What follows belongs to an exercise in optimizing a design on an open flow for small area; a production flow would make more cautious choices. Function was checked by simulation only, so behaviour that the tests miss may differ from the original. Not every run is shown, and edits may drop behaviour that the tests do not exercise. No activity file was given, so power comes from the tool's default toggle rates.

<file path="flow/run.sh">
#!/bin/bash
# synth_recipe.tcl (not shown) runs the flow's synth.tcl, then flattens the netlist and writes it again
# the make line also repeats each setting of config.mk as NAME=value (left out here)
make -C /OpenROAD-flow-scripts/flow DESIGN_CONFIG=/design/flow/config.mk WORK_HOME=/design/flow/orfs CLKGATE_MAP_FILE= SYNTH_SCRIPT=/design/flow/synth_recipe.tcl finish
</file>
<file path="flow/config.mk">
export PLATFORM = sky130hd
export DESIGN_NAME = top
export DESIGN_NICKNAME = top
export VERILOG_FILES = /design/flow/design.v
export SDC_FILE = /design/flow/constraint.sdc
export NUM_CORES = 4
export LEC_CHECK = 0
export CAP_MARGIN = 20
export CORE_MARGIN = 2
export CORE_UTILIZATION = 40
export SLEW_MARGIN = 20
</file>
<file path="flow/constraint.sdc">
create_clock -name core_clock -period 40.0 [get_ports {clk}]
set_input_delay 8.0000 -clock core_clock [delete_from_list [all_inputs] [get_ports {clk}]]
set_output_delay 8.0000 -clock core_clock [all_outputs]
set_load 0.01 [all_outputs]
</file>
<file path="flow/design.v">
`timescale 1ns / 1ps
module sync(
    input  wire clk,        
    input  wire rst,
    output reg hsync,
    output reg vsync,
    output wire video_on,
    output wire [9:0] x,
    output wire [9:0] y
);
    parameter H_TOTAL       = 800;
    parameter H_SYNC_START  = 656;
    parameter H_SYNC_END    = 752;
    parameter H_VISIBLE     = 640;
    parameter V_TOTAL       = 525;
    parameter V_SYNC_START  = 490;
    parameter V_SYNC_END    = 492;
    parameter V_VISIBLE     = 480;
    reg [9:0] h_count;
    reg [9:0] v_count;
    always @(posedge clk or posedge rst) begin
        if (rst) begin
            h_count <= 0;
            v_count <= 0;
        end else begin
            if (h_count == H_TOTAL - 1) begin
                h_count <= 0;
                if (v_count == V_TOTAL - 1)
                    v_count <= 0;
                else
                    v_count <= v_count + 1;
            end else begin
                h_count <= h_count + 1;
            end
        end
    end
    always @(posedge clk or posedge rst) begin
        if (rst) begin
            hsync <= 1;
            vsync <= 1;
        end else begin
            hsync <= ~((h_count >= H_SYNC_START) && (h_count < H_SYNC_END));
            vsync <= ~((v_count >= V_SYNC_START) && (v_count < V_SYNC_END));
        end
    end
    assign video_on = (h_count < H_VISIBLE) && (v_count < V_VISIBLE);
    assign x = h_count;
    assign y = v_count;
endmodule
`timescale 1ns / 1ps
module top(
    input wire clk,          
    input wire rst,
    input wire anim_step,    
    output wire Hsync,
    output wire Vsync,
    output wire [3:0] vgaRed,
    output wire [3:0] vgaGreen,
    output wire [3:0] vgaBlue
);
    wire video_on;
    wire [9:0] x, y;
    wire vsync_int;
    sync sync_inst(
        .clk(clk),
        .rst(rst),
        .hsync(Hsync),
        .vsync(vsync_int),
        .video_on(video_on),
        .x(x),
        .y(y)
    );
    assign Vsync = vsync_int;
    reg [9:0] sun_pos;
    reg [9:0] moon_pos;
    reg moon_active;       
    reg vsync_q;
    always @(posedge clk or posedge rst) begin
        if (rst)
            vsync_q <= 1;
        else
            vsync_q <= vsync_int;
    end
    wire frame_tick = vsync_int & ~vsync_q;
    wire anim_tick = frame_tick | anim_step;
    always @(posedge clk or posedge rst) begin
        if (rst) begin
            sun_pos <= 0;
            moon_pos <= 639;
            moon_active <= 0;
        end else if (anim_tick) begin
            if (!moon_active) begin
                if (sun_pos < 639) 
                    sun_pos <= sun_pos + 1;
               else begin
                    sun_pos <= 0;
                    moon_active <= 1;            
                    moon_pos <= 639;             
                end
                moon_pos <= 639;                  
            end else begin
                if (moon_pos > 0) 
                    moon_pos <= moon_pos - 1;
            else begin
                    moon_pos <= 0;
                    moon_active <= 0;                
                    sun_pos <= 0;
                end
                sun_pos <= 0;                         
            end
        end
    end
    localparam SUN_Y = 200;
    localparam MOON_Y = 200;
    wire ground = y > 400;
    wire sun_area = ((x - sun_pos)*(x - sun_pos) + (y - SUN_Y)*(y - SUN_Y)) < 900;  
    wire moon_outer = ((x - moon_pos)*(x - moon_pos) + (y - MOON_Y)*(y - MOON_Y)) < 625;  
    wire moon_cutout = ((x - (moon_pos + 10))*(x - (moon_pos + 10)) + (y - MOON_Y)*(y - MOON_Y)) < 400;  
    wire moon_area = moon_outer & ~moon_cutout;
    wire is_day = (moon_active == 0);
    wire is_night = (moon_active == 1);
wire cloud1 = ( ((x-100)*(x-100) + (y-150)*(y-150)) < 900 ) ||  
              ( ((x-130)*(x-130) + (y-140)*(y-140)) < 625 ) ||  
              ( ((x-160)*(x-160) + (y-150)*(y-150)) < 900 );   
wire star1 = ((x-50)*(x-50) + (y-50)*(y-50)) < 9;     
wire star2 = ((x-200)*(x-200) + (y-100)*(y-100)) < 9;
wire star3 = ((x-300)*(x-300) + (y-80)*(y-80)) < 9;
wire star4 = ((x-400)*(x-400) + (y-60)*(y-60)) < 9;
wire star5 = ((x-500)*(x-500) + (y-90)*(y-90)) < 9;
wire star6 = ((x-600)*(x-600) + (y-70)*(y-70)) < 9;
wire stars = star1 || star2 || star3 || star4 || star5 || star6;
wire tree_trunk1 = ((x >= 80) && (x <= 90) && (y >= 350) && (y <= 410));
wire tree_crown1 = ((x-85)*(x-85)+(y-340)*(y-340) < 400);
    reg [3:0] red, green, blue;
always @* begin
    if (!video_on) begin
        red = 0; green = 0; blue = 0;  
    end 
    else if (is_day && sun_area) begin
        red = 4'hF; green = 4'hF; blue = 0;   
    end 
    else if (is_night && moon_area) begin
        red = 4'hF; green = 4'hE; blue = 2;  
    end 
    else if (is_day && cloud1) begin
        red = 4'hF; green = 4'hF; blue = 4'hF;  
    end 
    else if (is_night && stars) begin
        red = 4'hF; green = 4'hF; blue = 4'hF;  
    end 
    else if (tree_trunk1) begin
        if (is_day) begin
            red = 4; green = 2; blue = 0;         
        end else begin
            red = 2; green = 1; blue = 0;         
        end
    end
    else if (tree_crown1) begin
        if (is_day) begin
            red = 1; green = 14; blue = 2;        
        end else begin
            red = 1; green = 6; blue = 2;         
        end
    end 
    else if (is_day && ground) begin
        red = 0; green = 4'hF; blue = 0;           
    end 
    else if (is_day) begin
        red = 4'hB; green = 4'hD; blue = 4'hF;     
    end 
    else if (is_night && ground) begin
        red = 4'h6; green = 3'h3; blue = 0;        
    end 
    else begin
        red = 0; green = 0; blue = 4'h4;           
    end
end
    assign vgaRed = red;
    assign vgaGreen = green;
    assign vgaBlue = blue;
endmodule
</file>
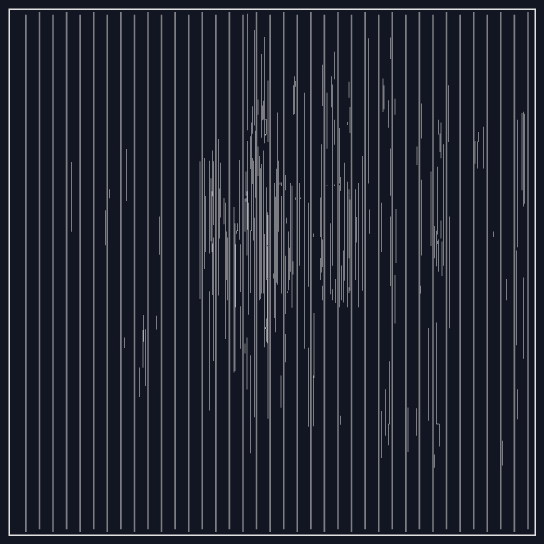
(run_1/layer_met4.png)
Drawn at 1 px/um. Supply wires on this layer in grey.
The layer holds 3.9% of the routed length. The layer carries 11,400 um of wire. The longest straight run is 256 um.
vias post-DR: 75,742
DRT Wirelength: 293,000 um

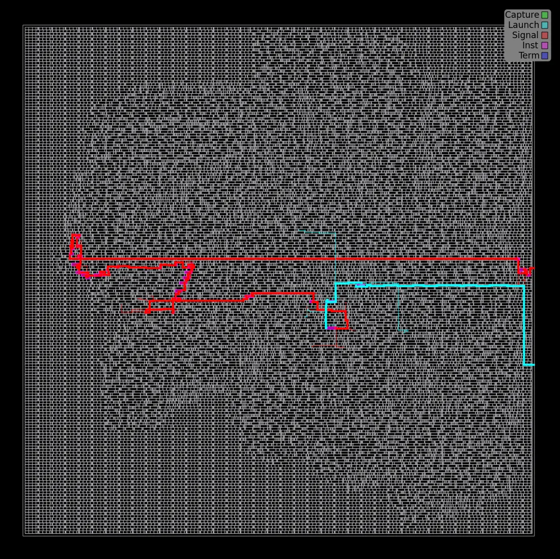
(run_1/worst_path.png)
Fin Setup TNS: 0 ns
Tmin final: 22.64 ns
Final Core Density: 0.421
Final Non-Filler Cells: 15,375

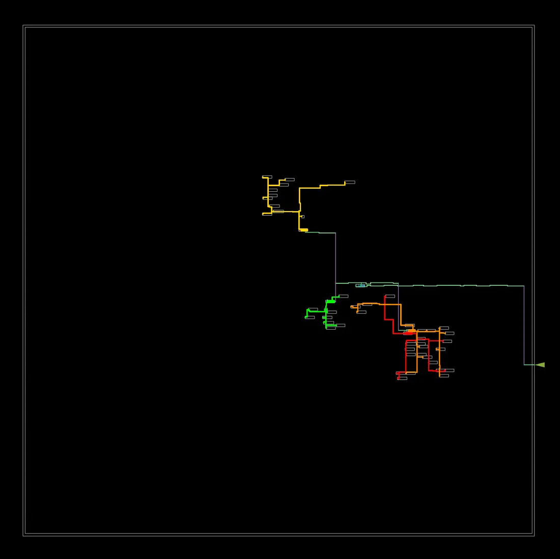
(run_1/clock_tree.png)
H-tree depth: 2
Num CTS Buffers: 5
Root Buffer: clkbuf_16
Clock Sinks: 44
sequential cells: 44

-- run 1: power groups by stage --
stage | sequential, uW | clock, uW | combinational, uW
detailed placement | 48.7 | 0 | 1730
global placement | 48.7 | 0 | 1710
finish | 47.9 | 56.2 | 1740
floorplan | 48.2 | 0 | 1370
CTS | 47.9 | 56.2 | 1740
global route | 48.4 | 57.4 | 2010
-- run 1: kinds of logic (layout without fill, tap and decap cells) --
kind of cell | Yosys count | after routing | synth area share
compound gates | 1038 | 1038 | 0.0614
xor+xnor | 472 | 472 | 0.0384
fa+ha+maj | 4015 | 4015 | 0.659
buf+inv | 3935 | 3916 | 0.137
flops | 44 | 44 | 0.0103
mux | 44 | 44 | 0.00421
other cells | 1 | 9 | 0.0000346
simple gates | 2267 | 2267 | 0.0904
-- run 1: sequential cells by signal, summed over array words and instances, names as in the netlist --
| name | flops |
|---|---|
| sun_pos | 10 |
| sync_inst.v_count | 10 |
| sync_inst.hsync | 1 |
| moon_active | 1 |
| sync_inst.h_count | 10 |
| moon_pos | 10 |
| sync_inst.vsync | 1 |
| vsync_q | 1 |
-- run 1: metal layers --
metal  GRT usage  routed length, um  vias to the layer above
met2       0.355             134000                     2092
li1            -                  -                    34647
met4      0.0691              11400                       14
met1       0.305             127000                    38581
met3      0.0356              20700                      408
met5     0.00121                137                        -
-- run 1: worst max-delay path by stage --
| stage | from | endpoint | slack, ns | cells past startpoint |
|---|---|---|---|---|
| floorplan | sync_inst.v_count[3] | vgaGreen[1] | 20.07 | 47 |
| global placement | sync_inst.v_count[3] | vgaRed[1] | 17.94 | 46 |
| detailed placement | sync_inst.v_count[3] | vgaRed[1] | 17.88 | 46 |
| CTS | sync_inst.v_count[3] | vgaRed[1] | 17.48 | 47 |
| global route | sync_inst.v_count[3] | vgaRed[0] | 16.52 | 47 |
| finish | sync_inst.v_count[3] | vgaRed[1] | 17.36 | 47 |
-- run 1: area by class of cell --
cell class	count	area (sq um)	area share
Antenna cell	2	5.00	0.0000440
Clock buffer	5	125	0.00110
Clock inverter	3	46.3	0.000407
Inverter	3731	14000	0.123
Multi-Input combinational cell	7843	92500	0.814
Sequential cell	44	1150	0.0101
Tap cell	3570	4470	0.0393
Timing Repair Buffer	177	1370	0.0120
==> flow_metrics.env, run 1 <==
export IMPL_synth_common_cells="inv_1 (3,672), fa_1 (2,816), ha_1 (1,199)"
export IMPL_critPathMaxStageDelay_ns=0.84
export IMPL_post_cts_repair_setup_buffers=0
export IMPL_ys_ff_latch=44
export IMPL_fin_skew_ns=0.0193
export IMPL_initial_core_util=0.401
export IMPL_min_path_type="reg -> reg"
export IMPL_max_freq_ghz=0.0442
export IMPL_max_vdd_ir_drop_mv=0.131
export IMPL_clk_pin_slew_worst_paths_ns=0.09
export IMPL_crit_arrival_ns=14.64
export IMPL_dp_cells=15365
export IMPL_seq_area_frac_synth=0.0103
export IMPL_slew_violations=0
export IMPL_swShare=0.557
export IMPL_setup_slack_ns=17.36
export IMPL_drtPass1Iterations=8
export IMPL_min_path_cells=0
export IMPL_reg2regPathDepth=10
export IMPL_fillerInstances=26880
export IMPL_grt_pass1_vias=82086
export IMPL_tightest_slew_ns=1.20
export IMPL_die_w_um=524
export IMPL_ys_types=104
export IMPL_drive_above_1_share=0.0237
export IMPL_antenna_found_initial=10
export IMPL_final_common_cell="inv_1"
export IMPL_cts_tree="done"
export IMPL_leakagePower_uw=0.0602
export IMPL_whs_endpoint="vsync_q"
export IMPL_holdBufCountCts=0
export IMPL_overflow=0
export IMPL_ant_nets=0
export IMPL_fin_hold_ws_ns=0.451
export IMPL_share_seq_of_total_power=0.026
export IMPL_r2r_end="sync_inst.v_count[5]"
export IMPL_status="finished clean"
export IMPL_drtIter0Drc=5312
export IMPL_final_nets=15820
export IMPL_critical_path_class="reg -> out"
export IMPL_route_detailed_drc=0
export IMPL_grt_max_degree=49
export IMPL_required_ns=32.00
export IMPL_cap_violations=0
export IMPL_synthArstFlopShare=1.00
export IMPL_crit_top_cell="fa_1"
export IMPL_max_slew_margin=0.193
export IMPL_cp_slowest_cell="xor2_1"
export IMPL_clkPwrFrac=0.030
export IMPL_period_share=0.566
export IMPL_rows=191
export IMPL_yosys_area_top_type="fa_1"
export IMPL_die_area_sq_mm=0.275
export IMPL_hp_start="sync_inst.vsync"
export IMPL_crit_path_end_kind="output pin"
export IMPL_synth_most_common_cell="inv_1"
export IMPL_core_sq_mm=0.270
==> run_1/wires.png <==
Drawn at 1.5 px/um.
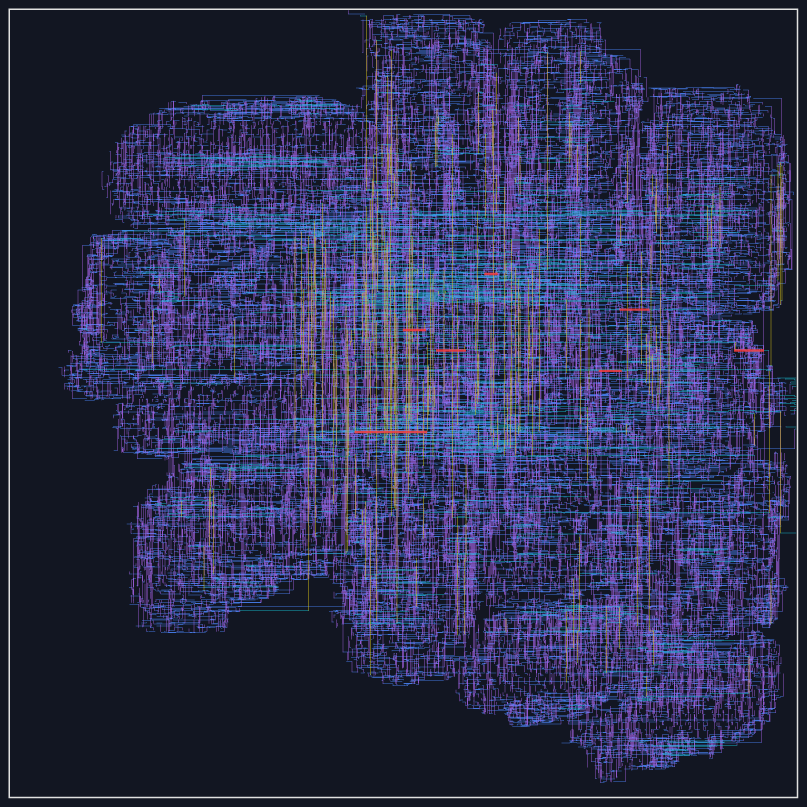

## Run 2: files that changed since run 1, shown whole
==> flow/design.v <==
module sync(
    input  wire clk,
    input  wire rst,
    output wire hsync,
    output wire vsync,
    output wire tick,
    output wire [9:0] x,
    output wire [9:0] y
);
    reg [9:0] h_count;
    reg [9:0] v_count;
    wire h_end = (h_count == 799);
    wire v_end = (v_count == 524);
    always @(posedge clk or posedge rst) begin
        if (rst) begin
            h_count <= 0;
            v_count <= 0;
        end else begin
            if (h_end) begin
                h_count <= 0;
                if (v_end)
                    v_count <= 0;
                else
                    v_count <= v_count + 1;
            end else begin
                h_count <= h_count + 1;
            end
        end
    end
    wire h0 = (h_count == 0);
    assign hsync = ~((h_count >= 657) && (h_count <= 752));
    assign vsync = ~(h0 ? ((v_count == 491) || (v_count == 492))
                        : ((v_count == 490) || (v_count == 491)));
    assign tick = (h_count == 1) && (v_count == 492);
    assign x = h_count;
    assign y = v_count;
endmodule
module top(
    input wire clk,
    input wire rst,
    input wire anim_step,
    output wire Hsync,
    output wire Vsync,
    output wire [3:0] vgaRed,
    output wire [3:0] vgaGreen,
    output wire [3:0] vgaBlue
);
    wire [9:0] x, y;
    wire tick;
    sync sync_inst(.clk(clk), .rst(rst), .hsync(Hsync), .vsync(Vsync),
                   .tick(tick), .x(x), .y(y));
    reg [9:0] pos;
    reg night;
    always @(posedge clk or posedge rst) begin
        if (rst) begin
            pos <= 0;
            night <= 0;
        end else if (anim_step | tick) begin
            if (!night) begin
                if (pos == 639) night <= 1;
                else pos <= pos + 1;
            end else begin
                if (pos == 0) night <= 0;
                else pos <= pos - 1;
            end
        end
    end
    wire video_on = (x < 640) && (y < 480);
    wire ground = y > 400;
    wire [10:0] dx = {1'b0, x} - {1'b0, pos};
    wire dx_in = (dx[10:5] == 6'b000000) || (dx[10:5] == 6'b111111);
    wire [10:0] dy = {1'b0, y} - 11'd200;
    wire dy_in = (dy[10:5] == 6'b000000) || (dy[10:5] == 6'b111111);
    function [4:0] ws;
        input [4:0] i;
        begin
            case (i)
                5'd0: ws = 5'd29;
                5'd1: ws = 5'd29;
                5'd2: ws = 5'd29;
                5'd3: ws = 5'd29;
                5'd4: ws = 5'd29;
                5'd5: ws = 5'd29;
                5'd6: ws = 5'd29;
                5'd7: ws = 5'd29;
                5'd8: ws = 5'd28;
                5'd9: ws = 5'd28;
                5'd10: ws = 5'd28;
                5'd11: ws = 5'd27;
                5'd12: ws = 5'd27;
                5'd13: ws = 5'd27;
                5'd14: ws = 5'd26;
                5'd15: ws = 5'd25;
                5'd16: ws = 5'd25;
                5'd17: ws = 5'd24;
                5'd18: ws = 5'd23;
                5'd19: ws = 5'd23;
                5'd20: ws = 5'd22;
                5'd21: ws = 5'd21;
                5'd22: ws = 5'd20;
                5'd23: ws = 5'd19;
                5'd24: ws = 5'd17;
                5'd25: ws = 5'd16;
                5'd26: ws = 5'd14;
                5'd27: ws = 5'd13;
                5'd28: ws = 5'd10;
                5'd29: ws = 5'd7;
                default: ws = 5'bx;
            endcase
        end
    endfunction
    function [4:0] wo;
        input [4:0] i;
        begin
            case (i)
                5'd0: wo = 5'd24;
                5'd1: wo = 5'd24;
                5'd2: wo = 5'd24;
                5'd3: wo = 5'd24;
                5'd4: wo = 5'd24;
                5'd5: wo = 5'd24;
                5'd6: wo = 5'd24;
                5'd7: wo = 5'd23;
                5'd8: wo = 5'd23;
                5'd9: wo = 5'd23;
                5'd10: wo = 5'd22;
                5'd11: wo = 5'd22;
                5'd12: wo = 5'd21;
                5'd13: wo = 5'd21;
                5'd14: wo = 5'd20;
                5'd15: wo = 5'd19;
                5'd16: wo = 5'd19;
                5'd17: wo = 5'd18;
                5'd18: wo = 5'd17;
                5'd19: wo = 5'd16;
                5'd20: wo = 5'd14;
                5'd21: wo = 5'd13;
                5'd22: wo = 5'd11;
                5'd23: wo = 5'd9;
                5'd24: wo = 5'd6;
                default: wo = 5'bx;
            endcase
        end
    endfunction
    function [4:0] wc;
        input [4:0] i;
        begin
            case (i)
                5'd0: wc = 5'd19;
                5'd1: wc = 5'd19;
                5'd2: wc = 5'd19;
                5'd3: wc = 5'd19;
                5'd4: wc = 5'd19;
                5'd5: wc = 5'd19;
                5'd6: wc = 5'd19;
                5'd7: wc = 5'd18;
                5'd8: wc = 5'd18;
                5'd9: wc = 5'd17;
                5'd10: wc = 5'd17;
                5'd11: wc = 5'd16;
                5'd12: wc = 5'd15;
                5'd13: wc = 5'd15;
                5'd14: wc = 5'd14;
                5'd15: wc = 5'd13;
                5'd16: wc = 5'd11;
                5'd17: wc = 5'd10;
                5'd18: wc = 5'd8;
                5'd19: wc = 5'd6;
                default: wc = 5'bx;
            endcase
        end
    endfunction
    wire sx_ = dx[5];
    wire [4:0] adx = sx_ ? (~dx[4:0] + 5'd1) : dx[4:0];
    wire sy_ = dy[5];
    wire [5:0] ady = sy_ ? ({1'b0,~dy[4:0]} + 6'd1) : {1'b0,dy[4:0]};
    wire [5:0] adx6 = sx_ ? ({1'b0,~dx[4:0]} + 6'd1) : {1'b0,dx[4:0]};
    wire sun_area = dx_in && dy_in && (ady < 30) && (adx6 <= ws(ady[4:0]));
    wire [6:0] cxs = {dx[5], dx[5:0]} - 7'd10;
    wire [5:0] acx = cxs[6] ? -cxs[5:0] : cxs[5:0];
    wire moon_area = dx_in && dy_in && (ady < 25) && (adx6 <= wo(ady[4:0])) && !((ady < 20) && (acx <= wc(ady[4:0])));
    wire cloud, stars, trunk, crown;
    static_scene sc(.x(x), .y(y), .cloud(cloud), .stars(stars), .trunk(trunk), .crown(crown));
    reg [11:0] rgb;
    always @* begin
        if (!video_on)                 rgb = 12'h000;
        else if (!night && sun_area)   rgb = 12'hFF0;
        else if (night && moon_area)   rgb = 12'hFE2;
        else if (!night && cloud)      rgb = 12'hFFF;
        else if (night && stars)       rgb = 12'hFFF;
        else if (trunk)                rgb = night ? 12'h210 : 12'h420;
        else if (crown)                rgb = night ? 12'h162 : 12'h1E2;
        else if (!night && ground)     rgb = 12'h0F0;
        else if (!night)               rgb = 12'hBDF;
        else if (ground)               rgb = 12'h630;
        else                           rgb = 12'h004;
    end
    assign {vgaRed, vgaGreen, vgaBlue} = rgb;
endmodule
module static_scene(input wire [9:0] x, input wire [9:0] y,
    output wire cloud, output wire stars, output wire trunk, output wire crown);
    assign stars = ((y >= 48) && (y <= 52) && (x >= 48) && (x <= 52)) ||
        ((y >= 98) && (y <= 102) && (x >= 198) && (x <= 202)) ||
        ((y >= 78) && (y <= 82) && (x >= 298) && (x <= 302)) ||
        ((y >= 58) && (y <= 62) && (x >= 398) && (x <= 402)) ||
        ((y >= 88) && (y <= 92) && (x >= 498) && (x <= 502)) ||
        ((y >= 68) && (y <= 72) && (x >= 598) && (x <= 602));
    assign trunk = (x >= 80) && (x <= 90) && (y >= 350) && (y <= 410);
    function [4:0] wcr;
        input [5:0] i;
        begin
            case (i)
                6'd1: wcr = 5'd6;
                6'd2: wcr = 5'd8;
                6'd3: wcr = 5'd10;
                6'd4: wcr = 5'd11;
                6'd5: wcr = 5'd13;
                6'd6: wcr = 5'd14;
                6'd7: wcr = 5'd15;
                6'd8: wcr = 5'd15;
                6'd9: wcr = 5'd16;
                6'd10: wcr = 5'd17;
                6'd11: wcr = 5'd17;
                6'd12: wcr = 5'd18;
                6'd13: wcr = 5'd18;
                6'd14: wcr = 5'd19;
                6'd15: wcr = 5'd19;
                6'd16: wcr = 5'd19;
                6'd17: wcr = 5'd19;
                6'd18: wcr = 5'd19;
                6'd19: wcr = 5'd19;
                6'd20: wcr = 5'd19;
                6'd21: wcr = 5'd19;
                6'd22: wcr = 5'd19;
                6'd23: wcr = 5'd19;
                6'd24: wcr = 5'd19;
                6'd25: wcr = 5'd19;
                6'd26: wcr = 5'd19;
                6'd27: wcr = 5'd18;
                6'd28: wcr = 5'd18;
                6'd29: wcr = 5'd17;
                6'd30: wcr = 5'd17;
                6'd31: wcr = 5'd16;
                6'd32: wcr = 5'd15;
                6'd33: wcr = 5'd15;
                6'd34: wcr = 5'd14;
                6'd35: wcr = 5'd13;
                6'd36: wcr = 5'd11;
                6'd37: wcr = 5'd10;
                6'd38: wcr = 5'd8;
                6'd39: wcr = 5'd6;
                default: wcr = 5'bx;
            endcase
        end
    endfunction
    wire [10:0] ex = {1'b0,x} - 11'd85;
    wire [10:0] ey = {1'b0,y} - 11'd320;
    wire [4:0] aex = ex[10] ? -ex[4:0] : ex[4:0];
    assign crown = (x >= 66) && (x <= 104) && (y >= 321) && (y <= 359) && (aex <= wcr(ey[5:0]));
    function [5:0] cla;
        input [5:0] i;
        begin
            case (i)
                6'd0: cla = 6'd63;
                6'd1: cla = 6'd63;
                6'd2: cla = 6'd63;
                6'd3: cla = 6'd63;
                6'd4: cla = 6'd63;
                6'd5: cla = 6'd17;
                6'd6: cla = 6'd18;
                6'd7: cla = 6'd63;
                6'd8: cla = 6'd63;
                6'd9: cla = 6'd63;
                6'd10: cla = 6'd63;
                6'd11: cla = 6'd63;
                6'd12: cla = 6'd63;
                6'd13: cla = 6'd63;
                6'd14: cla = 6'd63;
                6'd15: cla = 6'd63;
                6'd16: cla = 6'd63;
                6'd17: cla = 6'd63;
                6'd18: cla = 6'd63;
                6'd19: cla = 6'd63;
                6'd20: cla = 6'd63;
                6'd21: cla = 6'd63;
                6'd22: cla = 6'd63;
                6'd23: cla = 6'd63;
                6'd24: cla = 6'd63;
                6'd25: cla = 6'd63;
                6'd26: cla = 6'd63;
                6'd27: cla = 6'd63;
                6'd28: cla = 6'd63;
                6'd29: cla = 6'd63;
                6'd30: cla = 6'd63;
                6'd31: cla = 6'd63;
                6'd32: cla = 6'd63;
                6'd33: cla = 6'd63;
                6'd34: cla = 6'd63;
                6'd35: cla = 6'd63;
                6'd36: cla = 6'd63;
                6'd37: cla = 6'd63;
                6'd38: cla = 6'd63;
                6'd39: cla = 6'd63;
                6'd40: cla = 6'd63;
                6'd41: cla = 6'd63;
                6'd42: cla = 6'd63;
                6'd43: cla = 6'd63;
                6'd44: cla = 6'd63;
                6'd45: cla = 6'd63;
                6'd46: cla = 6'd63;
                6'd47: cla = 6'd63;
                6'd48: cla = 6'd63;
                6'd49: cla = 6'd0;
                6'd50: cla = 6'd0;
                6'd51: cla = 6'd0;
                6'd52: cla = 6'd0;
                6'd53: cla = 6'd0;
                6'd54: cla = 6'd0;
                6'd55: cla = 6'd0;
                6'd56: cla = 6'd0;
                6'd57: cla = 6'd0;
                6'd58: cla = 6'd0;
                6'd59: cla = 6'd0;
                6'd60: cla = 6'd0;
                6'd61: cla = 6'd0;
                6'd62: cla = 6'd0;
                6'd63: cla = 6'd0;
                default: cla = 6'bx;
            endcase
        end
    endfunction
    function [5:0] clb;
        input [5:0] i;
        begin
            case (i)
                6'd0: clb = 6'd0;
                6'd1: clb = 6'd0;
                6'd2: clb = 6'd0;
                6'd3: clb = 6'd0;
                6'd4: clb = 6'd0;
                6'd5: clb = 6'd22;
                6'd6: clb = 6'd19;
                6'd7: clb = 6'd0;
                6'd8: clb = 6'd0;
                6'd9: clb = 6'd0;
                6'd10: clb = 6'd0;
                6'd11: clb = 6'd0;
                6'd12: clb = 6'd0;
                6'd13: clb = 6'd0;
                6'd14: clb = 6'd0;
                6'd15: clb = 6'd0;
                6'd16: clb = 6'd0;
                6'd17: clb = 6'd0;
                6'd18: clb = 6'd0;
                6'd19: clb = 6'd0;
                6'd20: clb = 6'd0;
                6'd21: clb = 6'd0;
                6'd22: clb = 6'd0;
                6'd23: clb = 6'd0;
                6'd24: clb = 6'd0;
                6'd25: clb = 6'd0;
                6'd26: clb = 6'd0;
                6'd27: clb = 6'd0;
                6'd28: clb = 6'd0;
                6'd29: clb = 6'd0;
                6'd30: clb = 6'd0;
                6'd31: clb = 6'd0;
                6'd32: clb = 6'd0;
                6'd33: clb = 6'd0;
                6'd34: clb = 6'd0;
                6'd35: clb = 6'd0;
                6'd36: clb = 6'd0;
                6'd37: clb = 6'd0;
                6'd38: clb = 6'd0;
                6'd39: clb = 6'd0;
                6'd40: clb = 6'd0;
                6'd41: clb = 6'd0;
                6'd42: clb = 6'd0;
                6'd43: clb = 6'd0;
                6'd44: clb = 6'd0;
                6'd45: clb = 6'd0;
                6'd46: clb = 6'd0;
                6'd47: clb = 6'd0;
                6'd48: clb = 6'd0;
                6'd49: clb = 6'd4;
                6'd50: clb = 6'd4;
                6'd51: clb = 6'd5;
                6'd52: clb = 6'd6;
                6'd53: clb = 6'd6;
                6'd54: clb = 6'd7;
                6'd55: clb = 6'd8;
                6'd56: clb = 6'd9;
                6'd57: clb = 6'd10;
                6'd58: clb = 6'd12;
                6'd59: clb = 6'd13;
                6'd60: clb = 6'd15;
                6'd61: clb = 6'd16;
                6'd62: clb = 6'd19;
                6'd63: clb = 6'd22;
                default: clb = 6'bx;
            endcase
        end
    endfunction
    function [5:0] clc;
        input [5:0] i;
        begin
            case (i)
                6'd0: clc = 6'd6;
                6'd1: clc = 6'd9;
                6'd2: clc = 6'd11;
                6'd3: clc = 6'd13;
                6'd4: clc = 6'd14;
                6'd5: clc = 6'd37;
                6'd6: clc = 6'd40;
                6'd7: clc = 6'd43;
                6'd8: clc = 6'd44;
                6'd9: clc = 6'd46;
                6'd10: clc = 6'd47;
                6'd11: clc = 6'd49;
                6'd12: clc = 6'd50;
                6'd13: clc = 6'd51;
                6'd14: clc = 6'd52;
                6'd15: clc = 6'd53;
                6'd16: clc = 6'd53;
                6'd17: clc = 6'd54;
                6'd18: clc = 6'd55;
                6'd19: clc = 6'd55;
                6'd20: clc = 6'd56;
                6'd21: clc = 6'd57;
                6'd22: clc = 6'd57;
                6'd23: clc = 6'd57;
                6'd24: clc = 6'd58;
                6'd25: clc = 6'd58;
                6'd26: clc = 6'd58;
                6'd27: clc = 6'd59;
                6'd28: clc = 6'd59;
                6'd29: clc = 6'd59;
                6'd30: clc = 6'd59;
                6'd31: clc = 6'd59;
                6'd32: clc = 6'd59;
                6'd33: clc = 6'd59;
                6'd34: clc = 6'd59;
                6'd35: clc = 6'd59;
                6'd36: clc = 6'd59;
                6'd37: clc = 6'd59;
                6'd38: clc = 6'd59;
                6'd39: clc = 6'd59;
                6'd40: clc = 6'd59;
                6'd41: clc = 6'd59;
                6'd42: clc = 6'd58;
                6'd43: clc = 6'd58;
                6'd44: clc = 6'd58;
                6'd45: clc = 6'd57;
                6'd46: clc = 6'd57;
                6'd47: clc = 6'd57;
                6'd48: clc = 6'd56;
                6'd49: clc = 6'd55;
                6'd50: clc = 6'd55;
                6'd51: clc = 6'd54;
                6'd52: clc = 6'd53;
                6'd53: clc = 6'd53;
                6'd54: clc = 6'd52;
                6'd55: clc = 6'd51;
                6'd56: clc = 6'd50;
                6'd57: clc = 6'd49;
                6'd58: clc = 6'd47;
                6'd59: clc = 6'd46;
                6'd60: clc = 6'd44;
                6'd61: clc = 6'd43;
                6'd62: clc = 6'd40;
                6'd63: clc = 6'd37;
                default: clc = 6'bx;
            endcase
        end
    endfunction
    wire [10:0] cx = {1'b0,x} - 11'd130;
    wire [5:0] ce = cx[10] ? -cx[5:0] : cx[5:0];
    wire [10:0] cy = {1'b0,y} - 11'd116;
    wire cin = (x >= 70) && (x <= 190) && (y >= 116) && (y <= 179);
    assign cloud = cin && (ce <= clc(cy[5:0])) && !((ce >= cla(cy[5:0])) && (ce <= clb(cy[5:0])));
endmodule
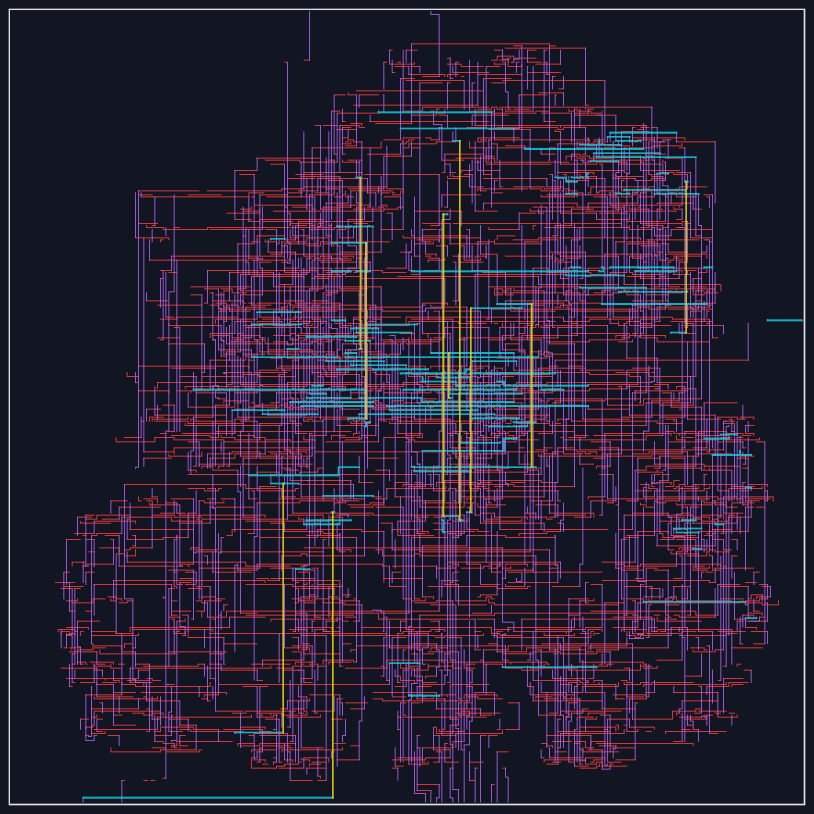
(run_2/wires.png)
Drawn at 6 px/um.
metal 2: drawn in purple, wire length 8,680 um. metal 4: drawn in yellow, wire length 354 um. metal 3: drawn in cyan, wire length 983 um. metal 1: drawn in red, wire length 9,250 um.
Avg WL per Cell: 17.6 um
DRT Wirelength: 19,300 um
GRT Total Usage: 0.215
vias post-DR: 6,687

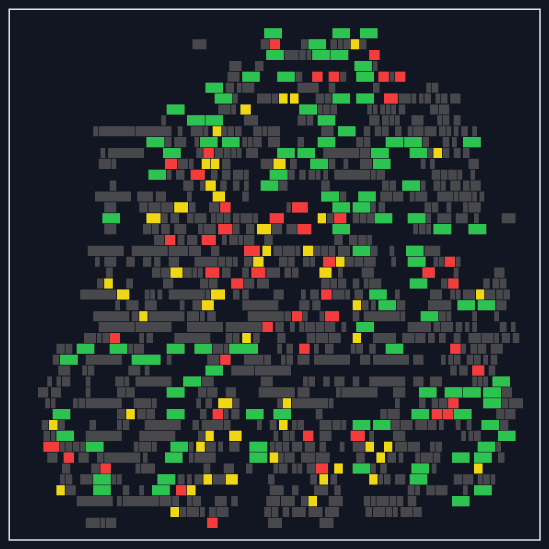
(run_2/logic_types.png)
Drawn at 4 px/um.
AND-OR and OR-AND gates: drawn in red, cells 47, most used o21a_1. AND and OR gates: drawn in yellow, cells 52, most used or2_2. adder and majority cells: drawn in green, cells 104, most used ha_1.
Final Non-Filler Cells: 1,098
multi-input gate share of the layout cell area: 0.773
leading cell type in the layout, fill and taps excluded: ha_1

==> run 2 against run 1 <==
Effect of this change: critical path type unchanged; cell count fell by 93%; critical endpoint is now vgaGreen[3]; sequential share of layout area rose by 10 points; global-route usage decreased by 0.61 points; combinational power is 88% lower; power fell by 84%; utilization is 1.7 points higher; wire length shrank 93%; sequential power is 9.0% lower.
==> flow_metrics.env, run 2 <==
export IMPL_status="finished clean"
export IMPL_final_nets=988
export IMPL_ys_ff_latch=31
export IMPL_overflow=0
export IMPL_reg2regPathDepth=8
export IMPL_clkPwrFrac=0.139
export IMPL_slew_violations=0
export IMPL_cap_violations=0
export IMPL_dp_cells=1089
export IMPL_leakagePower_uw=0.00294
export IMPL_swShare=0.478
export IMPL_post_cts_repair_setup_buffers=0
export IMPL_grt_max_degree=39
export IMPL_drtIter0Drc=756
export IMPL_whs_endpoint="pos[9]"
export IMPL_diodes=0
export IMPL_crit_arrival_ns=6.07
export IMPL_cts_tree="done"
export IMPL_die_w_um=132
export IMPL_critPathMaxStageDelay_ns=0.88
export IMPL_period_share=0.352
export IMPL_grt_pass1_vias=6009
export IMPL_fin_skew_ns=0.00471
export IMPL_setup_slack_ns=25.93
export IMPL_r2r_end="pos[8]"
export IMPL_synthArstFlopShare=1.00
export IMPL_seq_area_frac_synth=0.118
export IMPL_clk_pin_slew_worst_paths_ns=0.06
export IMPL_min_path_cells=2
export IMPL_cts_root_buf="clkbuf_16"
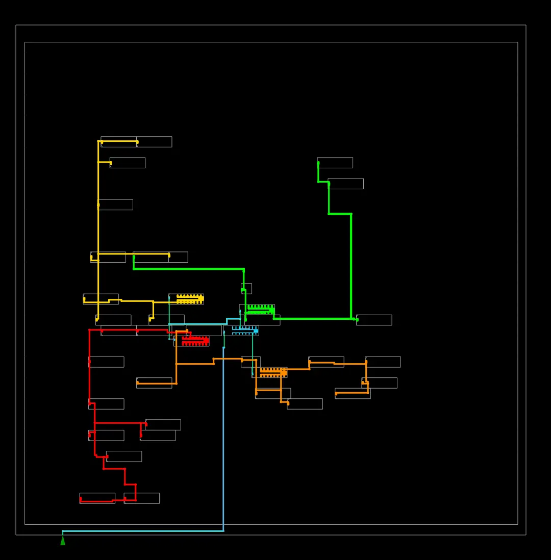
(run_2/clock_tree.png)
sequential cells: 31
Clock Sinks: 31

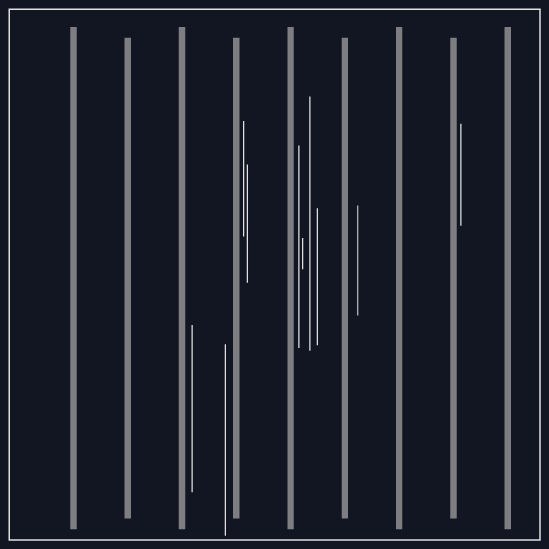
(run_2/layer_met4.png)
Drawn at 4 px/um. Supply wires on this layer in grey.
The wires run mostly vertical. The layer carries 354 um of wire. The layer holds 1.8% of the routed length. 10 nets have wire on it.

run 2: layer usage:
layer | up-vias | part of all wire | track usage
li1 | 3297 | - | -
met1 | 3140 | 0.48 | 0.314
met2 | 229 | 0.45 | 0.346
met3 | 21 | 0.051 | 0.0131
met4 | 0 | 0.018 | 0.0496
met5 | - | 0 | 0
run 2: worst max-delay path by stage:
stage / startpoint / to / slack (ns) / cells after the start
2_1_floorplan: sync_inst.v_count[3] / vgaBlue[3] / 27.71 / 19
5_1_grt: sync_inst.v_count[3] / vgaGreen[0] / 25.53 / 19
4_1_cts: sync_inst.v_count[3] / vgaGreen[2] / 25.90 / 18
6_report: sync_inst.v_count[3] / vgaGreen[3] / 25.93 / 19
3_3_place_gp: sync_inst.v_count[3] / vgaGreen[3] / 26.17 / 18
3_5_place_dp: sync_inst.v_count[3] / vgaGreen[2] / 26.18 / 18
run 2: final cells by class:
type / instances / area, sq um
fillers: 1692 / 8990
multi-input cells: 775 / 5420
flip-flops and latches: 31 / 776
well taps: 216 / 270
repair buffers: 24 / 220
inverters: 44 / 165
clock buffers: 7 / 153
clock inverters: 1 / 7.51
run 2: cell families (layout without fill, tap and decap cells):
| group | Yosys count | count (layout) | share of synthesized area |
|---|---|---|---|
| adders and majority gates | 104 | 104 | 0.200 |
| buffers and inverters | 99 | 76 | 0.0610 |
| muxes | 6 | 6 | 0.00931 |
| xor gates and xnor gates | 45 | 45 | 0.0633 |
| DFF | 31 | 31 | 0.118 |
| and+or+nand+nor | 318 | 318 | 0.248 |
| AOI/OAI and AO/OA | 302 | 302 | 0.301 |
run 2: power groups by stage:
stage	Sequential, uW	Clock (uW)	Combinational, uW
after floorplan	42.0	0	175
after global placement	43.9	0	213
after detailed placement	44.2	0	214
after CTS	43.6	42.3	215
after global routing	44.8	43.6	248
final	43.6	42.0	216
run 2: worst max-delay path, delay by kind of cell (launching register included):
kind	cells	cell delay, ns
AND/OR/NAND/NOR	3	0.44
AO/OA/AOI/OAI	11	2.04
adder cells (fa/ha/maj)	2	1.18
flip-flops	1	0.73
buffers and inverters	3	1.40
==> run_2/worst_path.png <==
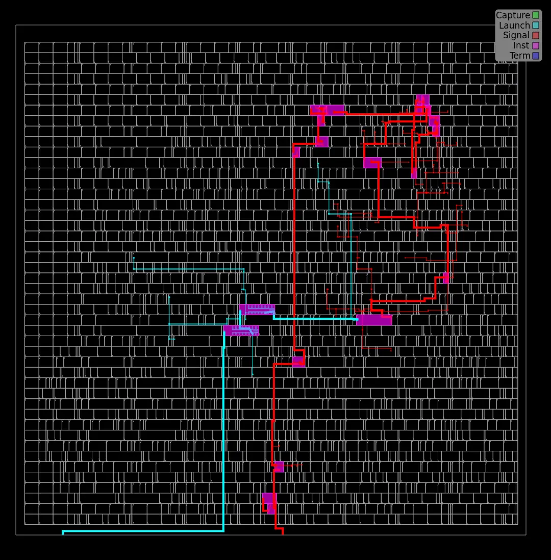

==> run 3: too many edits to list; what changed since run 2 <==
flow/design.v: 481 -> 2544 lines; modules unchanged: 0
  comb: new, 2509 lines
  top: edited, 162 -> 35 lines
  removed: sync, static_scene
==> module top as of run 3 <==
module top(
    input wire clk,          
    input wire rst,
    input wire anim_step,    
    output wire Hsync,
    output wire Vsync,
    output wire [3:0] vgaRed,
    output wire [3:0] vgaGreen,
    output wire [3:0] vgaBlue
);
    reg [9:0] h_count;       
    reg [9:0] v_count;       
    reg [9:0] pos;           
    reg night;
    wire [9:0] h_next, v_next, pos_next;
    wire night_next;
    comb c(
        .h(h_count), .v(v_count), .pos(pos), .night(night), .anim_step(anim_step),
        .h_next(h_next), .v_next(v_next), .pos_next(pos_next), .night_next(night_next),
        .hsync(Hsync), .vsync(Vsync), .rgb({vgaRed, vgaGreen, vgaBlue})
    );
    always @(posedge clk or posedge rst) begin
        if (rst) begin
            h_count <= 0;
            v_count <= 0;
            pos <= 0;
            night <= 0;
        end else begin
            h_count <= h_next;
            v_count <= v_next;
            pos <= pos_next;
            night <= night_next;
        end
    end
endmodule
--- a/flow/config.mk
+++ b/flow/config.mk
@@ -6,6 +6,8 @@
 export NUM_CORES = 4
 export LEC_CHECK = 0
+export ABC_AREA = 1
 export CAP_MARGIN = 20
 export CORE_MARGIN = 2
 export CORE_UTILIZATION = 40
+export CTS_BUF_LIST = sky130_fd_sc_hd__clkbuf_8
 export SLEW_MARGIN = 20
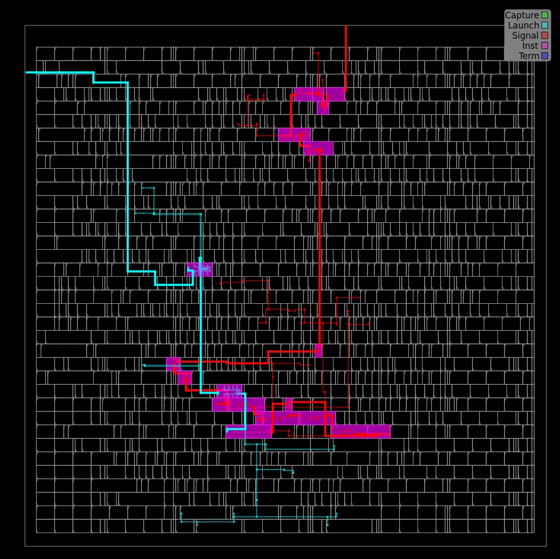
(run_3/worst_path.png)
Final Non-Filler Cells: 797
Final Core Density: 0.456
Tmin final: 12.55 ns
worst setup margin: 27.45 ns

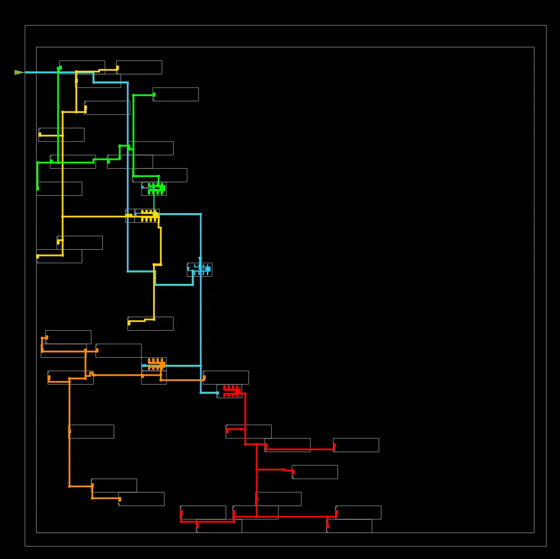
(run_3/clock_tree.png)
Root Buffer: clkbuf_8

==> run 3 against run 2 <==
Effect of this change: power shrank 66%; first-iteration DRC count shrank 44%; die area shrank 37%; largest cell class unchanged; setup slack gained 1.5 ns; sequential share of layout area grew 6.3 points; area after synthesis shrank 38%; critical path depth shrank 2; still clean; maximum frequency grew 12%; worst hold slack lost 0.10 ns; register-to-register slack lost 0.12 ns; sequential power shrank 9.9%.
==> flow_metrics.env, run 3 <==
export IMPL_core_sq_mm=0.00982
export IMPL_die_w_um=105
export IMPL_top_regs="h_count x10, pos x10, v_count x10"
export IMPL_synth_top_family_by_area="simple AND/OR/NAND/NOR gates"
export IMPL_ys_ff_latch=31
export IMPL_critPathMaxStageDelay_ns=0.53
export IMPL_max_slew_margin=0.399
export IMPL_period_share=0.314
export IMPL_crit_path_end_kind="output pin"
export IMPL_ys_types=51
export IMPL_fillerInstances=1104
export IMPL_grt_pass1_vias=4371
export IMPL_cap_violations=0
export IMPL_met3_wirelength_um=1270
export IMPL_r2r_end="v_count[8]"
export IMPL_htreeDepth=2
export IMPL_route_detailed_drc=0
export IMPL_fin_skew_ns=0.00609
export IMPL_leakagePower_uw=0.00216
export IMPL_holdBufCountCts=0
export IMPL_crit_top_cell="fa_1"
export IMPL_top_layer_used="met4"
export IMPL_critical_path_class="reg -> out"
export IMPL_max_freq_ghz=0.0797
export IMPL_wl_met1_um=6240
export IMPL_cp_slowest_cell="clkdlybuf4s50_1"
export IMPL_slew_violations=0
export IMPL_required_ns=32.00
export IMPL_synth_compound_area_frac=0.217
export IMPL_fin_tns_setup_ns=0
export IMPL_crit_arrival_ns=4.55
export IMPL_rows=36
export IMPL_drtPass1Iterations=6
export IMPL_clk_pin_slew_worst_paths_ns=0.07
export IMPL_cts_buffers=5
export IMPL_hp_start="pos[4]"
export IMPL_whs_endpoint="pos[4]"
export IMPL_cts_sinks=31
export IMPL_synth_common_cells="nand2_1 (131), inv_1 (106), nor2_1 (75)"
export IMPL_synth_xor_area_share=0.0279
export IMPL_initial_core_util=0.416
export IMPL_wl_met2_um=6240
export IMPL_dp_cells=789
export IMPL_final_nets=703
export IMPL_yosys_mux_area_fraction=0
export IMPL_grt_max_degree=32
export IMPL_synth_most_common_cell="nand2_1"
export IMPL_status="finished clean"
export IMPL_synthArstFlopShare=1.00
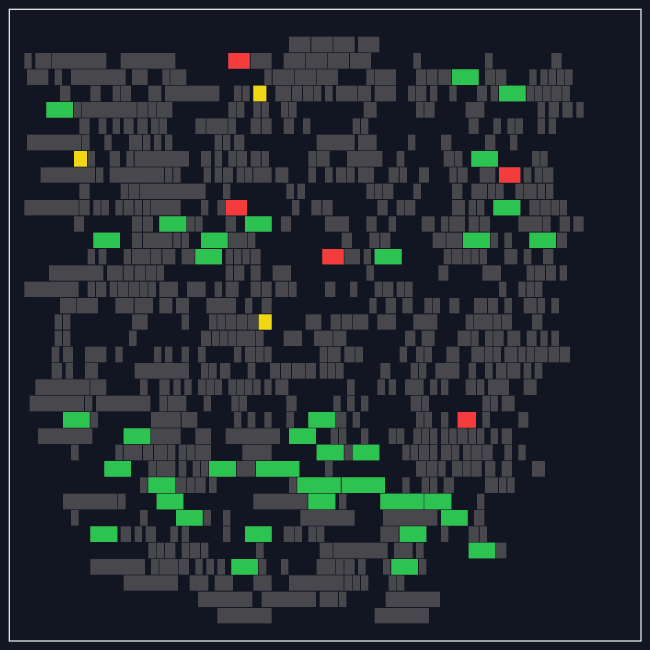
(run_3/logic_types.png)
Drawn at 6 px/um.
adder and majority cells: drawn in green, cells 37, most used ha_1. AND and OR gates: drawn in yellow, cells 3, most used or2_2. AND-OR and OR-AND gates: drawn in red, cells 5, most used a32o_1.
leading cell type in the layout, fill and taps excluded: nand2_1
multi-input gate share of the layout cell area: 0.624

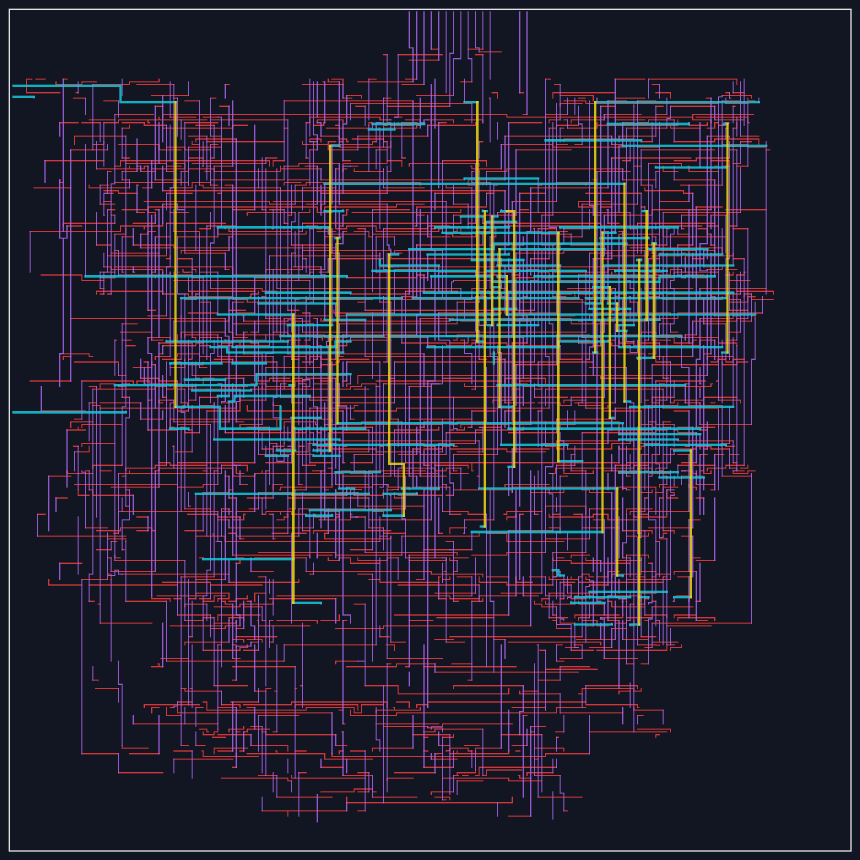
(run_3/wires.png)
Drawn at 8 px/um.
metal 3: drawn in cyan, wire length 1,270 um. metal 4: drawn in yellow, wire length 586 um. metal 1: drawn in red, wire length 6,240 um. metal 2: drawn in purple, wire length 6,240 um.
DRT Wirelength: 14,300 um
Avg WL per Cell: 18.0 um
vias post-DR: 4,647
GRT Total Usage: 0.259

[run 3: cell types whose count changed after synthesis, sizes merged, moves of 15 or more]
cell / delta
inv: +78
ha: -69
nand2: +55
a21oi: -49
xnor2: -34
clkbuf: -22
nor2b: -22
buf: -19
nand3: +18
o21a: -15
[run 3: per-layer routing]
layer,up-vias,global-route usage
met5,-,0
met4,0,0.103
met3,52,0.0362
met2,246,0.401
met1,2169,0.361
li1,2180,-
[run 3: worst max-delay path by stage]
stage	to	from
after global placement	vgaBlue[1]	h_count[0]
after global routing	vgaBlue[1]	h_count[0]
after detailed placement	vgaBlue[1]	h_count[0]
after floorplan	vgaBlue[3]	v_count[5]
final	vgaBlue[1]	h_count[0]
after CTS	vgaBlue[1]	h_count[0]
[run 3: stage by stage]
step | hold slack [ns] | total power (uW) | util
2_1_floorplan | 0.466 | 61.9 | -
3_3_place_gp | 0.496 | 69.8 | 0.444
3_5_place_dp | 0.493 | 69.5 | 0.444
4_1_cts | 0.507 | 103 | 0.456
5_1_grt | 0.549 | 110 | 0.456
6_report | 0.509 | 102 | 0.456
[run 3: logic make-up (layout without fill, tap and decap cells)]
kind of cell | Yosys count | in the layout
AO/OA/AOI/OAI | 146 | 146
XOR/XNOR | 13 | 13
adder cells (fa/ha/maj) | 37 | 37
buffers and inverters | 131 | 144
flip-flops | 31 | 31
AND/OR/NAND/NOR | 293 | 293
[run 3: layout make-up]
cell class / count / area [sq um] / area share
sequential: 31 / 776 / 0.173
clock buffer: 6 / 82.6 / 0.0184
clock inverter: 2 / 35.0 / 0.00783
tap: 133 / 166 / 0.0372
timing repair buffer: 19 / 183 / 0.0408
inverter: 117 / 442 / 0.0987
multi-input combinational: 489 / 2790 / 0.624
[run 3: power by group]
part	leakage, uW	internal (uW)	switching [uW]
registers	0.000391	34.7	4.58
logic	0.00170	11.6	17.9
clock network	0.0000612	20.2	12.8
total	0.00216	66.5	35.2
## Run 4: what changed since run 3
--- a/flow/config.mk
+++ b/flow/config.mk
@@ -10,4 +10,6 @@
 export CORE_MARGIN = 2
 export CORE_UTILIZATION = 40
 export CTS_BUF_LIST = sky130_fd_sc_hd__clkbuf_8
+export CTS_CLUSTER_DIAMETER = 500
+export CTS_CLUSTER_SIZE = 40
 export SLEW_MARGIN = 20
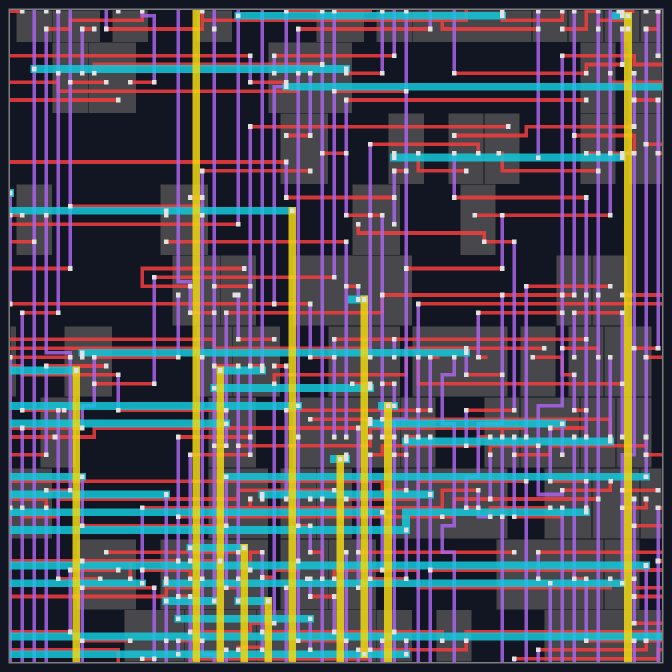
(run_4/detail.png)
Region (66, 66) to (91, 91) um. Cells in grey, sequential cells in the stronger grey; small squares are vias.
metal 4: drawn in yellow. metal 1: drawn in red. metal 2: drawn in purple. metal 3: drawn in cyan.
58 logic cells have their middle in the window. Sequential cells in the window: 0. Most frequent: nand2_1 (14), nor2_1 (8), o21ai_0 (7).

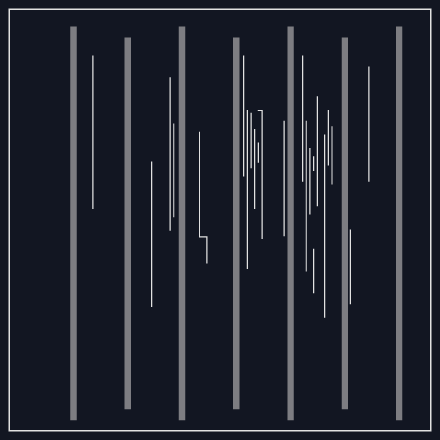
(run_4/layer_met4.png)
Drawn at 4 px/um. Supply wires on this layer in grey.
The layer holds 4.1% of the routed length. The wires run mostly vertical. The layer carries 586 um of wire. The longest straight run is 45.6 um. 23 nets have wire on it.

==> run 4 against run 3 <==
Effect of this change: still clean on timing, DRC and antenna; non-clock buffer count stayed put; wire length did not move; setup slack unchanged; sequential cell count stayed put; cell count unchanged; clock power about the same; synthesized cell count unchanged; power unchanged; sequential share of layout area unchanged.
==> flow_metrics.env, run 4 <==
export IMPL_max_slew_margin=0.399
export IMPL_stdcell_count=797
export IMPL_clk_pin_slew_worst_paths_ns=0.07
export IMPL_max_freq_ghz=0.0797
export IMPL_dp_cells=789
export IMPL_cap_violations=0
export IMPL_ys_types=51
export IMPL_initial_core_util=0.416
export IMPL_top_regs="h_count x10, pos x10, v_count x10"
export IMPL_power_frac_comb=0.290
export IMPL_htreeDepth=2
export IMPL_switchingPower_uw=35.2
export IMPL_fin_skew_ns=0.00609
export IMPL_grt_util_met1=0.361
export IMPL_crit_arrival_ns=4.55
export IMPL_max_vdd_ir_drop_mv=0.0145
export IMPL_reg2regPathDepth=14
export IMPL_crit_path_end_kind="output pin"
export IMPL_grt_max_degree=32
export IMPL_grt_pass1_vias=4371
export IMPL_synth_common_cells="nand2_1 (131), inv_1 (106), nor2_1 (75)"
export IMPL_cts_sinks=31
export IMPL_tightest_slew_ns=0.892
export IMPL_synthArstFlopShare=1.00
export IMPL_grt_busiest_layer="met2"
export IMPL_cts_root_buf="clkbuf_8"
export IMPL_share_seq_of_total_power=0.386
export IMPL_cts_tree="done"
export IMPL_endpoint="vgaBlue[1]"
export IMPL_critPathMaxStageDelay_ns=0.53
export IMPL_swShare=0.346
export IMPL_yosys_area_top_type="dfrtp_1"
export IMPL_slew_violations=0
export IMPL_grt_usage=0.259
export IMPL_drtIter0Drc=422
export IMPL_leakagePower_uw=0.00216
export IMPL_antenna_found_initial=0
export IMPL_wl_um=14300
export IMPL_critPathLaunch="h_count[0]"
export IMPL_ant_nets=0
export IMPL_avgRoutedWirePerCell_um=18.0
export IMPL_crit_top_cell="fa_1"
export IMPL_r2r_end="v_count[8]"
export IMPL_fin_util=0.456
export IMPL_synth_most_common_cell="nand2_1"
export IMPL_post_cts_repair_setup_buffers=0
export IMPL_grtUsageMet3=0.0362
export IMPL_period_share=0.314
export IMPL_critical_path_class="reg -> out"
export IMPL_overflow=0
export IMPL_route_detailed_drc=0
export IMPL_status="finished clean"
export IMPL_fin_hold_ws_ns=0.509
export IMPL_required_ns=32.00
export IMPL_die_w_um=105
export IMPL_final_nets=703
export IMPL_die_area_sq_mm=0.0110
-- run 4: cell counts after synthesis --
No cell type changed its count.
-- run 4: kinds of logic (layout without fill, tap and decap cells) --
kind of cell / Yosys count / count (layout) / share of synthesized area
XOR/XNOR: 13 / 13 / 0.0279
AO/OA/AOI/OAI: 146 / 146 / 0.217
adder cells (fa/ha/maj): 37 / 37 / 0.121
AND/OR/NAND/NOR: 293 / 293 / 0.318
buffers and inverters: 131 / 144 / 0.126
flip-flops: 31 / 31 / 0.190
-- run 4: worst min path at each step --
stage	cells past startpoint	to	slack (ns)	start
floorplan	1	pos[4]	0.47	pos[4]
global placement	1	pos[4]	0.50	pos[4]
detailed placement	1	pos[4]	0.49	pos[4]
CTS	1	pos[4]	0.51	pos[4]
global route	1	pos[4]	0.55	pos[4]
finish	1	pos[4]	0.51	pos[4]
-- run 4: cell type report --
cell class                      instances  area (sq um)
Fill cell                            1104          5340
Timing Repair Buffer                   19           183
Inverter                              117           442
Clock inverter                          2          35.0
Tap cell                              133           166
Sequential cell                        31           776
Multi-Input combinational cell        489          2790
Clock buffer                            6          82.6
-- run 4: per-layer routing --
layer,up-vias,routed length (um)
li1,2180,-
met1,2169,6240
met2,246,6240
met3,52,1270
met4,0,585
met5,-,0
-- run 4: critical path, delay by kind of cell, from the launching register on --
family / cells / cell delay (ns)
adder cells (fa/ha/maj): 5 / 1.55
AO/OA/AOI/OAI: 3 / 0.67
XOR/XNOR: 1 / 0.35
buffers and inverters: 3 / 0.79
AND/OR/NAND/NOR: 5 / 0.54
flip-flops: 1 / 0.38
-- run 4: power groups by stage --
| stage | Combinational, uW | Sequential [uW] | Clock (uW) |
|---|---|---|---|
| 5_1_grt | 35.1 | 40.0 | 35.0 |
| 3_5_place_dp | 29.5 | 40.0 | 0 |
| 2_1_floorplan | 23.1 | 38.8 | 0 |
| 6_report | 29.5 | 39.3 | 32.9 |
| 3_3_place_gp | 30.0 | 39.9 | 0 |
| 4_1_cts | 29.7 | 39.4 | 33.7 |
## Run 5: what changed since run 4
--- a/flow/config.mk
+++ b/flow/config.mk
@@ -9,7 +9,7 @@
 export CAP_MARGIN = 20
 export CORE_MARGIN = 2
 export CORE_UTILIZATION = 40
-export CTS_BUF_LIST = sky130_fd_sc_hd__clkbuf_8
+export CTS_BUF_LIST = sky130_fd_sc_hd__clkbuf_4
 export CTS_CLUSTER_DIAMETER = 500
 export CTS_CLUSTER_SIZE = 40
 export SLEW_MARGIN = 20
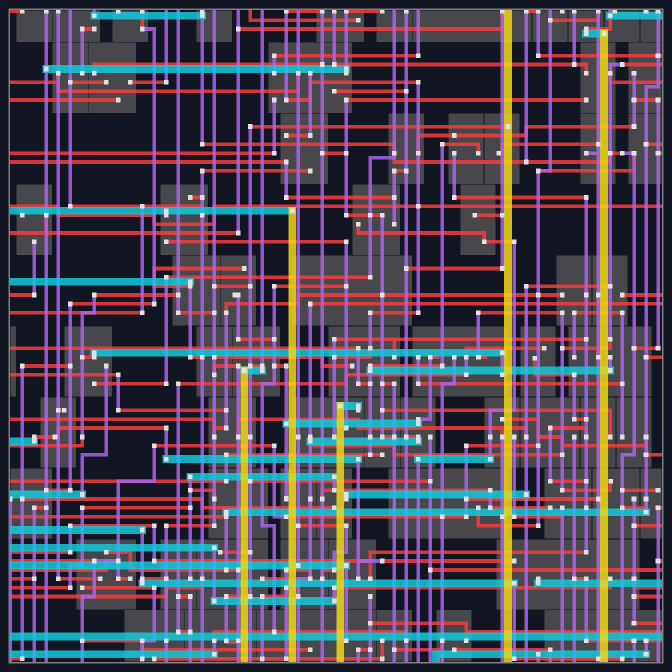
(run_5/detail.png)
Region (66, 66) to (91, 91) um. Cells in grey, sequential cells in the stronger grey; small squares are vias.
metal 1: drawn in red. metal 4: drawn in yellow. metal 3: drawn in cyan. metal 2: drawn in purple.
58 logic cells have their middle in the window. Most frequent: nand2_1 (14), nor2_1 (8), o21ai_0 (7). Sequential cells in the window: 0.

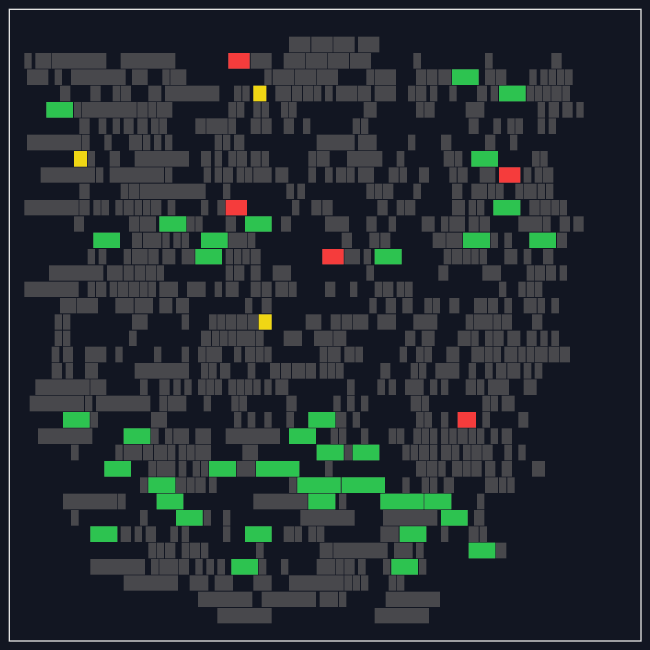
(run_5/logic_types.png)
Drawn at 6 px/um.
adder and majority cells: drawn in green, cells 37, most used ha_1. AND and OR gates: drawn in yellow, cells 3, most used or2_2. AND-OR and OR-AND gates: drawn in red, cells 5, most used a32o_1.
multi-input gate share of the layout cell area: 0.630

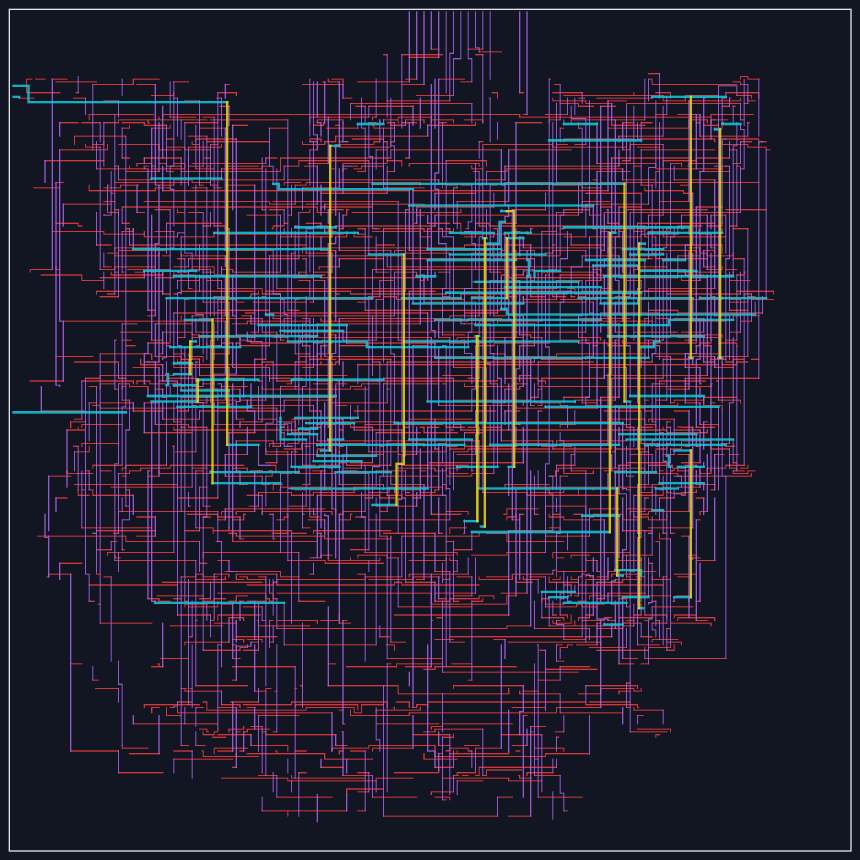
(run_5/wires.png)
Drawn at 8 px/um.
metal 3: drawn in cyan, wire length 1,150 um. metal 2: drawn in purple, wire length 6,440 um. metal 4: drawn in yellow, wire length 440 um. metal 1: drawn in red, wire length 6,350 um.
GRT Total Usage: 0.258
Avg WL per Cell: 18.0 um

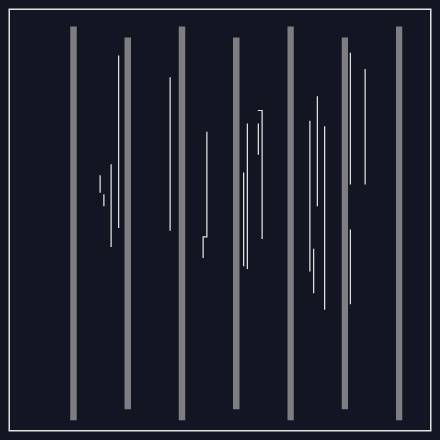
(run_5/layer_met4.png)
Drawn at 4 px/um. Supply wires on this layer in grey.
The layer carries 440 um of wire. 17 nets have wire on it. The wires run mostly vertical. The layer holds 3.1% of the routed length.
vias post-DR: 4,602
DRT Wirelength: 14,400 um

==> run 5 against run 4 <==
Effect of this change: wire length increased by 0.27%; critical endpoint unchanged; sequential cell count unchanged; non-clock buffer count unchanged.
==> flow_metrics.env, run 5 <==
export IMPL_die_w_um=105
export IMPL_final_common_cell="nand2_1"
export IMPL_antenna_found_initial=0
export IMPL_r2r_end="v_count[8]"
export IMPL_final_nets=703
export IMPL_share_seq_of_total_power=0.420
export IMPL_grt_max_degree=32
export IMPL_top_regs="h_count x10, pos x10, v_count x10"
export IMPL_critical_path_class="reg -> out"
export IMPL_max_freq_ghz=0.0789
export IMPL_yosys_area_share_simple=0.318
export IMPL_initial_core_util=0.416
export IMPL_htreeDepth=2
export IMPL_synth_most_common_cell="nand2_1"
export IMPL_min_path_type="reg -> reg"
export IMPL_swShare=0.367
export IMPL_overflow=0
export IMPL_cts_sinks=31
export IMPL_max_vdd_ir_drop_mv=0.0150
export IMPL_clkPwrFrac=0.264
export IMPL_synth_common_cells="nand2_1 (131), inv_1 (106), nor2_1 (75)"
export IMPL_synthArstFlopShare=1.00
export IMPL_min_path_cells=1
export IMPL_cts_root_buf="clkbuf_4"
export IMPL_route_detailed_drc=0
export IMPL_fin_crit_ns=12.68
export IMPL_slew_violations=0
export IMPL_status="finished clean"
export IMPL_crit_arrival_ns=4.68
export IMPL_dp_cells=789
export IMPL_holdBufCountCts=0
export IMPL_core_sq_mm=0.00982
export IMPL_fin_tns_setup_ns=0
export IMPL_switchingPower_uw=34.4
export IMPL_internal_power_uw=59.2
export IMPL_power_frac_comb=0.317
export IMPL_synth_top_family_by_area="simple AND/OR/NAND/NOR gates"
export IMPL_synth_compound_area_frac=0.217
export IMPL_rows=36
export IMPL_clk_pin_slew_worst_paths_ns=0.11
export IMPL_hp_start="pos[4]"
export IMPL_synth_xor_area_share=0.0279
export IMPL_die_area_sq_mm=0.0110
export IMPL_fin_skew_ns=0.0145
export IMPL_period_share=0.317
export IMPL_yosys_area_top_type="dfrtp_1"
export IMPL_max_slew_margin=0.361
export IMPL_stdcell_count=797
export IMPL_ant_nets=0
export IMPL_crit_path_end_kind="output pin"
run 5: cell types whose count changed in the layout (fill, tap and decap cells not counted):
cell | before | now
clkinv_1 | 0 | 1
clkbuf_8 | 6 | 0
clkbuf_4 | 0 | 5
run 5: kinds of logic after synthesis:
kind of cell,after synthesis
AOI/OAI and AO/OA,146
xor gates and xnor gates,13
adders and majority gates,37
buffers and inverters,131
DFF,31
and+or+nand+nor,293
run 5: layout make-up:
cell class	instances	area [sq um]
Inverter	117	442
Clock buffer	5	37.5
Tap cell	133	166
Timing Repair Buffer	19	183
Sequential cell	31	776
Fill cell	1110	5380
Multi-Input combinational cell	489	2790
Clock inverter	3	38.8
run 5: worst max-delay path, stage by stage (launching register included):
cell and delay, ns:
dfrtp_1 0.40, inv_1 0.20, ha_1 0.26, fa_1 0.38
fa_1 0.38, fa_1 0.36, inv_1 0.07, fa_1 0.17
xor2_1 0.38, o211ai_1 0.16, a211oi_1 0.34, nand2_1 0.19
a21oi_4 0.19, nand3_4 0.12, nand3_2 0.10, nand2_2 0.06
nor2_2 0.07, clkdlybuf4s50_1 0.53
run 5: routing by layer:
layer | wire [um] | GRT usage
met1 | 6350 | 0.359
met3 | 1150 | 0.0331
met4 | 440 | 0.110
met5 | 0 | 0
met2 | 6440 | 0.398
run 5: worst max-delay path by stage:
| stage | endpoint | from |
|---|---|---|
| 6_report | vgaBlue[1] | h_count[0] |
| 5_1_grt | vgaBlue[1] | h_count[0] |
| 4_1_cts | vgaBlue[1] | h_count[0] |
| 3_5_place_dp | vgaBlue[1] | h_count[0] |
| 3_3_place_gp | vgaBlue[1] | h_count[0] |
| 2_1_floorplan | vgaBlue[3] | v_count[5] |
run 5: per-stage QoR:
step | util | hold slack, ns | setup slack [ns] | total power (uW)
2_1_floorplan | - | 0.466 | 28.59 | 61.9
3_3_place_gp | 0.444 | 0.496 | 27.73 | 69.8
3_5_place_dp | 0.444 | 0.493 | 27.70 | 69.5
4_1_cts | 0.452 | 0.513 | 27.30 | 94.6
5_1_grt | 0.452 | 0.556 | 27.03 | 102
6_report | 0.452 | 0.514 | 27.32 | 93.5
run 5: power groups by stage:
stage / registers [uW] / clock network [uW] / logic [uW]
detailed placement: 40.0 / 0 / 29.5
CTS: 39.4 / 25.5 / 29.7
global route: 40.0 / 27.0 / 35.1
global placement: 39.9 / 0 / 30.0
finish: 39.2 / 24.7 / 29.6
floorplan: 38.8 / 0 / 23.1
## Run 6: what changed since run 5
--- a/flow/config.mk
+++ b/flow/config.mk
@@ -9,7 +9,4 @@
 export CAP_MARGIN = 20
 export CORE_MARGIN = 2
 export CORE_UTILIZATION = 40
-export CTS_BUF_LIST = sky130_fd_sc_hd__clkbuf_4
-export CTS_CLUSTER_DIAMETER = 500
-export CTS_CLUSTER_SIZE = 40
 export SLEW_MARGIN = 20
==> run 6 against run 5 <==
Effect of this change: sequential cell count unchanged; wire length decreased by 0.27%; synthesized cell count unchanged; sequential power about the same; register-to-register slack about the same; worst hold slack got worse by 0.0046 ns; via count increased by 0.98%; design area increased by 0.93%.
==> flow_metrics.env, run 6 <==
export IMPL_status="finished clean"
export IMPL_fin_skew_ns=0.00609
export IMPL_critical_path_class="reg -> out"
export IMPL_wl_um=14300
export IMPL_slew_violations=0
export IMPL_ys_ff_latch=31
export IMPL_htreeDepth=2
export IMPL_route_detailed_drc=0
export IMPL_diodes=0
export IMPL_share_seq_of_total_power=0.386
export IMPL_max_freq_ghz=0.0797
export IMPL_synth_common_cells="nand2_1 (131), inv_1 (106), nor2_1 (75)"
export IMPL_cp_slowest_cell="clkdlybuf4s50_1"
export IMPL_final_common_cell="nand2_1"
export IMPL_power_frac_comb=0.290
export IMPL_holdBufCountCts=0
export IMPL_seq_area_frac_synth=0.190
export IMPL_clkPwrFrac=0.324
export IMPL_die_area_sq_mm=0.0110
export IMPL_swShare=0.346
export IMPL_cts_root_buf="clkbuf_8"
export IMPL_tightest_slew_ns=0.892
export IMPL_clk_pin_slew_worst_paths_ns=0.07
export IMPL_ys_types=51
export IMPL_fin_crit_ns=12.55
export IMPL_initial_core_util=0.416
export IMPL_leakagePower_uw=0.00216
## run 6: cell counts after synthesis
No cell type changed its count.
## run 6: cell families (layout without fill, tap and decap cells)
kind of cell	count (synthesis)	after routing	synth area share
flops	31	31	0.190
buf+inv	131	144	0.126
fa+ha+maj	37	37	0.121
xor+xnor	13	13	0.0279
compound gates	146	146	0.217
simple gates	293	293	0.318
## run 6: stage by stage
step / hold WS (ns) / util / total power, uW / area [sq um]
6_report: 0.509 / 0.456 / 102 / 4480
3_5_place_dp: 0.493 / 0.444 / 69.5 / 4360
2_1_floorplan: 0.466 / - / 61.9 / 4080
4_1_cts: 0.507 / 0.456 / 103 / 4480
5_1_grt: 0.549 / 0.456 / 110 / 4480
3_3_place_gp: 0.496 / 0.444 / 69.8 / 4360
## run 6: cell type report
cell class / count / area share
clock buffers: 6 / 0.0184
multi-input cells: 489 / 0.624
inverters: 117 / 0.0987
repair buffers: 19 / 0.0408
well taps: 133 / 0.0372
clock inverters: 2 / 0.00783
flip-flops and latches: 31 / 0.173
## run 6: routing by layer
layer  part of all wire  routed length, um  global-route usage  up-vias
met5                  0                  0                   0        -
met4              0.041                585               0.103        0
met3              0.089               1270              0.0362       52
met2               0.44               6240               0.401      246
met1               0.44               6240               0.361     2169
li1                   -                  -                   -     2180
## run 6: power groups by stage
stage / clock network, uW / registers (uW) / logic, uW
final: 32.9 / 39.3 / 29.5
after floorplan: 0 / 38.8 / 23.1
after detailed placement: 0 / 40.0 / 29.5
after global routing: 35.0 / 40.0 / 35.1
after global placement: 0 / 39.9 / 30.0
after CTS: 33.7 / 39.4 / 29.7
## run 6: final timing paths
check                                 from    endpoint  slack [ns]  depth (start not counted)
worst max register to register  h_count[1]  v_count[8]       36.69                         14
worst max-delay path            h_count[0]  vgaBlue[1]       27.45                         17
worst min-delay path                pos[4]      pos[4]        0.51                          1
max in group asynchronous              rst  h_count[2]       31.59                          3
min in group asynchronous              rst  v_count[1]        8.09                          3
worst min register to register      pos[4]      pos[4]        0.51                          1
## run 6: worst max-delay path, delay by kind of cell, from the launching register on
family / cells / cell delay [ns]
adder cells (fa/ha/maj): 5 / 1.55
buffers and inverters: 3 / 0.79
AO/OA/AOI/OAI: 3 / 0.67
AND/OR/NAND/NOR: 5 / 0.54
flip-flops: 1 / 0.38
XOR/XNOR: 1 / 0.35
## Run 7: what changed since run 6
==> flow/flow/run.sh (new file) <==
#!/bin/bash
# Own flow: the standard layout (standard.sh, unchanged synthesis), with
#  - the port buffers made with the smallest buffer (buf_1) instead of the
#    default clkdlybuf4s50_1;
#  - one clock-tree cluster of clkbuf_8 buffers and no dummy loads.
# The full make output goes to standard.log in this folder.
export BUFFER_PORTS_ARGS="-buffer_cell sky130_fd_sc_hd__buf_1"
export CTS_ARGS="-sink_clustering_enable -repair_clock_nets -buf_list sky130_fd_sc_hd__clkbuf_8 -sink_clustering_size 40 -sink_clustering_max_diameter 500 -dont_use_dummy_load"
bash standard.sh > standard.log 2>&1
==> flow/standard.sh (new file) <==
#!/bin/bash
# synth_recipe.tcl (not shown) runs the flow's synth.tcl, then flattens the netlist and writes it again
# the make line also repeats each setting of config.mk as NAME=value (left out here)
make -C /OpenROAD-flow-scripts/flow DESIGN_CONFIG=/design/flow/config.mk WORK_HOME=/design/flow/orfs CLKGATE_MAP_FILE= SYNTH_SCRIPT=/design/flow/synth_recipe.tcl "${@:-finish}"
removed: flow/run.sh
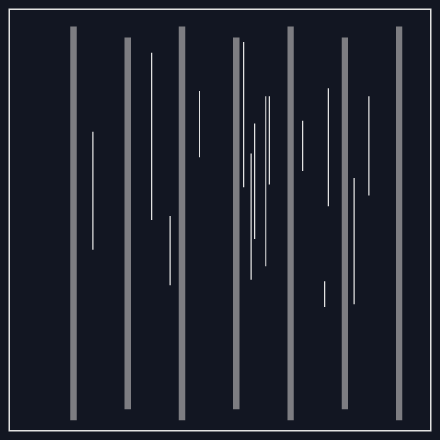
(run_7/layer_met4.png)
Drawn at 4 px/um. Supply wires on this layer in grey.
The layer holds 2.6% of the routed length. The longest straight run is 42.2 um. 13 nets have wire on it. The wires run mostly vertical.
DRT Wirelength: 14,100 um
vias post-DR: 4,590

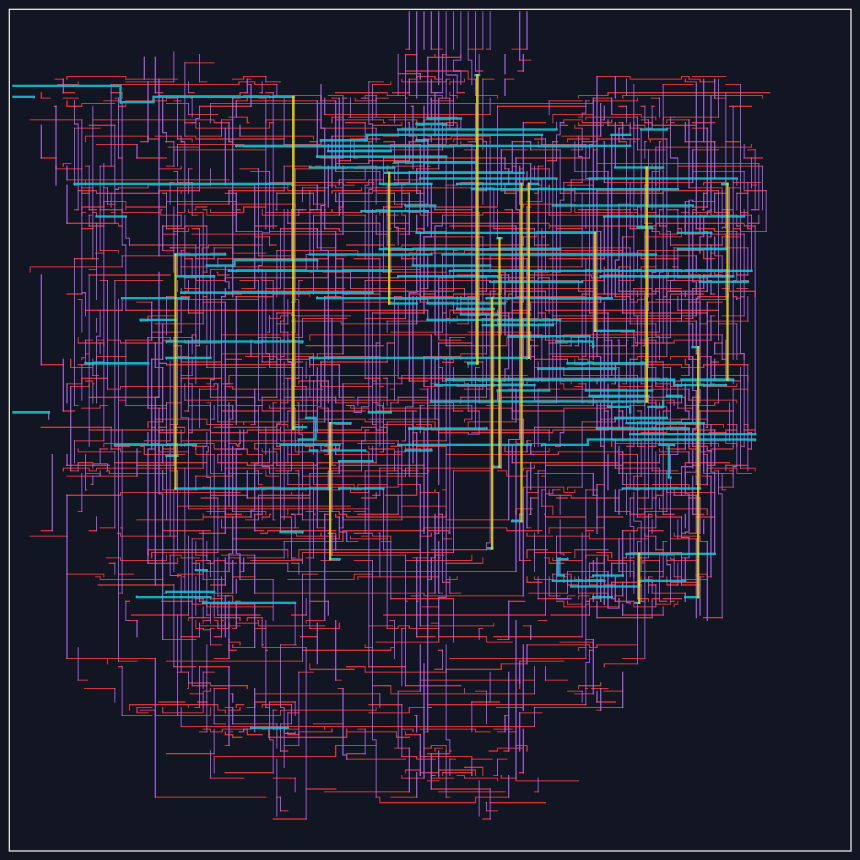
(run_7/wires.png)
Drawn at 8 px/um.
metal 4: drawn in yellow, wire length 367 um. metal 1: drawn in red, wire length 6,300 um. metal 2: drawn in purple, wire length 6,240 um. metal 3: drawn in cyan, wire length 1,210 um.
GRT Total Usage: 0.258
Avg WL per Cell: 17.8 um

==> run 7 against run 6 <==
Effect of this change: still clean on timing, DRC and antenna; count of clock-buffer cells in the layout shrank 1; design area decreased by 3.7%; global-route usage about the same; power down 9.5%; cell count fell by 0.63%; area after synthesis unchanged; via count shrank 1.2%; synthesized cell count did not move; sequential power about the same; first-iteration DRC count rose by 3.6%; critical path depth is 8 higher; non-clock buffer count shrank 2; critical path type unchanged; highest routed layer unchanged.
==> flow_metrics.env, run 7 <==
export IMPL_ant_nets=0
export IMPL_fin_tns_setup_ns=0
export IMPL_wl_met1_um=6300
export IMPL_max_freq_ghz=0.0812
export IMPL_critPathMaxStageDelay_ns=0.78
export IMPL_route_detailed_drc=0
export IMPL_drtIter0Drc=437
export IMPL_dpl_worst_slack_ns=28.08
export IMPL_slew_violations=0
export IMPL_synthArstFlopShare=1.00
export IMPL_drtPass1Iterations=5
export IMPL_fillerInstances=1093
export IMPL_rows=36
export IMPL_die_w_um=105
export IMPL_die_area_sq_mm=0.0110
export IMPL_max_vdd_ir_drop_mv=0.0107
export IMPL_top_regs="h_count x10, pos x10, v_count x10"
export IMPL_fin_crit_ns=12.31
export IMPL_crit_top_cell="nand2_1"
export IMPL_cap_violations=0
export IMPL_top_layer_used="met4"
export IMPL_seq_area_frac_synth=0.190
export IMPL_fin_hold_ws_ns=0.512
export IMPL_critical_path_class="reg -> out"
export IMPL_cts_tree="done"
export IMPL_status="finished clean"
export IMPL_power_frac_comb=0.323
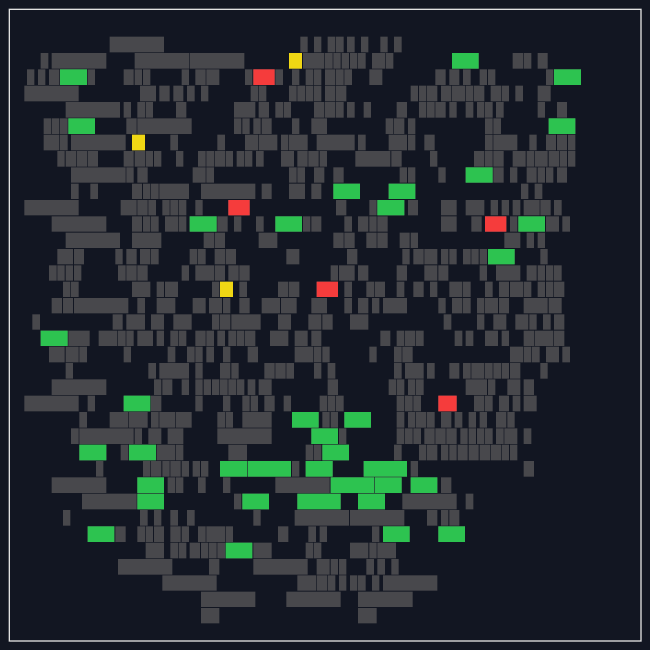
(run_7/logic_types.png)
Drawn at 6 px/um.
AND and OR gates: drawn in yellow, cells 3, most used or2_2. AND-OR and OR-AND gates: drawn in red, cells 5, most used a32o_1. adder and majority cells: drawn in green, cells 37, most used ha_1, where spread over the die.
Final Non-Filler Cells: 792
multi-input gate share of the layout cell area: 0.648

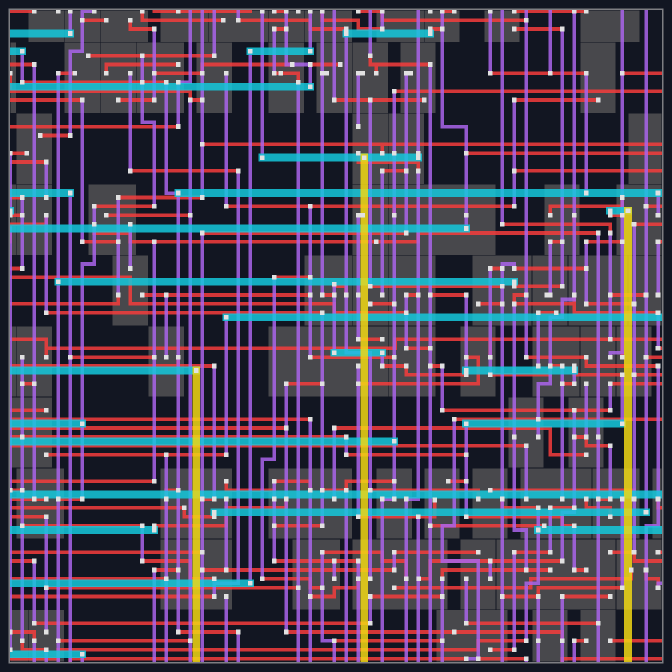
(run_7/detail.png)
Region (66, 66) to (91, 91) um. Cells in grey, sequential cells in the stronger grey; small squares are vias.
metal 4: drawn in yellow. metal 1: drawn in red. metal 3: drawn in cyan. metal 2: drawn in purple.
Sequential cells in the window: 0. 54 logic cells have their middle in the window. Most frequent: nand2_1 (12), inv_1 (9), nor2_1 (9).

==> run 7: logic make-up after synthesis <==
group | count (synthesis) | share of synthesized area
XOR/XNOR | 13 | 0.0279
AND/OR/NAND/NOR | 293 | 0.318
buffers and inverters | 131 | 0.126
adder cells (fa/ha/maj) | 37 | 0.121
flip-flops | 31 | 0.190
AO/OA/AOI/OAI | 146 | 0.217
==> run 7: worst max-delay path: cells and delay by family (launching register included) <==
| kind | cells | cell delay (ns) |
|---|---|---|
| buffers and inverters | 2 | 0.45 |
| DFF | 1 | 0.78 |
| adders and majority gates | 1 | 0.60 |
| and+or+nand+nor | 22 | 2.20 |
==> run 7: area by class of cell <==
class / count / area (sq um) / area share
Timing Repair Buffer: 17 / 67.6 / 0.0157
Multi-Input combinational cell: 489 / 2790 / 0.648
Sequential cell: 31 / 776 / 0.180
Inverter: 117 / 442 / 0.102
Tap cell: 133 / 166 / 0.0386
Clock buffer: 5 / 68.8 / 0.0160
==> run 7: through the flow <==
| stage | instances | util | area [sq um] | power, uW |
|---|---|---|---|---|
| floorplan | 651 | - | 4080 | 61.9 |
| global placement | 787 | 0.432 | 4240 | 69.4 |
| detailed placement | 787 | 0.432 | 4240 | 69.4 |
| CTS | 792 | 0.439 | 4310 | 92.4 |
| global route | 792 | 0.439 | 4310 | 98.9 |
| finish | 792 | 0.439 | 4310 | 92.1 |
==> run 7: final timing paths <==
check / cells after the start / endpoint / start
max reg2reg: 14 / v_count[8] / h_count[1]
max in group asynchronous: 3 / pos[7] / rst
max: 25 / vgaBlue[3] / v_count[3]
min reg2reg: 1 / pos[4] / pos[4]
min in group asynchronous: 3 / v_count[9] / rst
min: 1 / pos[4] / pos[4]
==> run 7: per-layer routing <==
metal  track usage  vias to the layer above
met4        0.0800                        0
li1              -                     2172
met1         0.373                     2160
met5             0                        -
met2         0.396                      228
met3        0.0381                       30
==> run 7: power groups by stage <==
stage,Combinational [uW],Sequential (uW),Clock (uW)
detailed placement,29.4,39.9,0
CTS,29.7,39.4,23.3
global route,34.3,40.1,24.5
finish,29.8,39.3,23.0
floorplan,23.1,38.8,0
global placement,29.4,40.0,0
==> run_7/clock_tree.png <==
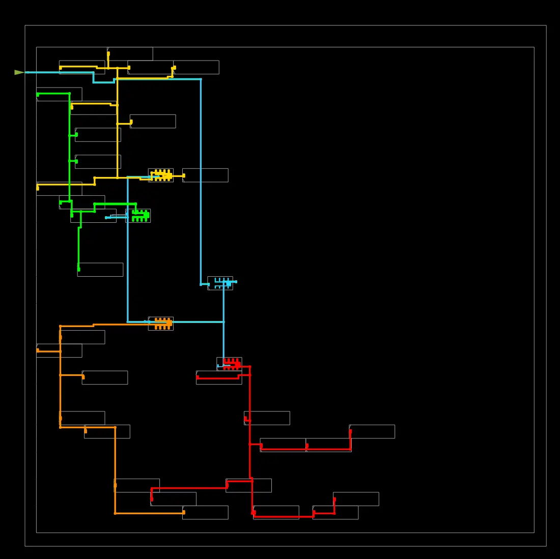

## Run 8: what changed since run 7
==> flow/flow/run.sh (replaced) <==
#!/bin/bash
# Own flow: the standard layout (standard.sh, unchanged synthesis), with
#  - the port buffers made with the smallest buffer (buf_1) instead of the
#    default clkdlybuf4s50_1;
#  - a small clock tree (clkbuf_4 root, clkbuf_2 leaves) and no dummy loads.
# The full make output goes to standard.log in this folder.
export BUFFER_PORTS_ARGS="-buffer_cell sky130_fd_sc_hd__buf_1"
export CTS_ARGS="-sink_clustering_enable -repair_clock_nets -root_buf sky130_fd_sc_hd__clkbuf_4 -buf_list sky130_fd_sc_hd__clkbuf_2 -sink_clustering_size 40 -sink_clustering_max_diameter 500 -dont_use_dummy_load"
bash standard.sh > standard.log 2>&1
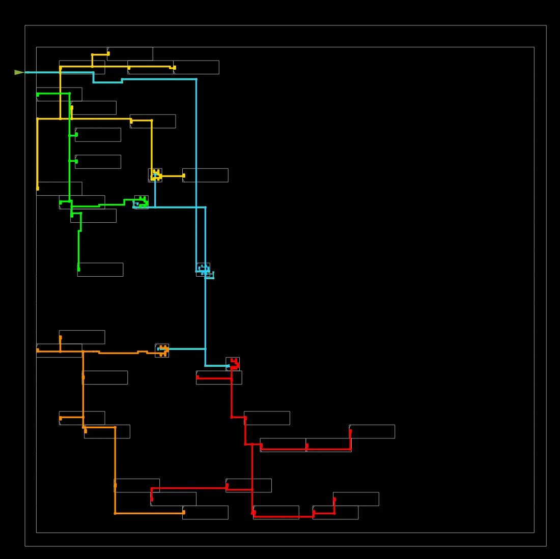
(run_8/clock_tree.png)
Root Buffer: clkbuf_4

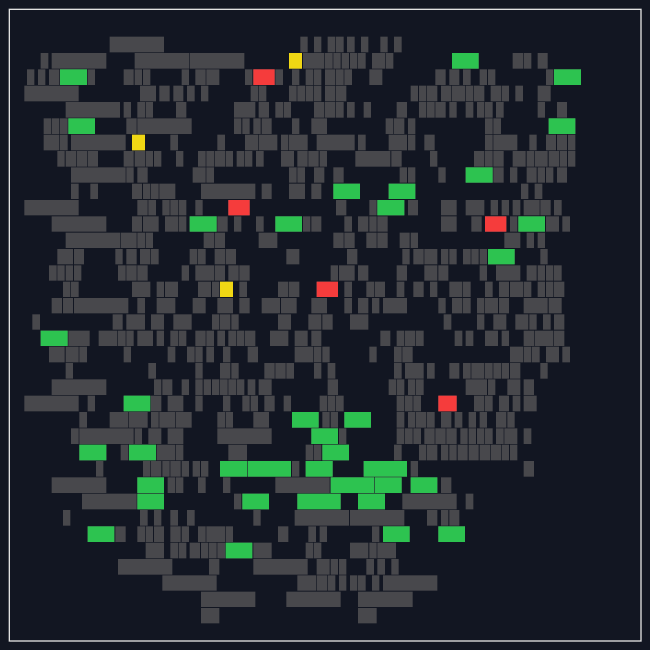
(run_8/logic_types.png)
Drawn at 6 px/um.
adder and majority cells: drawn in green, cells 37, most used ha_1, where spread over the die. AND-OR and OR-AND gates: drawn in red, cells 5, most used a32o_1. AND and OR gates: drawn in yellow, cells 3, most used or2_2.
multi-input gate share of the layout cell area: 0.652

==> run 8 against run 7 <==
Effect of this change: clock power decreased by 29%; area after synthesis stayed put; critical path depth is the same; count of clock-buffer cells in the layout unchanged; die area unchanged; first-iteration DRC count rose by 11%; non-clock buffer count unchanged; via count shrank 0.35%; sequential share of layout area increased by 0.13 points; combinational power about the same; clock skew rose by 0.011 ns; sequential cell count unchanged.
==> flow_metrics.env, run 8 <==
export IMPL_synthArstFlopShare=1.00
export IMPL_max_freq_ghz=0.0810
export IMPL_cts_tree="done"
export IMPL_top_regs="h_count x10, pos x10, v_count x10"
export IMPL_overflow=0
export IMPL_status="finished clean"
export IMPL_dp_cells=787
export IMPL_clk_pin_slew_worst_paths_ns=0.11
export IMPL_switchingPower_uw=33.2
export IMPL_tightest_slew_ns=0.834
export IMPL_holdBufCountCts=0
export IMPL_stdcell_count=792
export IMPL_synth_most_common_cell="nand2_1"
export IMPL_power_frac_comb=0.349
export IMPL_ys_types=51
export IMPL_die_area_sq_mm=0.0110
export IMPL_final_common_cell="nand2_1"
export IMPL_hp_start="pos[4]"
export IMPL_ys_ff_latch=31
export IMPL_die_w_um=105
export IMPL_fin_crit_ns=12.34
export IMPL_critical_path_class="reg -> out"
export IMPL_max_slew_margin=0.438
export IMPL_period_share=0.308
export IMPL_drtIter0Drc=487
export IMPL_initial_core_util=0.416
export IMPL_final_nets=701
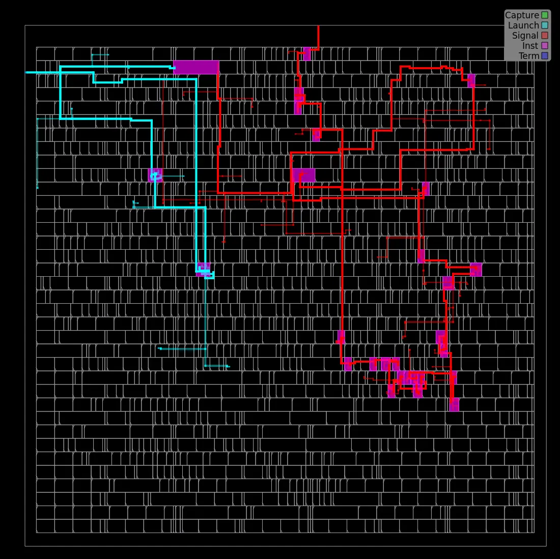
(run_8/worst_path.png)
Final Core Density: 0.436
worst setup margin: 27.66 ns

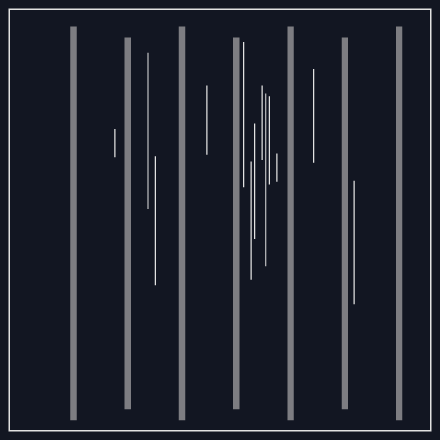
(run_8/layer_met4.png)
Drawn at 4 px/um. Supply wires on this layer in grey.
The layer carries 332 um of wire. The wires run mostly vertical. The layer holds 2.4% of the routed length. 11 nets have wire on it.
DRT Wirelength: 14,100 um
vias post-DR: 4,574

[run 8: worst paths after layout]
check                        endpoint  slack (ns)  cells past startpoint
setup / recovery           vgaBlue[3]       27.66                     25
hold / removal                 pos[4]        0.51                      1
max in group asynchronous  h_count[7]       31.97                      3
min in group asynchronous  h_count[2]        7.71                      3
hold reg to reg                pos[4]        0.51                      1
setup reg to reg           v_count[8]       36.60                     14
[run 8: cells by family (layout without fill, tap and decap cells)]
| family | after synthesis | after routing | share of synthesized area |
|---|---|---|---|
| AOI/OAI and AO/OA | 146 | 146 | 0.217 |
| xor gates and xnor gates | 13 | 13 | 0.0279 |
| adders and majority gates | 37 | 37 | 0.121 |
| buffers and inverters | 131 | 139 | 0.126 |
| DFF | 31 | 31 | 0.190 |
| and+or+nand+nor | 293 | 293 | 0.318 |
[run 8: final cells by class]
cell class	instances	area, sq um
clock buffer	5	37.5
inverter	117	442
multi-input combinational	489	2790
timing repair buffer	17	67.6
sequential	31	776
tap	133	166
fill	1098	5540
[run 8: metrics by stage]
| step | cell area (sq um) | utilization |
|---|---|---|
| after global routing | 4280 | 0.436 |
| after detailed placement | 4240 | 0.432 |
| final | 4280 | 0.436 |
| after floorplan | 4080 | - |
| after global placement | 4240 | 0.432 |
| after CTS | 4280 | 0.436 |
[run 8: metal layers]
layer / global-route usage / vias to the layer above / part of all wire
met1: 0.372 / 2155 / 0.45
met3: 0.0399 / 28 / 0.079
li1: - / 2172 / -
met5: 0 / - / 0
met2: 0.395 / 219 / 0.45
met4: 0.0743 / 0 / 0.024
[run 8: power groups by stage]
stage | logic, uW | clock network, uW | registers, uW
3_3_place_gp | 29.4 | 0 | 40.0
2_1_floorplan | 23.1 | 0 | 38.8
3_5_place_dp | 29.4 | 0 | 39.9
4_1_cts | 29.7 | 17.2 | 39.4
6_report | 29.8 | 16.3 | 39.3
5_1_grt | 34.3 | 18.6 | 40.1
==> run_8/wires.png <==
Drawn at 8 px/um.
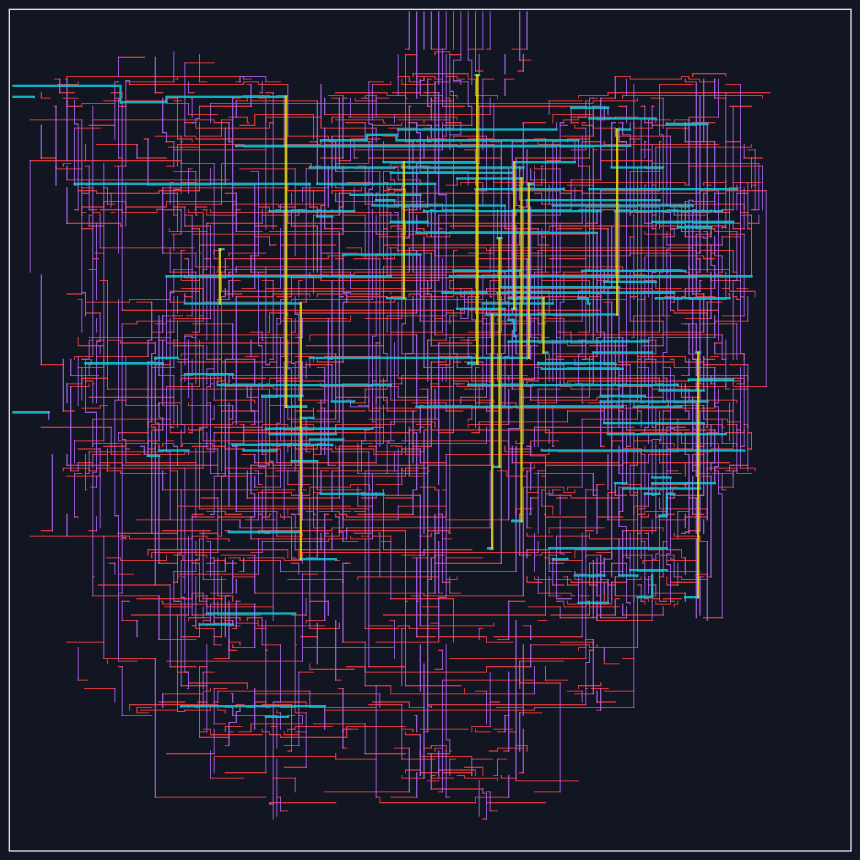

## Run 9: what changed since run 8
==> flow/flow/run.sh (replaced) <==
#!/bin/bash
# Own flow: the standard layout (standard.sh with synth_recipe.tcl, the
# standard synthesis script), with three changes:
#  - synthesis and the later steps also treat the half/full adder cells
#    (ha_*, fa_*) as don't-use (flow/dont_use.txt is the platform's list plus
#    those), so Yosys leaves adders to ABC instead of extracting them;
#  - the port buffers are made with buf_1 instead of clkdlybuf4s50_1;
#  - a small clock tree (clkbuf_8 buffers) and no dummy loads.
# The full make output goes to standard.log in this folder.
set -euo pipefail
DONT_USE="$(cat flow/dont_use.txt)"
sed -e "s|\"\${@:-finish}\"|\"DONT_USE_CELLS=$DONT_USE\" \"\${@:-finish}\"|" standard.sh > standard_dont_use.sh
export BUFFER_PORTS_ARGS="-buffer_cell sky130_fd_sc_hd__buf_1"
export CTS_ARGS="-sink_clustering_enable -repair_clock_nets -buf_list sky130_fd_sc_hd__clkbuf_8 -sink_clustering_size 40 -sink_clustering_max_diameter 500 -dont_use_dummy_load"
bash standard_dont_use.sh > standard.log 2>&1
==> flow/flow/dont_use.txt (new file) <==
sky130_fd_sc_hd__probe_p_8 sky130_fd_sc_hd__probec_p_8 sky130_fd_sc_hd__lpflow_bleeder_1 sky130_fd_sc_hd__lpflow_clkbufkapwr_1 sky130_fd_sc_hd__lpflow_clkbufkapwr_16 sky130_fd_sc_hd__lpflow_clkbufkapwr_2 sky130_fd_sc_hd__lpflow_clkbufkapwr_4 sky130_fd_sc_hd__lpflow_clkbufkapwr_8 sky130_fd_sc_hd__lpflow_clkinvkapwr_1 sky130_fd_sc_hd__lpflow_clkinvkapwr_16 sky130_fd_sc_hd__lpflow_clkinvkapwr_2 sky130_fd_sc_hd__lpflow_clkinvkapwr_4 sky130_fd_sc_hd__lpflow_clkinvkapwr_8 sky130_fd_sc_hd__lpflow_decapkapwr_12 sky130_fd_sc_hd__lpflow_decapkapwr_3 sky130_fd_sc_hd__lpflow_decapkapwr_4 sky130_fd_sc_hd__lpflow_decapkapwr_6 sky130_fd_sc_hd__lpflow_decapkapwr_8 sky130_fd_sc_hd__lpflow_inputiso0n_1 sky130_fd_sc_hd__lpflow_inputiso0p_1 sky130_fd_sc_hd__lpflow_inputiso1n_1 sky130_fd_sc_hd__lpflow_inputiso1p_1 sky130_fd_sc_hd__lpflow_inputisolatch_1 sky130_fd_sc_hd__lpflow_isobufsrc_1 sky130_fd_sc_hd__lpflow_isobufsrc_16 sky130_fd_sc_hd__lpflow_isobufsrc_2 sky130_fd_sc_hd__lpflow_isobufsrc_4 sky130_fd_sc_hd__lpflow_isobufsrc_8 sky130_fd_sc_hd__lpflow_isobufsrckapwr_16 sky130_fd_sc_hd__lpflow_lsbuf_lh_hl_isowell_tap_1 sky130_fd_sc_hd__lpflow_lsbuf_lh_hl_isowell_tap_2 sky130_fd_sc_hd__lpflow_lsbuf_lh_hl_isowell_tap_4 sky130_fd_sc_hd__lpflow_lsbuf_lh_isowell_4 sky130_fd_sc_hd__lpflow_lsbuf_lh_isowell_tap_1 sky130_fd_sc_hd__lpflow_lsbuf_lh_isowell_tap_2 sky130_fd_sc_hd__lpflow_lsbuf_lh_isowell_tap_4 sky130_fd_sc_hd__ha_1 sky130_fd_sc_hd__ha_2 sky130_fd_sc_hd__ha_4 sky130_fd_sc_hd__fa_1 sky130_fd_sc_hd__fa_2 sky130_fd_sc_hd__fa_4
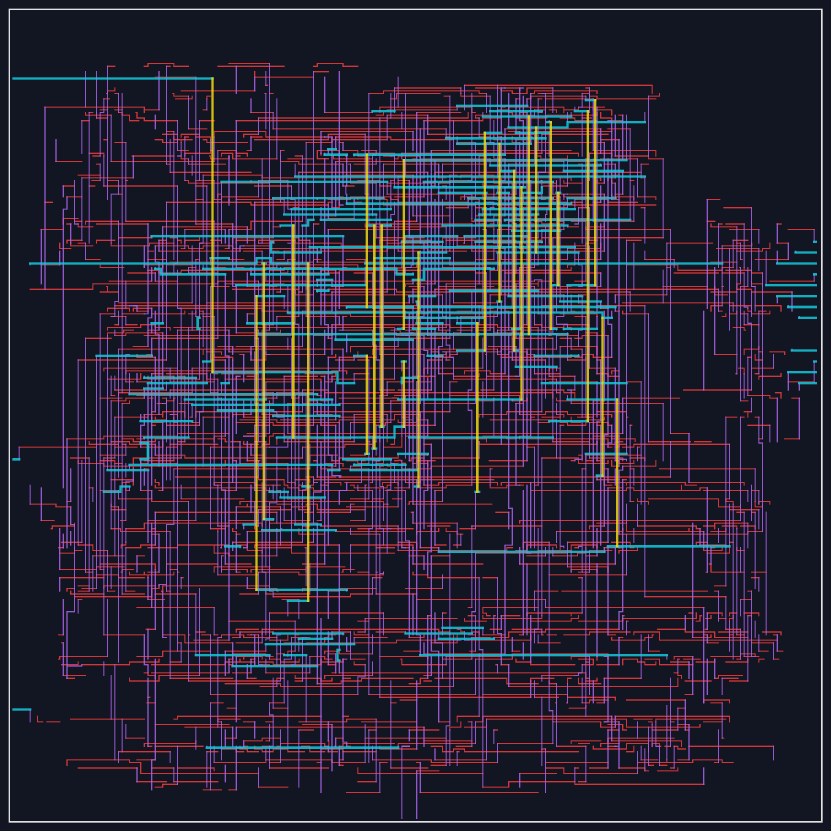
(run_9/wires.png)
Drawn at 8 px/um.
metal 1: drawn in red, wire length 6,570 um. metal 2: drawn in purple, wire length 6,230 um. metal 3: drawn in cyan, wire length 1,430 um. metal 4: drawn in yellow, wire length 614 um.
DRT Wirelength: 14,800 um
Avg WL per Cell: 18.8 um

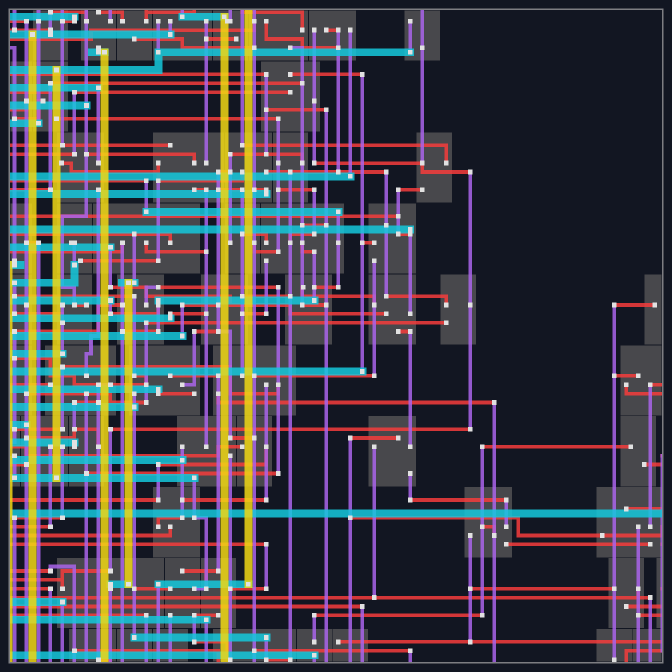
(run_9/detail.png)
Region (64, 64) to (89, 89) um. Cells in grey, sequential cells in the stronger grey; small squares are vias.
metal 3: drawn in cyan. metal 4: drawn in yellow. metal 1: drawn in red. metal 2: drawn in purple.
44 logic cells have their middle in the window. Most frequent: nor2_1 (8), nand2_1 (6). Sequential cells in the window: 0.

==> run 9 against run 8 <==
Effect of this change: still clean; register-to-register slack gained 0.12 ns; clock power grew 55%; design area shrank 6.6%; count of clock-buffer cells in the layout is the same; critical path type unchanged.
==> flow_metrics.env, run 9 <==
export IMPL_synth_common_cells="nand2_1 (130), inv_1 (106), nor2_1 (90)"
export IMPL_cts_tree="done"
export IMPL_fin_crit_ns=12.09
export IMPL_rows=35
export IMPL_use_met2=0.460
export IMPL_met3_wirelength_um=1430
export IMPL_grt_pass1_vias=4311
export IMPL_top_layer_used="met4"
export IMPL_crit_arrival_ns=4.09
export IMPL_grt_util_met1=0.424
export IMPL_cts_sinks=31
export IMPL_core_sq_mm=0.00924
export IMPL_fin_tns_setup_ns=0
export IMPL_yosys_area_top_type="dfrtp_1"
export IMPL_min_path_type="reg -> reg"
export IMPL_final_nets=667
export IMPL_max_vdd_ir_drop_mv=0.0232
export IMPL_synthArstFlopShare=1.00
export IMPL_switchingPower_uw=75.3
export IMPL_reg2regPathDepth=16
export IMPL_min_path_cells=2
export IMPL_slew_violations=0
export IMPL_seq_area_frac_synth=0.204
export IMPL_cts_buffers=5
export IMPL_powerComb_uw=80.9
export IMPL_drtPass1Iterations=7
export IMPL_max_slew_margin=0.416
export IMPL_drive_above_1_share=0.0604
export IMPL_fin_skew_ns=0.0193
export IMPL_grt_usage=0.297
export IMPL_status="finished clean"
export IMPL_antenna_found_initial=0
export IMPL_top_regs="h_count x10, pos x10, v_count x10"
export IMPL_die_area_sq_mm=0.0103
export IMPL_p_seq_uw=45.4
export IMPL_die_w_um=101
export IMPL_final_common_cell="nand2_1"
export IMPL_grt_max_degree=32
export IMPL_overflow=0
export IMPL_grtUsageMet3=0.0476
export IMPL_grt_busiest_layer="met2"
export IMPL_drtIter0Drc=672
export IMPL_max_freq_ghz=0.0827
export IMPL_post_cts_repair_setup_buffers=0
export IMPL_period_share=0.302
export IMPL_ant_nets=0
export IMPL_power_top_consumer="combinational cells"
export IMPL_htreeDepth=2
export IMPL_internal_power_uw=76.3
export IMPL_synth_most_common_cell="nand2_1"
export IMPL_required_ns=32.00
export IMPL_clk_pin_slew_worst_paths_ns=0.08
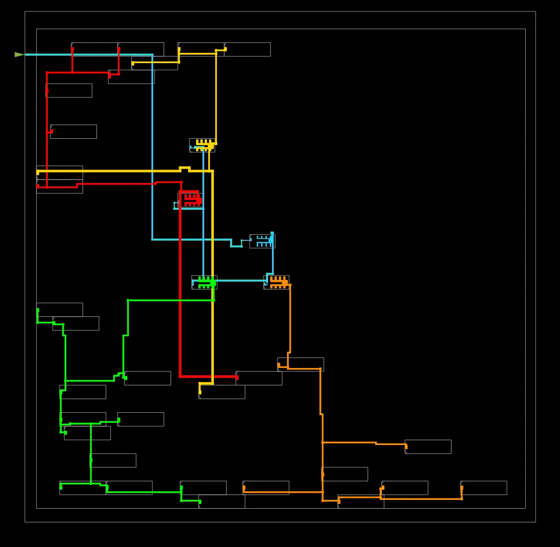
(run_9/clock_tree.png)
Root Buffer: clkbuf_8

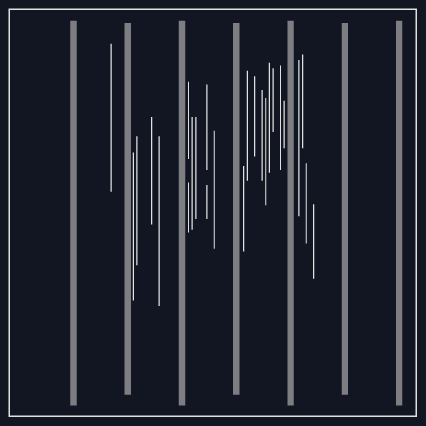
(run_9/layer_met4.png)
Drawn at 4 px/um. Supply wires on this layer in grey.
The layer carries 614 um of wire. The wires run mostly vertical. The longest straight run is 42.2 um. 24 nets have wire on it.
vias post-DR: 4,678

[run 9: changes by cell type after synthesis, sizes merged, moves of 5 or more]
cell and delta:
a21oi +10, xor2 +5, nor2 +16, buf +5, nand3 +9, ha -33
[run 9: kinds of logic (layout without fill, tap and decap cells)]
| kind of cell | after synthesis | in the layout | share of synthesized area |
|---|---|---|---|
| simple gates | 325 | 325 | 0.379 |
| compound gates | 149 | 149 | 0.231 |
| buf+inv | 133 | 136 | 0.137 |
| flops | 31 | 31 | 0.204 |
| xor+xnor | 20 | 20 | 0.0462 |
| fa+ha+maj | 1 | 1 | 0.00264 |
[run 9: metrics by stage]
stage | power, uW | std cells | worst slack, ns | area (sq um)
after floorplan | 109 | 659 | 29.20 | 3790
after global placement | 124 | 786 | 28.22 | 3930
after detailed placement | 126 | 786 | 28.29 | 3930
after CTS | 151 | 791 | 27.96 | 4000
after global routing | 165 | 791 | 27.63 | 4000
final | 152 | 791 | 27.91 | 4000
[run 9: cell type report]
| type | instances | area, sq um |
|---|---|---|
| tap | 129 | 161 |
| sequential | 31 | 776 |
| multi-input combinational | 495 | 2500 |
| inverter | 114 | 428 |
| clock buffer | 5 | 68.8 |
| fill | 1049 | 5240 |
| timing repair buffer | 17 | 67.6 |
[run 9: path summary, 6_finish.rpt]
path                       startpoint          to  slack [ns]
setup / recovery           v_count[5]  vgaBlue[1]       27.91
setup reg to reg           h_count[0]  v_count[8]       36.72
hold / removal             v_count[9]  v_count[9]        0.50
max in group asynchronous         rst  v_count[0]       31.94
min in group asynchronous         rst      pos[7]        7.74
hold reg to reg            v_count[9]  v_count[9]        0.50
[run 9: worst max-delay path: stages (launching register included)]
cell	delay, ns
dfrtp_1	0.68
inv_2	0.32
nor2_2	0.28
nand3_1	0.13
nand2_2	0.13
nand2_1	0.08
nand2_2	0.11
nand3_2	0.11
nand2_1	0.09
nand3_1	0.08
nand2_2	0.11
nand2_2	0.08
nand2_1	0.06
nand2_1	0.11
o22ai_1	0.18
nand2_1	0.11
nand2_1	0.12
nand2_1	0.05
nand2_1	0.07
nand2_1	0.05
nand2_1	0.05
nand2_1	0.08
a21oi_4	0.20
nand3_4	0.12
nand3_2	0.09
nand2_2	0.06
nor2_2	0.07
buf_1	0.15
==> run_9/logic_types.png <==
Drawn at 6 px/um.
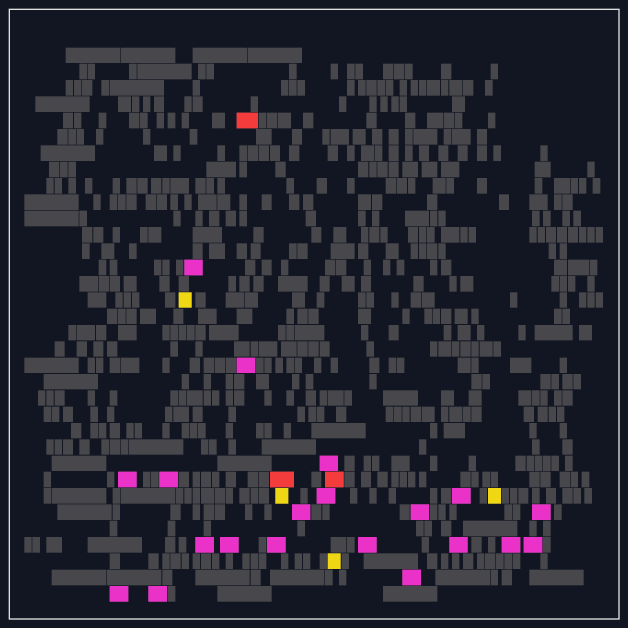

## Run 10: what changed since run 9
==> flow/flow/run.sh (replaced) <==
#!/bin/bash
# Own flow: the standard layout (standard.sh with synth_recipe.tcl, the
# standard synthesis script), with three changes:
#  - synthesis and the later steps also treat the half/full adder cells
#    (ha_*, fa_*) as don't-use (flow/dont_use.txt is the platform's list plus
#    those), so Yosys leaves adders to ABC instead of extracting them;
#  - the port buffers are made with buf_1 instead of clkdlybuf4s50_1;
#  - a small clock tree (clkbuf_4 buffers) and no dummy loads.
# The full make output goes to standard.log in this folder.
set -euo pipefail
DONT_USE="$(cat flow/dont_use.txt)"
sed -e "s|\"\${@:-finish}\"|\"DONT_USE_CELLS=$DONT_USE\" \"\${@:-finish}\"|" standard.sh > standard_dont_use.sh
export BUFFER_PORTS_ARGS="-buffer_cell sky130_fd_sc_hd__buf_1"
export CTS_ARGS="-sink_clustering_enable -repair_clock_nets -buf_list sky130_fd_sc_hd__clkbuf_4 -sink_clustering_size 40 -sink_clustering_max_diameter 500 -dont_use_dummy_load"
bash standard_dont_use.sh > standard.log 2>&1
--- a/flow/config.mk
+++ b/flow/config.mk
@@ -8,5 +8,5 @@
 export ABC_AREA = 1
 export CAP_MARGIN = 20
 export CORE_MARGIN = 2
-export CORE_UTILIZATION = 40
+export CORE_UTILIZATION = 65
 export SLEW_MARGIN = 20
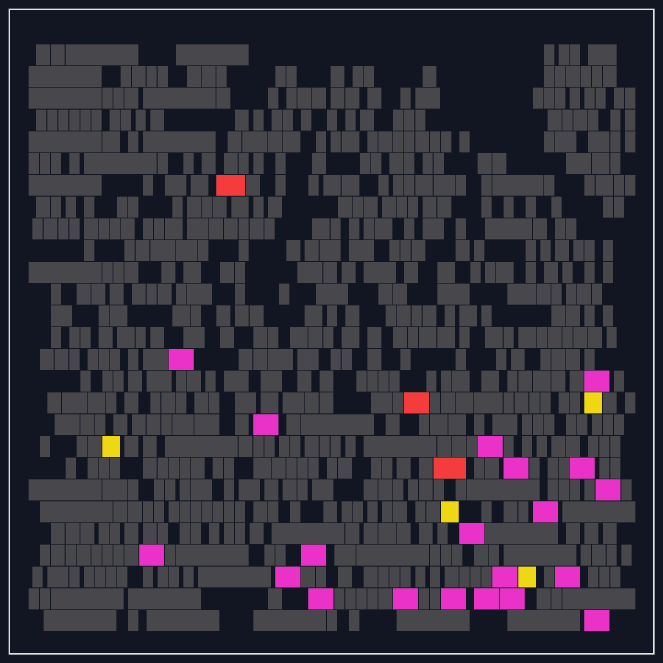
(run_10/logic_types.png)
Drawn at 8 px/um.
XOR/XNOR gates: drawn in magenta, cells 20, most used xor2_1. AND and OR gates: drawn in yellow, cells 4, most used or2_2. AND-OR and OR-AND gates: drawn in red, cells 3.
multi-input gate share of the layout cell area: 0.641
Final Non-Filler Cells: 734

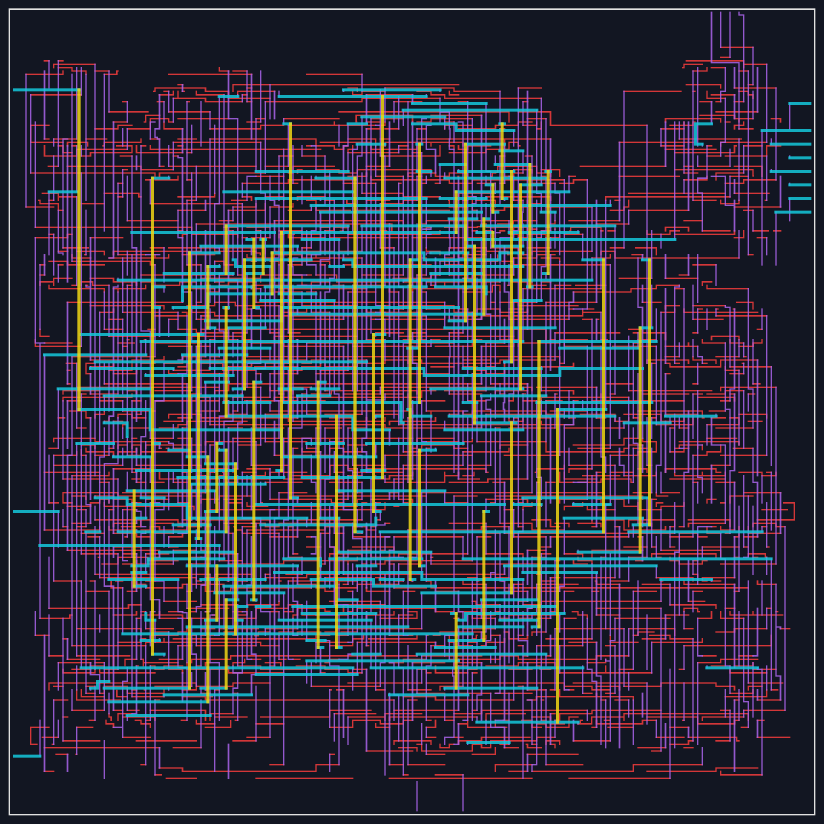
(run_10/wires.png)
Drawn at 10 px/um.
metal 1: drawn in red, wire length 5,010 um. metal 4: drawn in yellow, wire length 862 um. metal 2: drawn in purple, wire length 5,690 um. metal 3: drawn in cyan, wire length 1,780 um.
Avg WL per Cell: 18.2 um
GRT Total Usage: 0.426
vias post-DR: 4,743
DRT Wirelength: 13,300 um

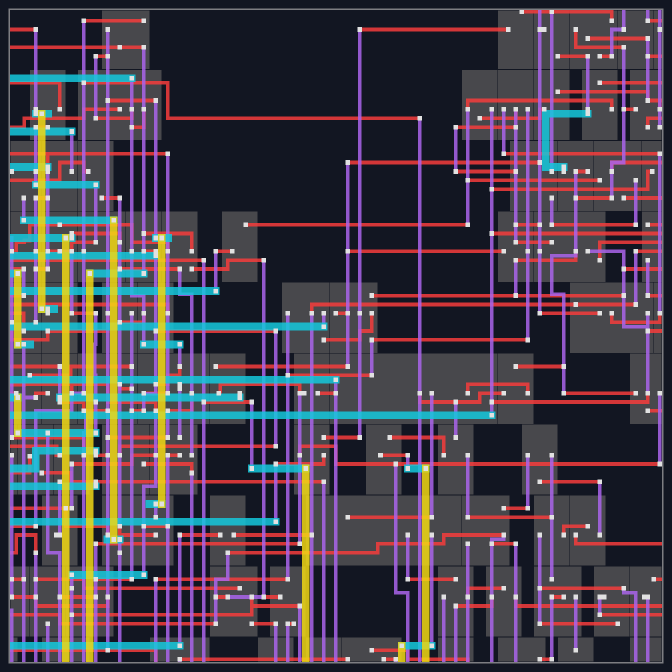
(run_10/detail.png)
Region (48, 48) to (73, 73) um. Cells in grey, sequential cells in the stronger grey; small squares are vias.
metal 4: drawn in yellow. metal 3: drawn in cyan. metal 1: drawn in red. metal 2: drawn in purple.
68 logic cells have their middle in the window. Sequential cells in the window: 0. Most frequent: nand2_1 (22), inv_1 (15).

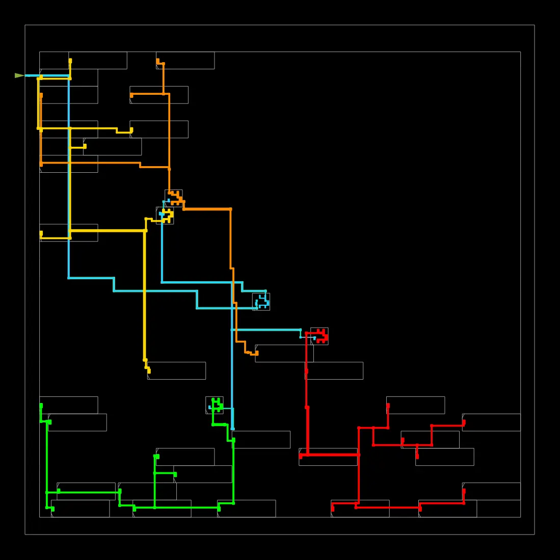
(run_10/clock_tree.png)
Root Buffer: clkbuf_4

==> run 10 against run 9 <==
Effect of this change: cell count fell by 7.2%; synthesized cell count did not move; clock skew fell by 0.00054 ns; maximum frequency rose by 2.0%; worst hold slack improved by 0.016 ns; still clean; die area fell by 37%; setup slack improved by 0.24 ns; sequential cell count did not move; area after synthesis did not move; count of clock-buffer cells in the layout did not move.
==> flow_metrics.env, run 10 <==
export IMPL_final_common_cell="nand2_1"
export IMPL_slew_violations=0
export IMPL_holdBufCountCts=0
export IMPL_grt_pass1_vias=4252
export IMPL_drtPass1Iterations=7
export IMPL_fin_skew_ns=0.0187
export IMPL_rrSetupSlack_ns=36.78
export IMPL_required_ns=32.00
export IMPL_max_vdd_ir_drop_mv=0.0404
export IMPL_crit_top_cell="nand2_1"
export IMPL_die_area_sq_mm=0.00646
export IMPL_synth_common_cells="nand2_1 (130), inv_1 (106), nor2_1 (90)"
export IMPL_yosys_mux_area_fraction=0
export IMPL_clk_pin_slew_worst_paths_ns=0.10
export IMPL_critPathMaxStageDelay_ns=0.66
export IMPL_cts_sinks=31
export IMPL_r2r_start="h_count[3]"
export IMPL_synth_xor_area_share=0.0462
export IMPL_ant_nets=0
export IMPL_status="finished clean"
export IMPL_period_share=0.296
export IMPL_min_path_type="reg -> reg"
export IMPL_fin_tns_setup_ns=0
export IMPL_cts_buffers=5
export IMPL_grt_max_degree=32
export IMPL_drive_above_1_share=0.0604
export IMPL_max_slew_margin=0.517
export IMPL_top_regs="h_count x10, pos x10, v_count x10"
export IMPL_ys_ff_latch=31
export IMPL_post_cts_repair_setup_buffers=0
export IMPL_leakagePower_uw=0.00199
export IMPL_synth_fa_ha_area_frac=0.00264
export IMPL_route_detailed_drc=0
export IMPL_crit_path_end_kind="output pin"
export IMPL_yosys_area_top_type="dfrtp_1"
export IMPL_cts_tree="done"
export IMPL_cp_slowest_cell="dfrtp_1"
export IMPL_htreeDepth=2
export IMPL_synth_top_family_by_area="simple AND/OR/NAND/NOR gates"
export IMPL_critical_path_class="reg -> out"
export IMPL_whs_endpoint="pos[7]"
export IMPL_crit_arrival_ns=3.85
export IMPL_seq_area_frac_synth=0.204
export IMPL_r2r_end="v_count[8]"
export IMPL_yosys_area_share_simple=0.379
export IMPL_drtIter0Drc=977
export IMPL_tightest_slew_ns=0.719
export IMPL_place_area_sq_mm=0.00386
export IMPL_overflow=0
export IMPL_synthArstFlopShare=1.00
## run 10: cell counts after synthesis
Identical to the previous run, type by type.
## run 10: area by class of cell
class | count | area, sq um
Clock buffer | 5 | 37.5
Fill cell | 513 | 1680
Inverter | 114 | 428
Multi-Input combinational cell | 495 | 2500
Sequential cell | 31 | 776
Tap cell | 72 | 90.1
Timing Repair Buffer | 17 | 67.6
## run 10: worst max path at each step
stage	cells after the start	from	to
floorplan	27	v_count[2]	vgaBlue[3]
global placement	27	v_count[5]	vgaBlue[1]
detailed placement	27	v_count[5]	vgaBlue[1]
CTS	27	v_count[5]	vgaBlue[1]
global route	27	v_count[5]	vgaBlue[1]
finish	27	v_count[5]	vgaBlue[1]
## run 10: critical path: cells and delay by family (launching register included)
| family | cells | cell delay, ns |
|---|---|---|
| AOI/OAI and AO/OA | 2 | 0.29 |
| buffers and inverters | 2 | 0.45 |
| DFF | 1 | 0.66 |
| and+or+nand+nor | 23 | 2.10 |
## run 10: stage by stage
stage	total power, uW	cells	util	hold WS (ns)	worst slack, ns
6_report	146	734	0.699	0.517	28.15
5_1_grt	158	734	0.699	0.524	27.81
4_1_cts	144	734	0.699	0.509	28.25
3_5_place_dp	127	729	0.692	0.489	28.62
3_3_place_gp	123	729	0.692	0.479	28.69
2_1_floorplan	109	659	-	0.463	29.20
## run 10: cells by family (layout without fill, tap and decap cells)
| logic type | after synthesis | count (layout) |
|---|---|---|
| AO/OA/AOI/OAI | 149 | 149 |
| XOR/XNOR | 20 | 20 |
| adder cells (fa/ha/maj) | 1 | 1 |
| buffers and inverters | 133 | 136 |
| flip-flops | 31 | 31 |
| AND/OR/NAND/NOR | 325 | 325 |
## run 10: where the power goes
part	total, uW	leakage (uW)	internal, uW	switching [uW]
combinational	83.6	0.00157	28.2	55.3
sequential	45.1	0.000396	36.9	8.21
clock	17.4	0.0000230	5.88	11.5
total	146	0.00199	70.9	75.1
## run 10: layer usage
| layer | up-vias | global-route usage | routed length (um) |
|---|---|---|---|
| met4 | 0 | 0.224 | 861 |
| met2 | 419 | 0.658 | 5690 |
| met5 | - | 0 | 0 |
| met3 | 103 | 0.0955 | 1780 |
| li1 | 2186 | - | - |
| met1 | 2035 | 0.554 | 5010 |
==> run_10/layer_met4.png <==
Drawn at 6 px/um. Supply wires on this layer in grey.
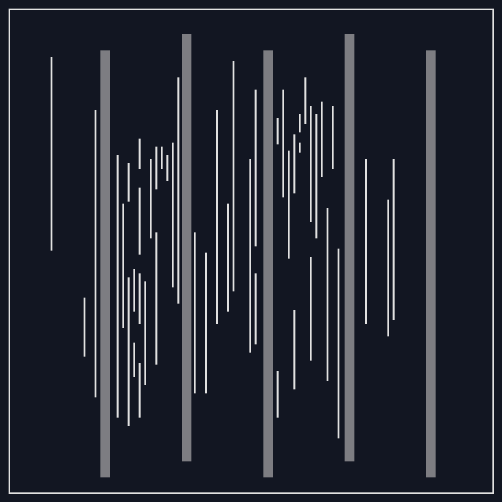

## Run 11: large edit since run 10, in outline
flow/design.v: 2544 -> 3252 lines; modules unchanged: 1
  comb: edited, 2509 -> 3217 lines
==> flow/run.sh (new file) <==
#!/bin/bash
# synth_recipe.tcl (not shown) runs the flow's synth.tcl, then flattens the netlist and writes it again
# the make line also repeats each setting of config.mk as NAME=value (left out here)
make -C /OpenROAD-flow-scripts/flow DESIGN_CONFIG=/design/flow/config.mk WORK_HOME=/design/flow/orfs CLKGATE_MAP_FILE= SYNTH_SCRIPT=/design/flow/synth_recipe.tcl finish
--- a/flow/config.mk
+++ b/flow/config.mk
@@ -6,7 +6,6 @@
 export NUM_CORES = 4
 export LEC_CHECK = 0
-export ABC_AREA = 1
 export CAP_MARGIN = 20
 export CORE_MARGIN = 2
-export CORE_UTILIZATION = 65
+export CORE_UTILIZATION = 40
 export SLEW_MARGIN = 20
removed: flow/flow/run.sh
removed: flow/flow/dont_use.txt
removed: flow/standard.sh
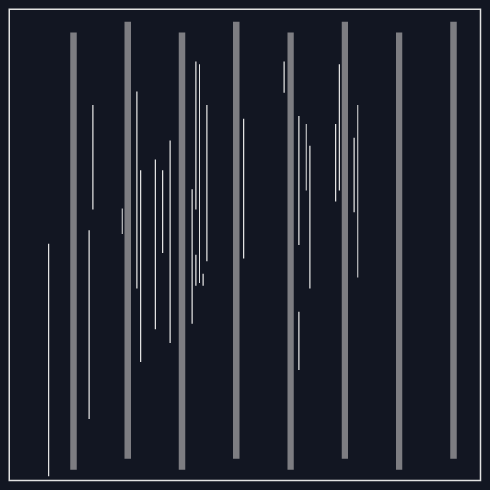
(run_11/layer_met4.png)
Drawn at 4 px/um. Supply wires on this layer in grey.
24 nets have wire on it. The layer carries 771 um of wire. The wires run mostly vertical.
vias post-DR: 5,492
DRT Wirelength: 17,700 um

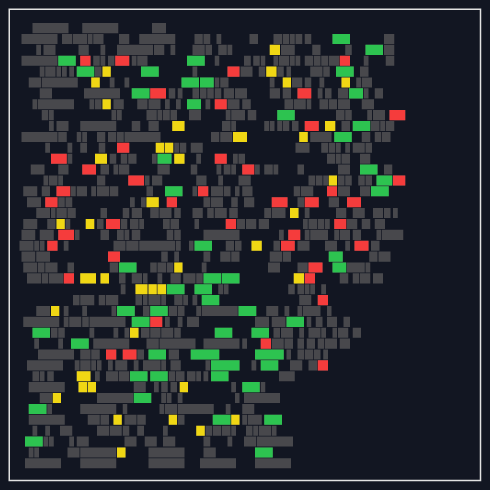
(run_11/logic_types.png)
Drawn at 4 px/um.
AND-OR and OR-AND gates: drawn in red, cells 42, most used a21o_1. AND and OR gates: drawn in yellow, cells 40, most used or2_2. adder and majority cells: drawn in green, cells 53, most used ha_1.
Final Non-Filler Cells: 854
multi-input gate share of the layout cell area: 0.721
leading cell type in the layout, fill and taps excluded: nor2_1

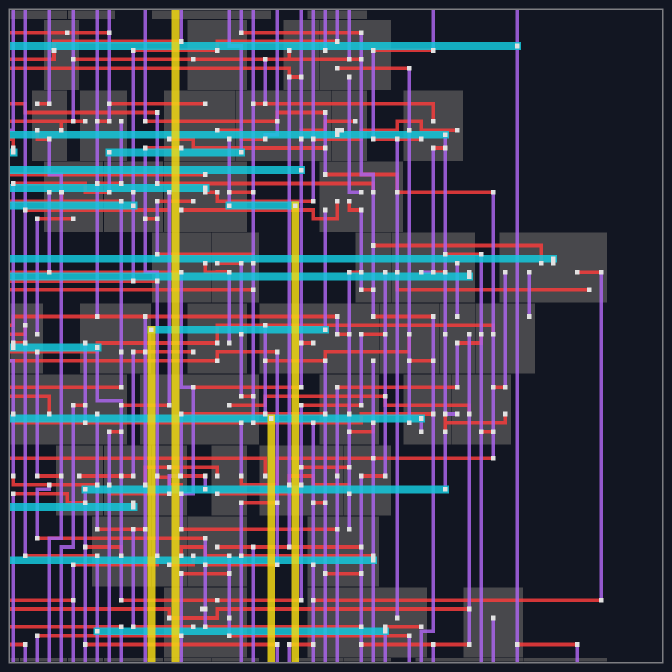
(run_11/detail.png)
Region (76, 76) to (101, 101) um. Cells in grey, sequential cells in the stronger grey; small squares are vias.
metal 3: drawn in cyan. metal 2: drawn in purple. metal 1: drawn in red. metal 4: drawn in yellow.
43 logic cells have their middle in the window. Sequential cells in the window: 0. Most frequent: nor2b_1 (6), o21ai_0 (4).

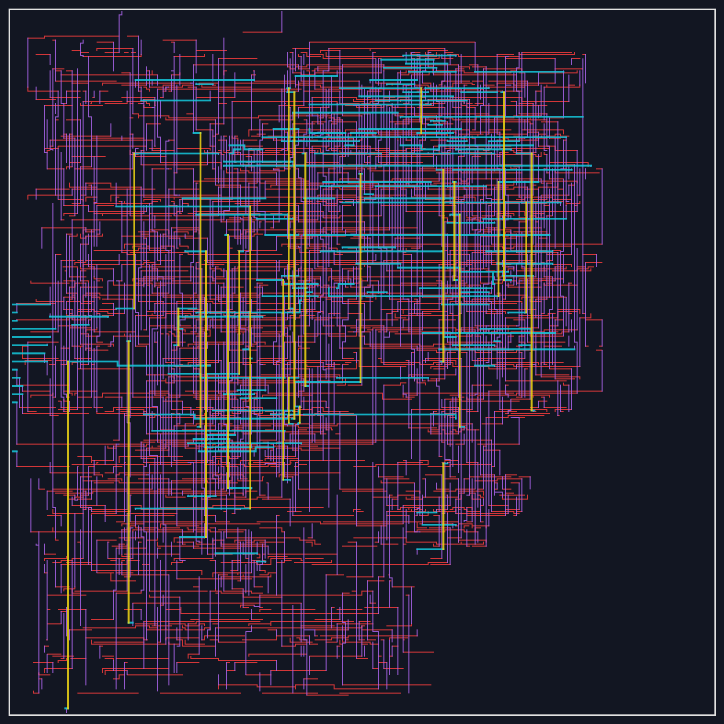
(run_11/wires.png)
Drawn at 6 px/um.
metal 3: drawn in cyan, wire length 1,420 um. metal 4: drawn in yellow, wire length 771 um. metal 1: drawn in red, wire length 7,640 um. metal 2: drawn in purple, wire length 7,900 um.
Avg WL per Cell: 20.8 um
GRT Total Usage: 0.251

==> run 11 against run 10 <==
Effect of this change: non-clock buffer count is 6 higher; still clean; power is 48% higher; highest routed layer unchanged; clock skew shrank 0.014 ns; critical endpoint is now vgaBlue[0]; sequential power is 2% higher; sequential share of layout area down 5.7 points; area after synthesis rose by 36%; maximum frequency shrank 15%; first-iteration DRC count shrank 36%; worst hold slack better by 0.050 ns; via count grew 16%; die area grew 110%.
==> flow_metrics.env, run 11 <==
export IMPL_dpl_worst_slack_ns=26.48
export IMPL_ys_types=92
export IMPL_final_area_sq_mm=0.00546
export IMPL_slew_violations=0
export IMPL_critPathMaxStageDelay_ns=0.60
export IMPL_crit_family="adder cells"
export IMPL_setup_slack_ns=26.12
export IMPL_switchingPower_uw=97.7
export IMPL_clkPwrFrac=0.177
export IMPL_core_sq_mm=0.0126
export IMPL_status="finished clean"
export IMPL_synth_common_cells="nor2_1 (69), nand2_1 (51), a21oi_1 (47)"
export IMPL_die_area_sq_mm=0.0138
export IMPL_tightest_slew_ns=0.887
export IMPL_pg_clk_uw=38.2
export IMPL_clk_pin_slew_worst_paths_ns=0.06
export IMPL_drtIter0Drc=625
export IMPL_fin_skew_ns=0.00513
export IMPL_cp_num_buf_inv=5
export IMPL_power_frac_comb=0.610
[run 11: area by class of cell]
cell class | instances | area, sq um
inverters | 48 | 180
flip-flops and latches | 31 | 776
well taps | 172 | 215
clock buffers | 6 | 129
repair buffers | 23 | 213
clock inverters | 2 | 12.5
multi-input cells | 572 | 3940
fillers | 1301 | 7110
[run 11: cell families after synthesis]
logic type | synth area share
AND/OR/NAND/NOR | 0.267
AO/OA/AOI/OAI | 0.307
buffers and inverters | 0.0841
adder cells (fa/ha/maj) | 0.130
flip-flops | 0.151
XOR/XNOR | 0.0494
multiplexers | 0.0119
[run 11: metal layers]
layer	up-vias	part of all wire	track usage	wire, um
li1	2531	-	-	-
met1	2614	0.43	0.343	7640
met2	296	0.45	0.391	7900
met3	51	0.080	0.0321	1420
met4	0	0.043	0.120	771
met5	-	0	0	0
[run 11: final timing paths]
kind	to	slack [ns]	depth (start not counted)
min in group asynchronous	v_count[3]	8.10	3
worst max register to register	v_count[6]	36.31	12
worst min register to register	pos[7]	0.57	1
max in group asynchronous	pos[1]	31.57	3
worst max-delay path	vgaBlue[0]	26.12	19
worst min-delay path	pos[7]	0.57	1

Check on run 11: ideal ports give 26.119 ns setup slack; a clkbuf_16 on the clock port and buf_2 on the inputs give 26.083 ns; moving port delays by the midpoint clock arrival (0.317 ns) as well gives 26.399 ns.
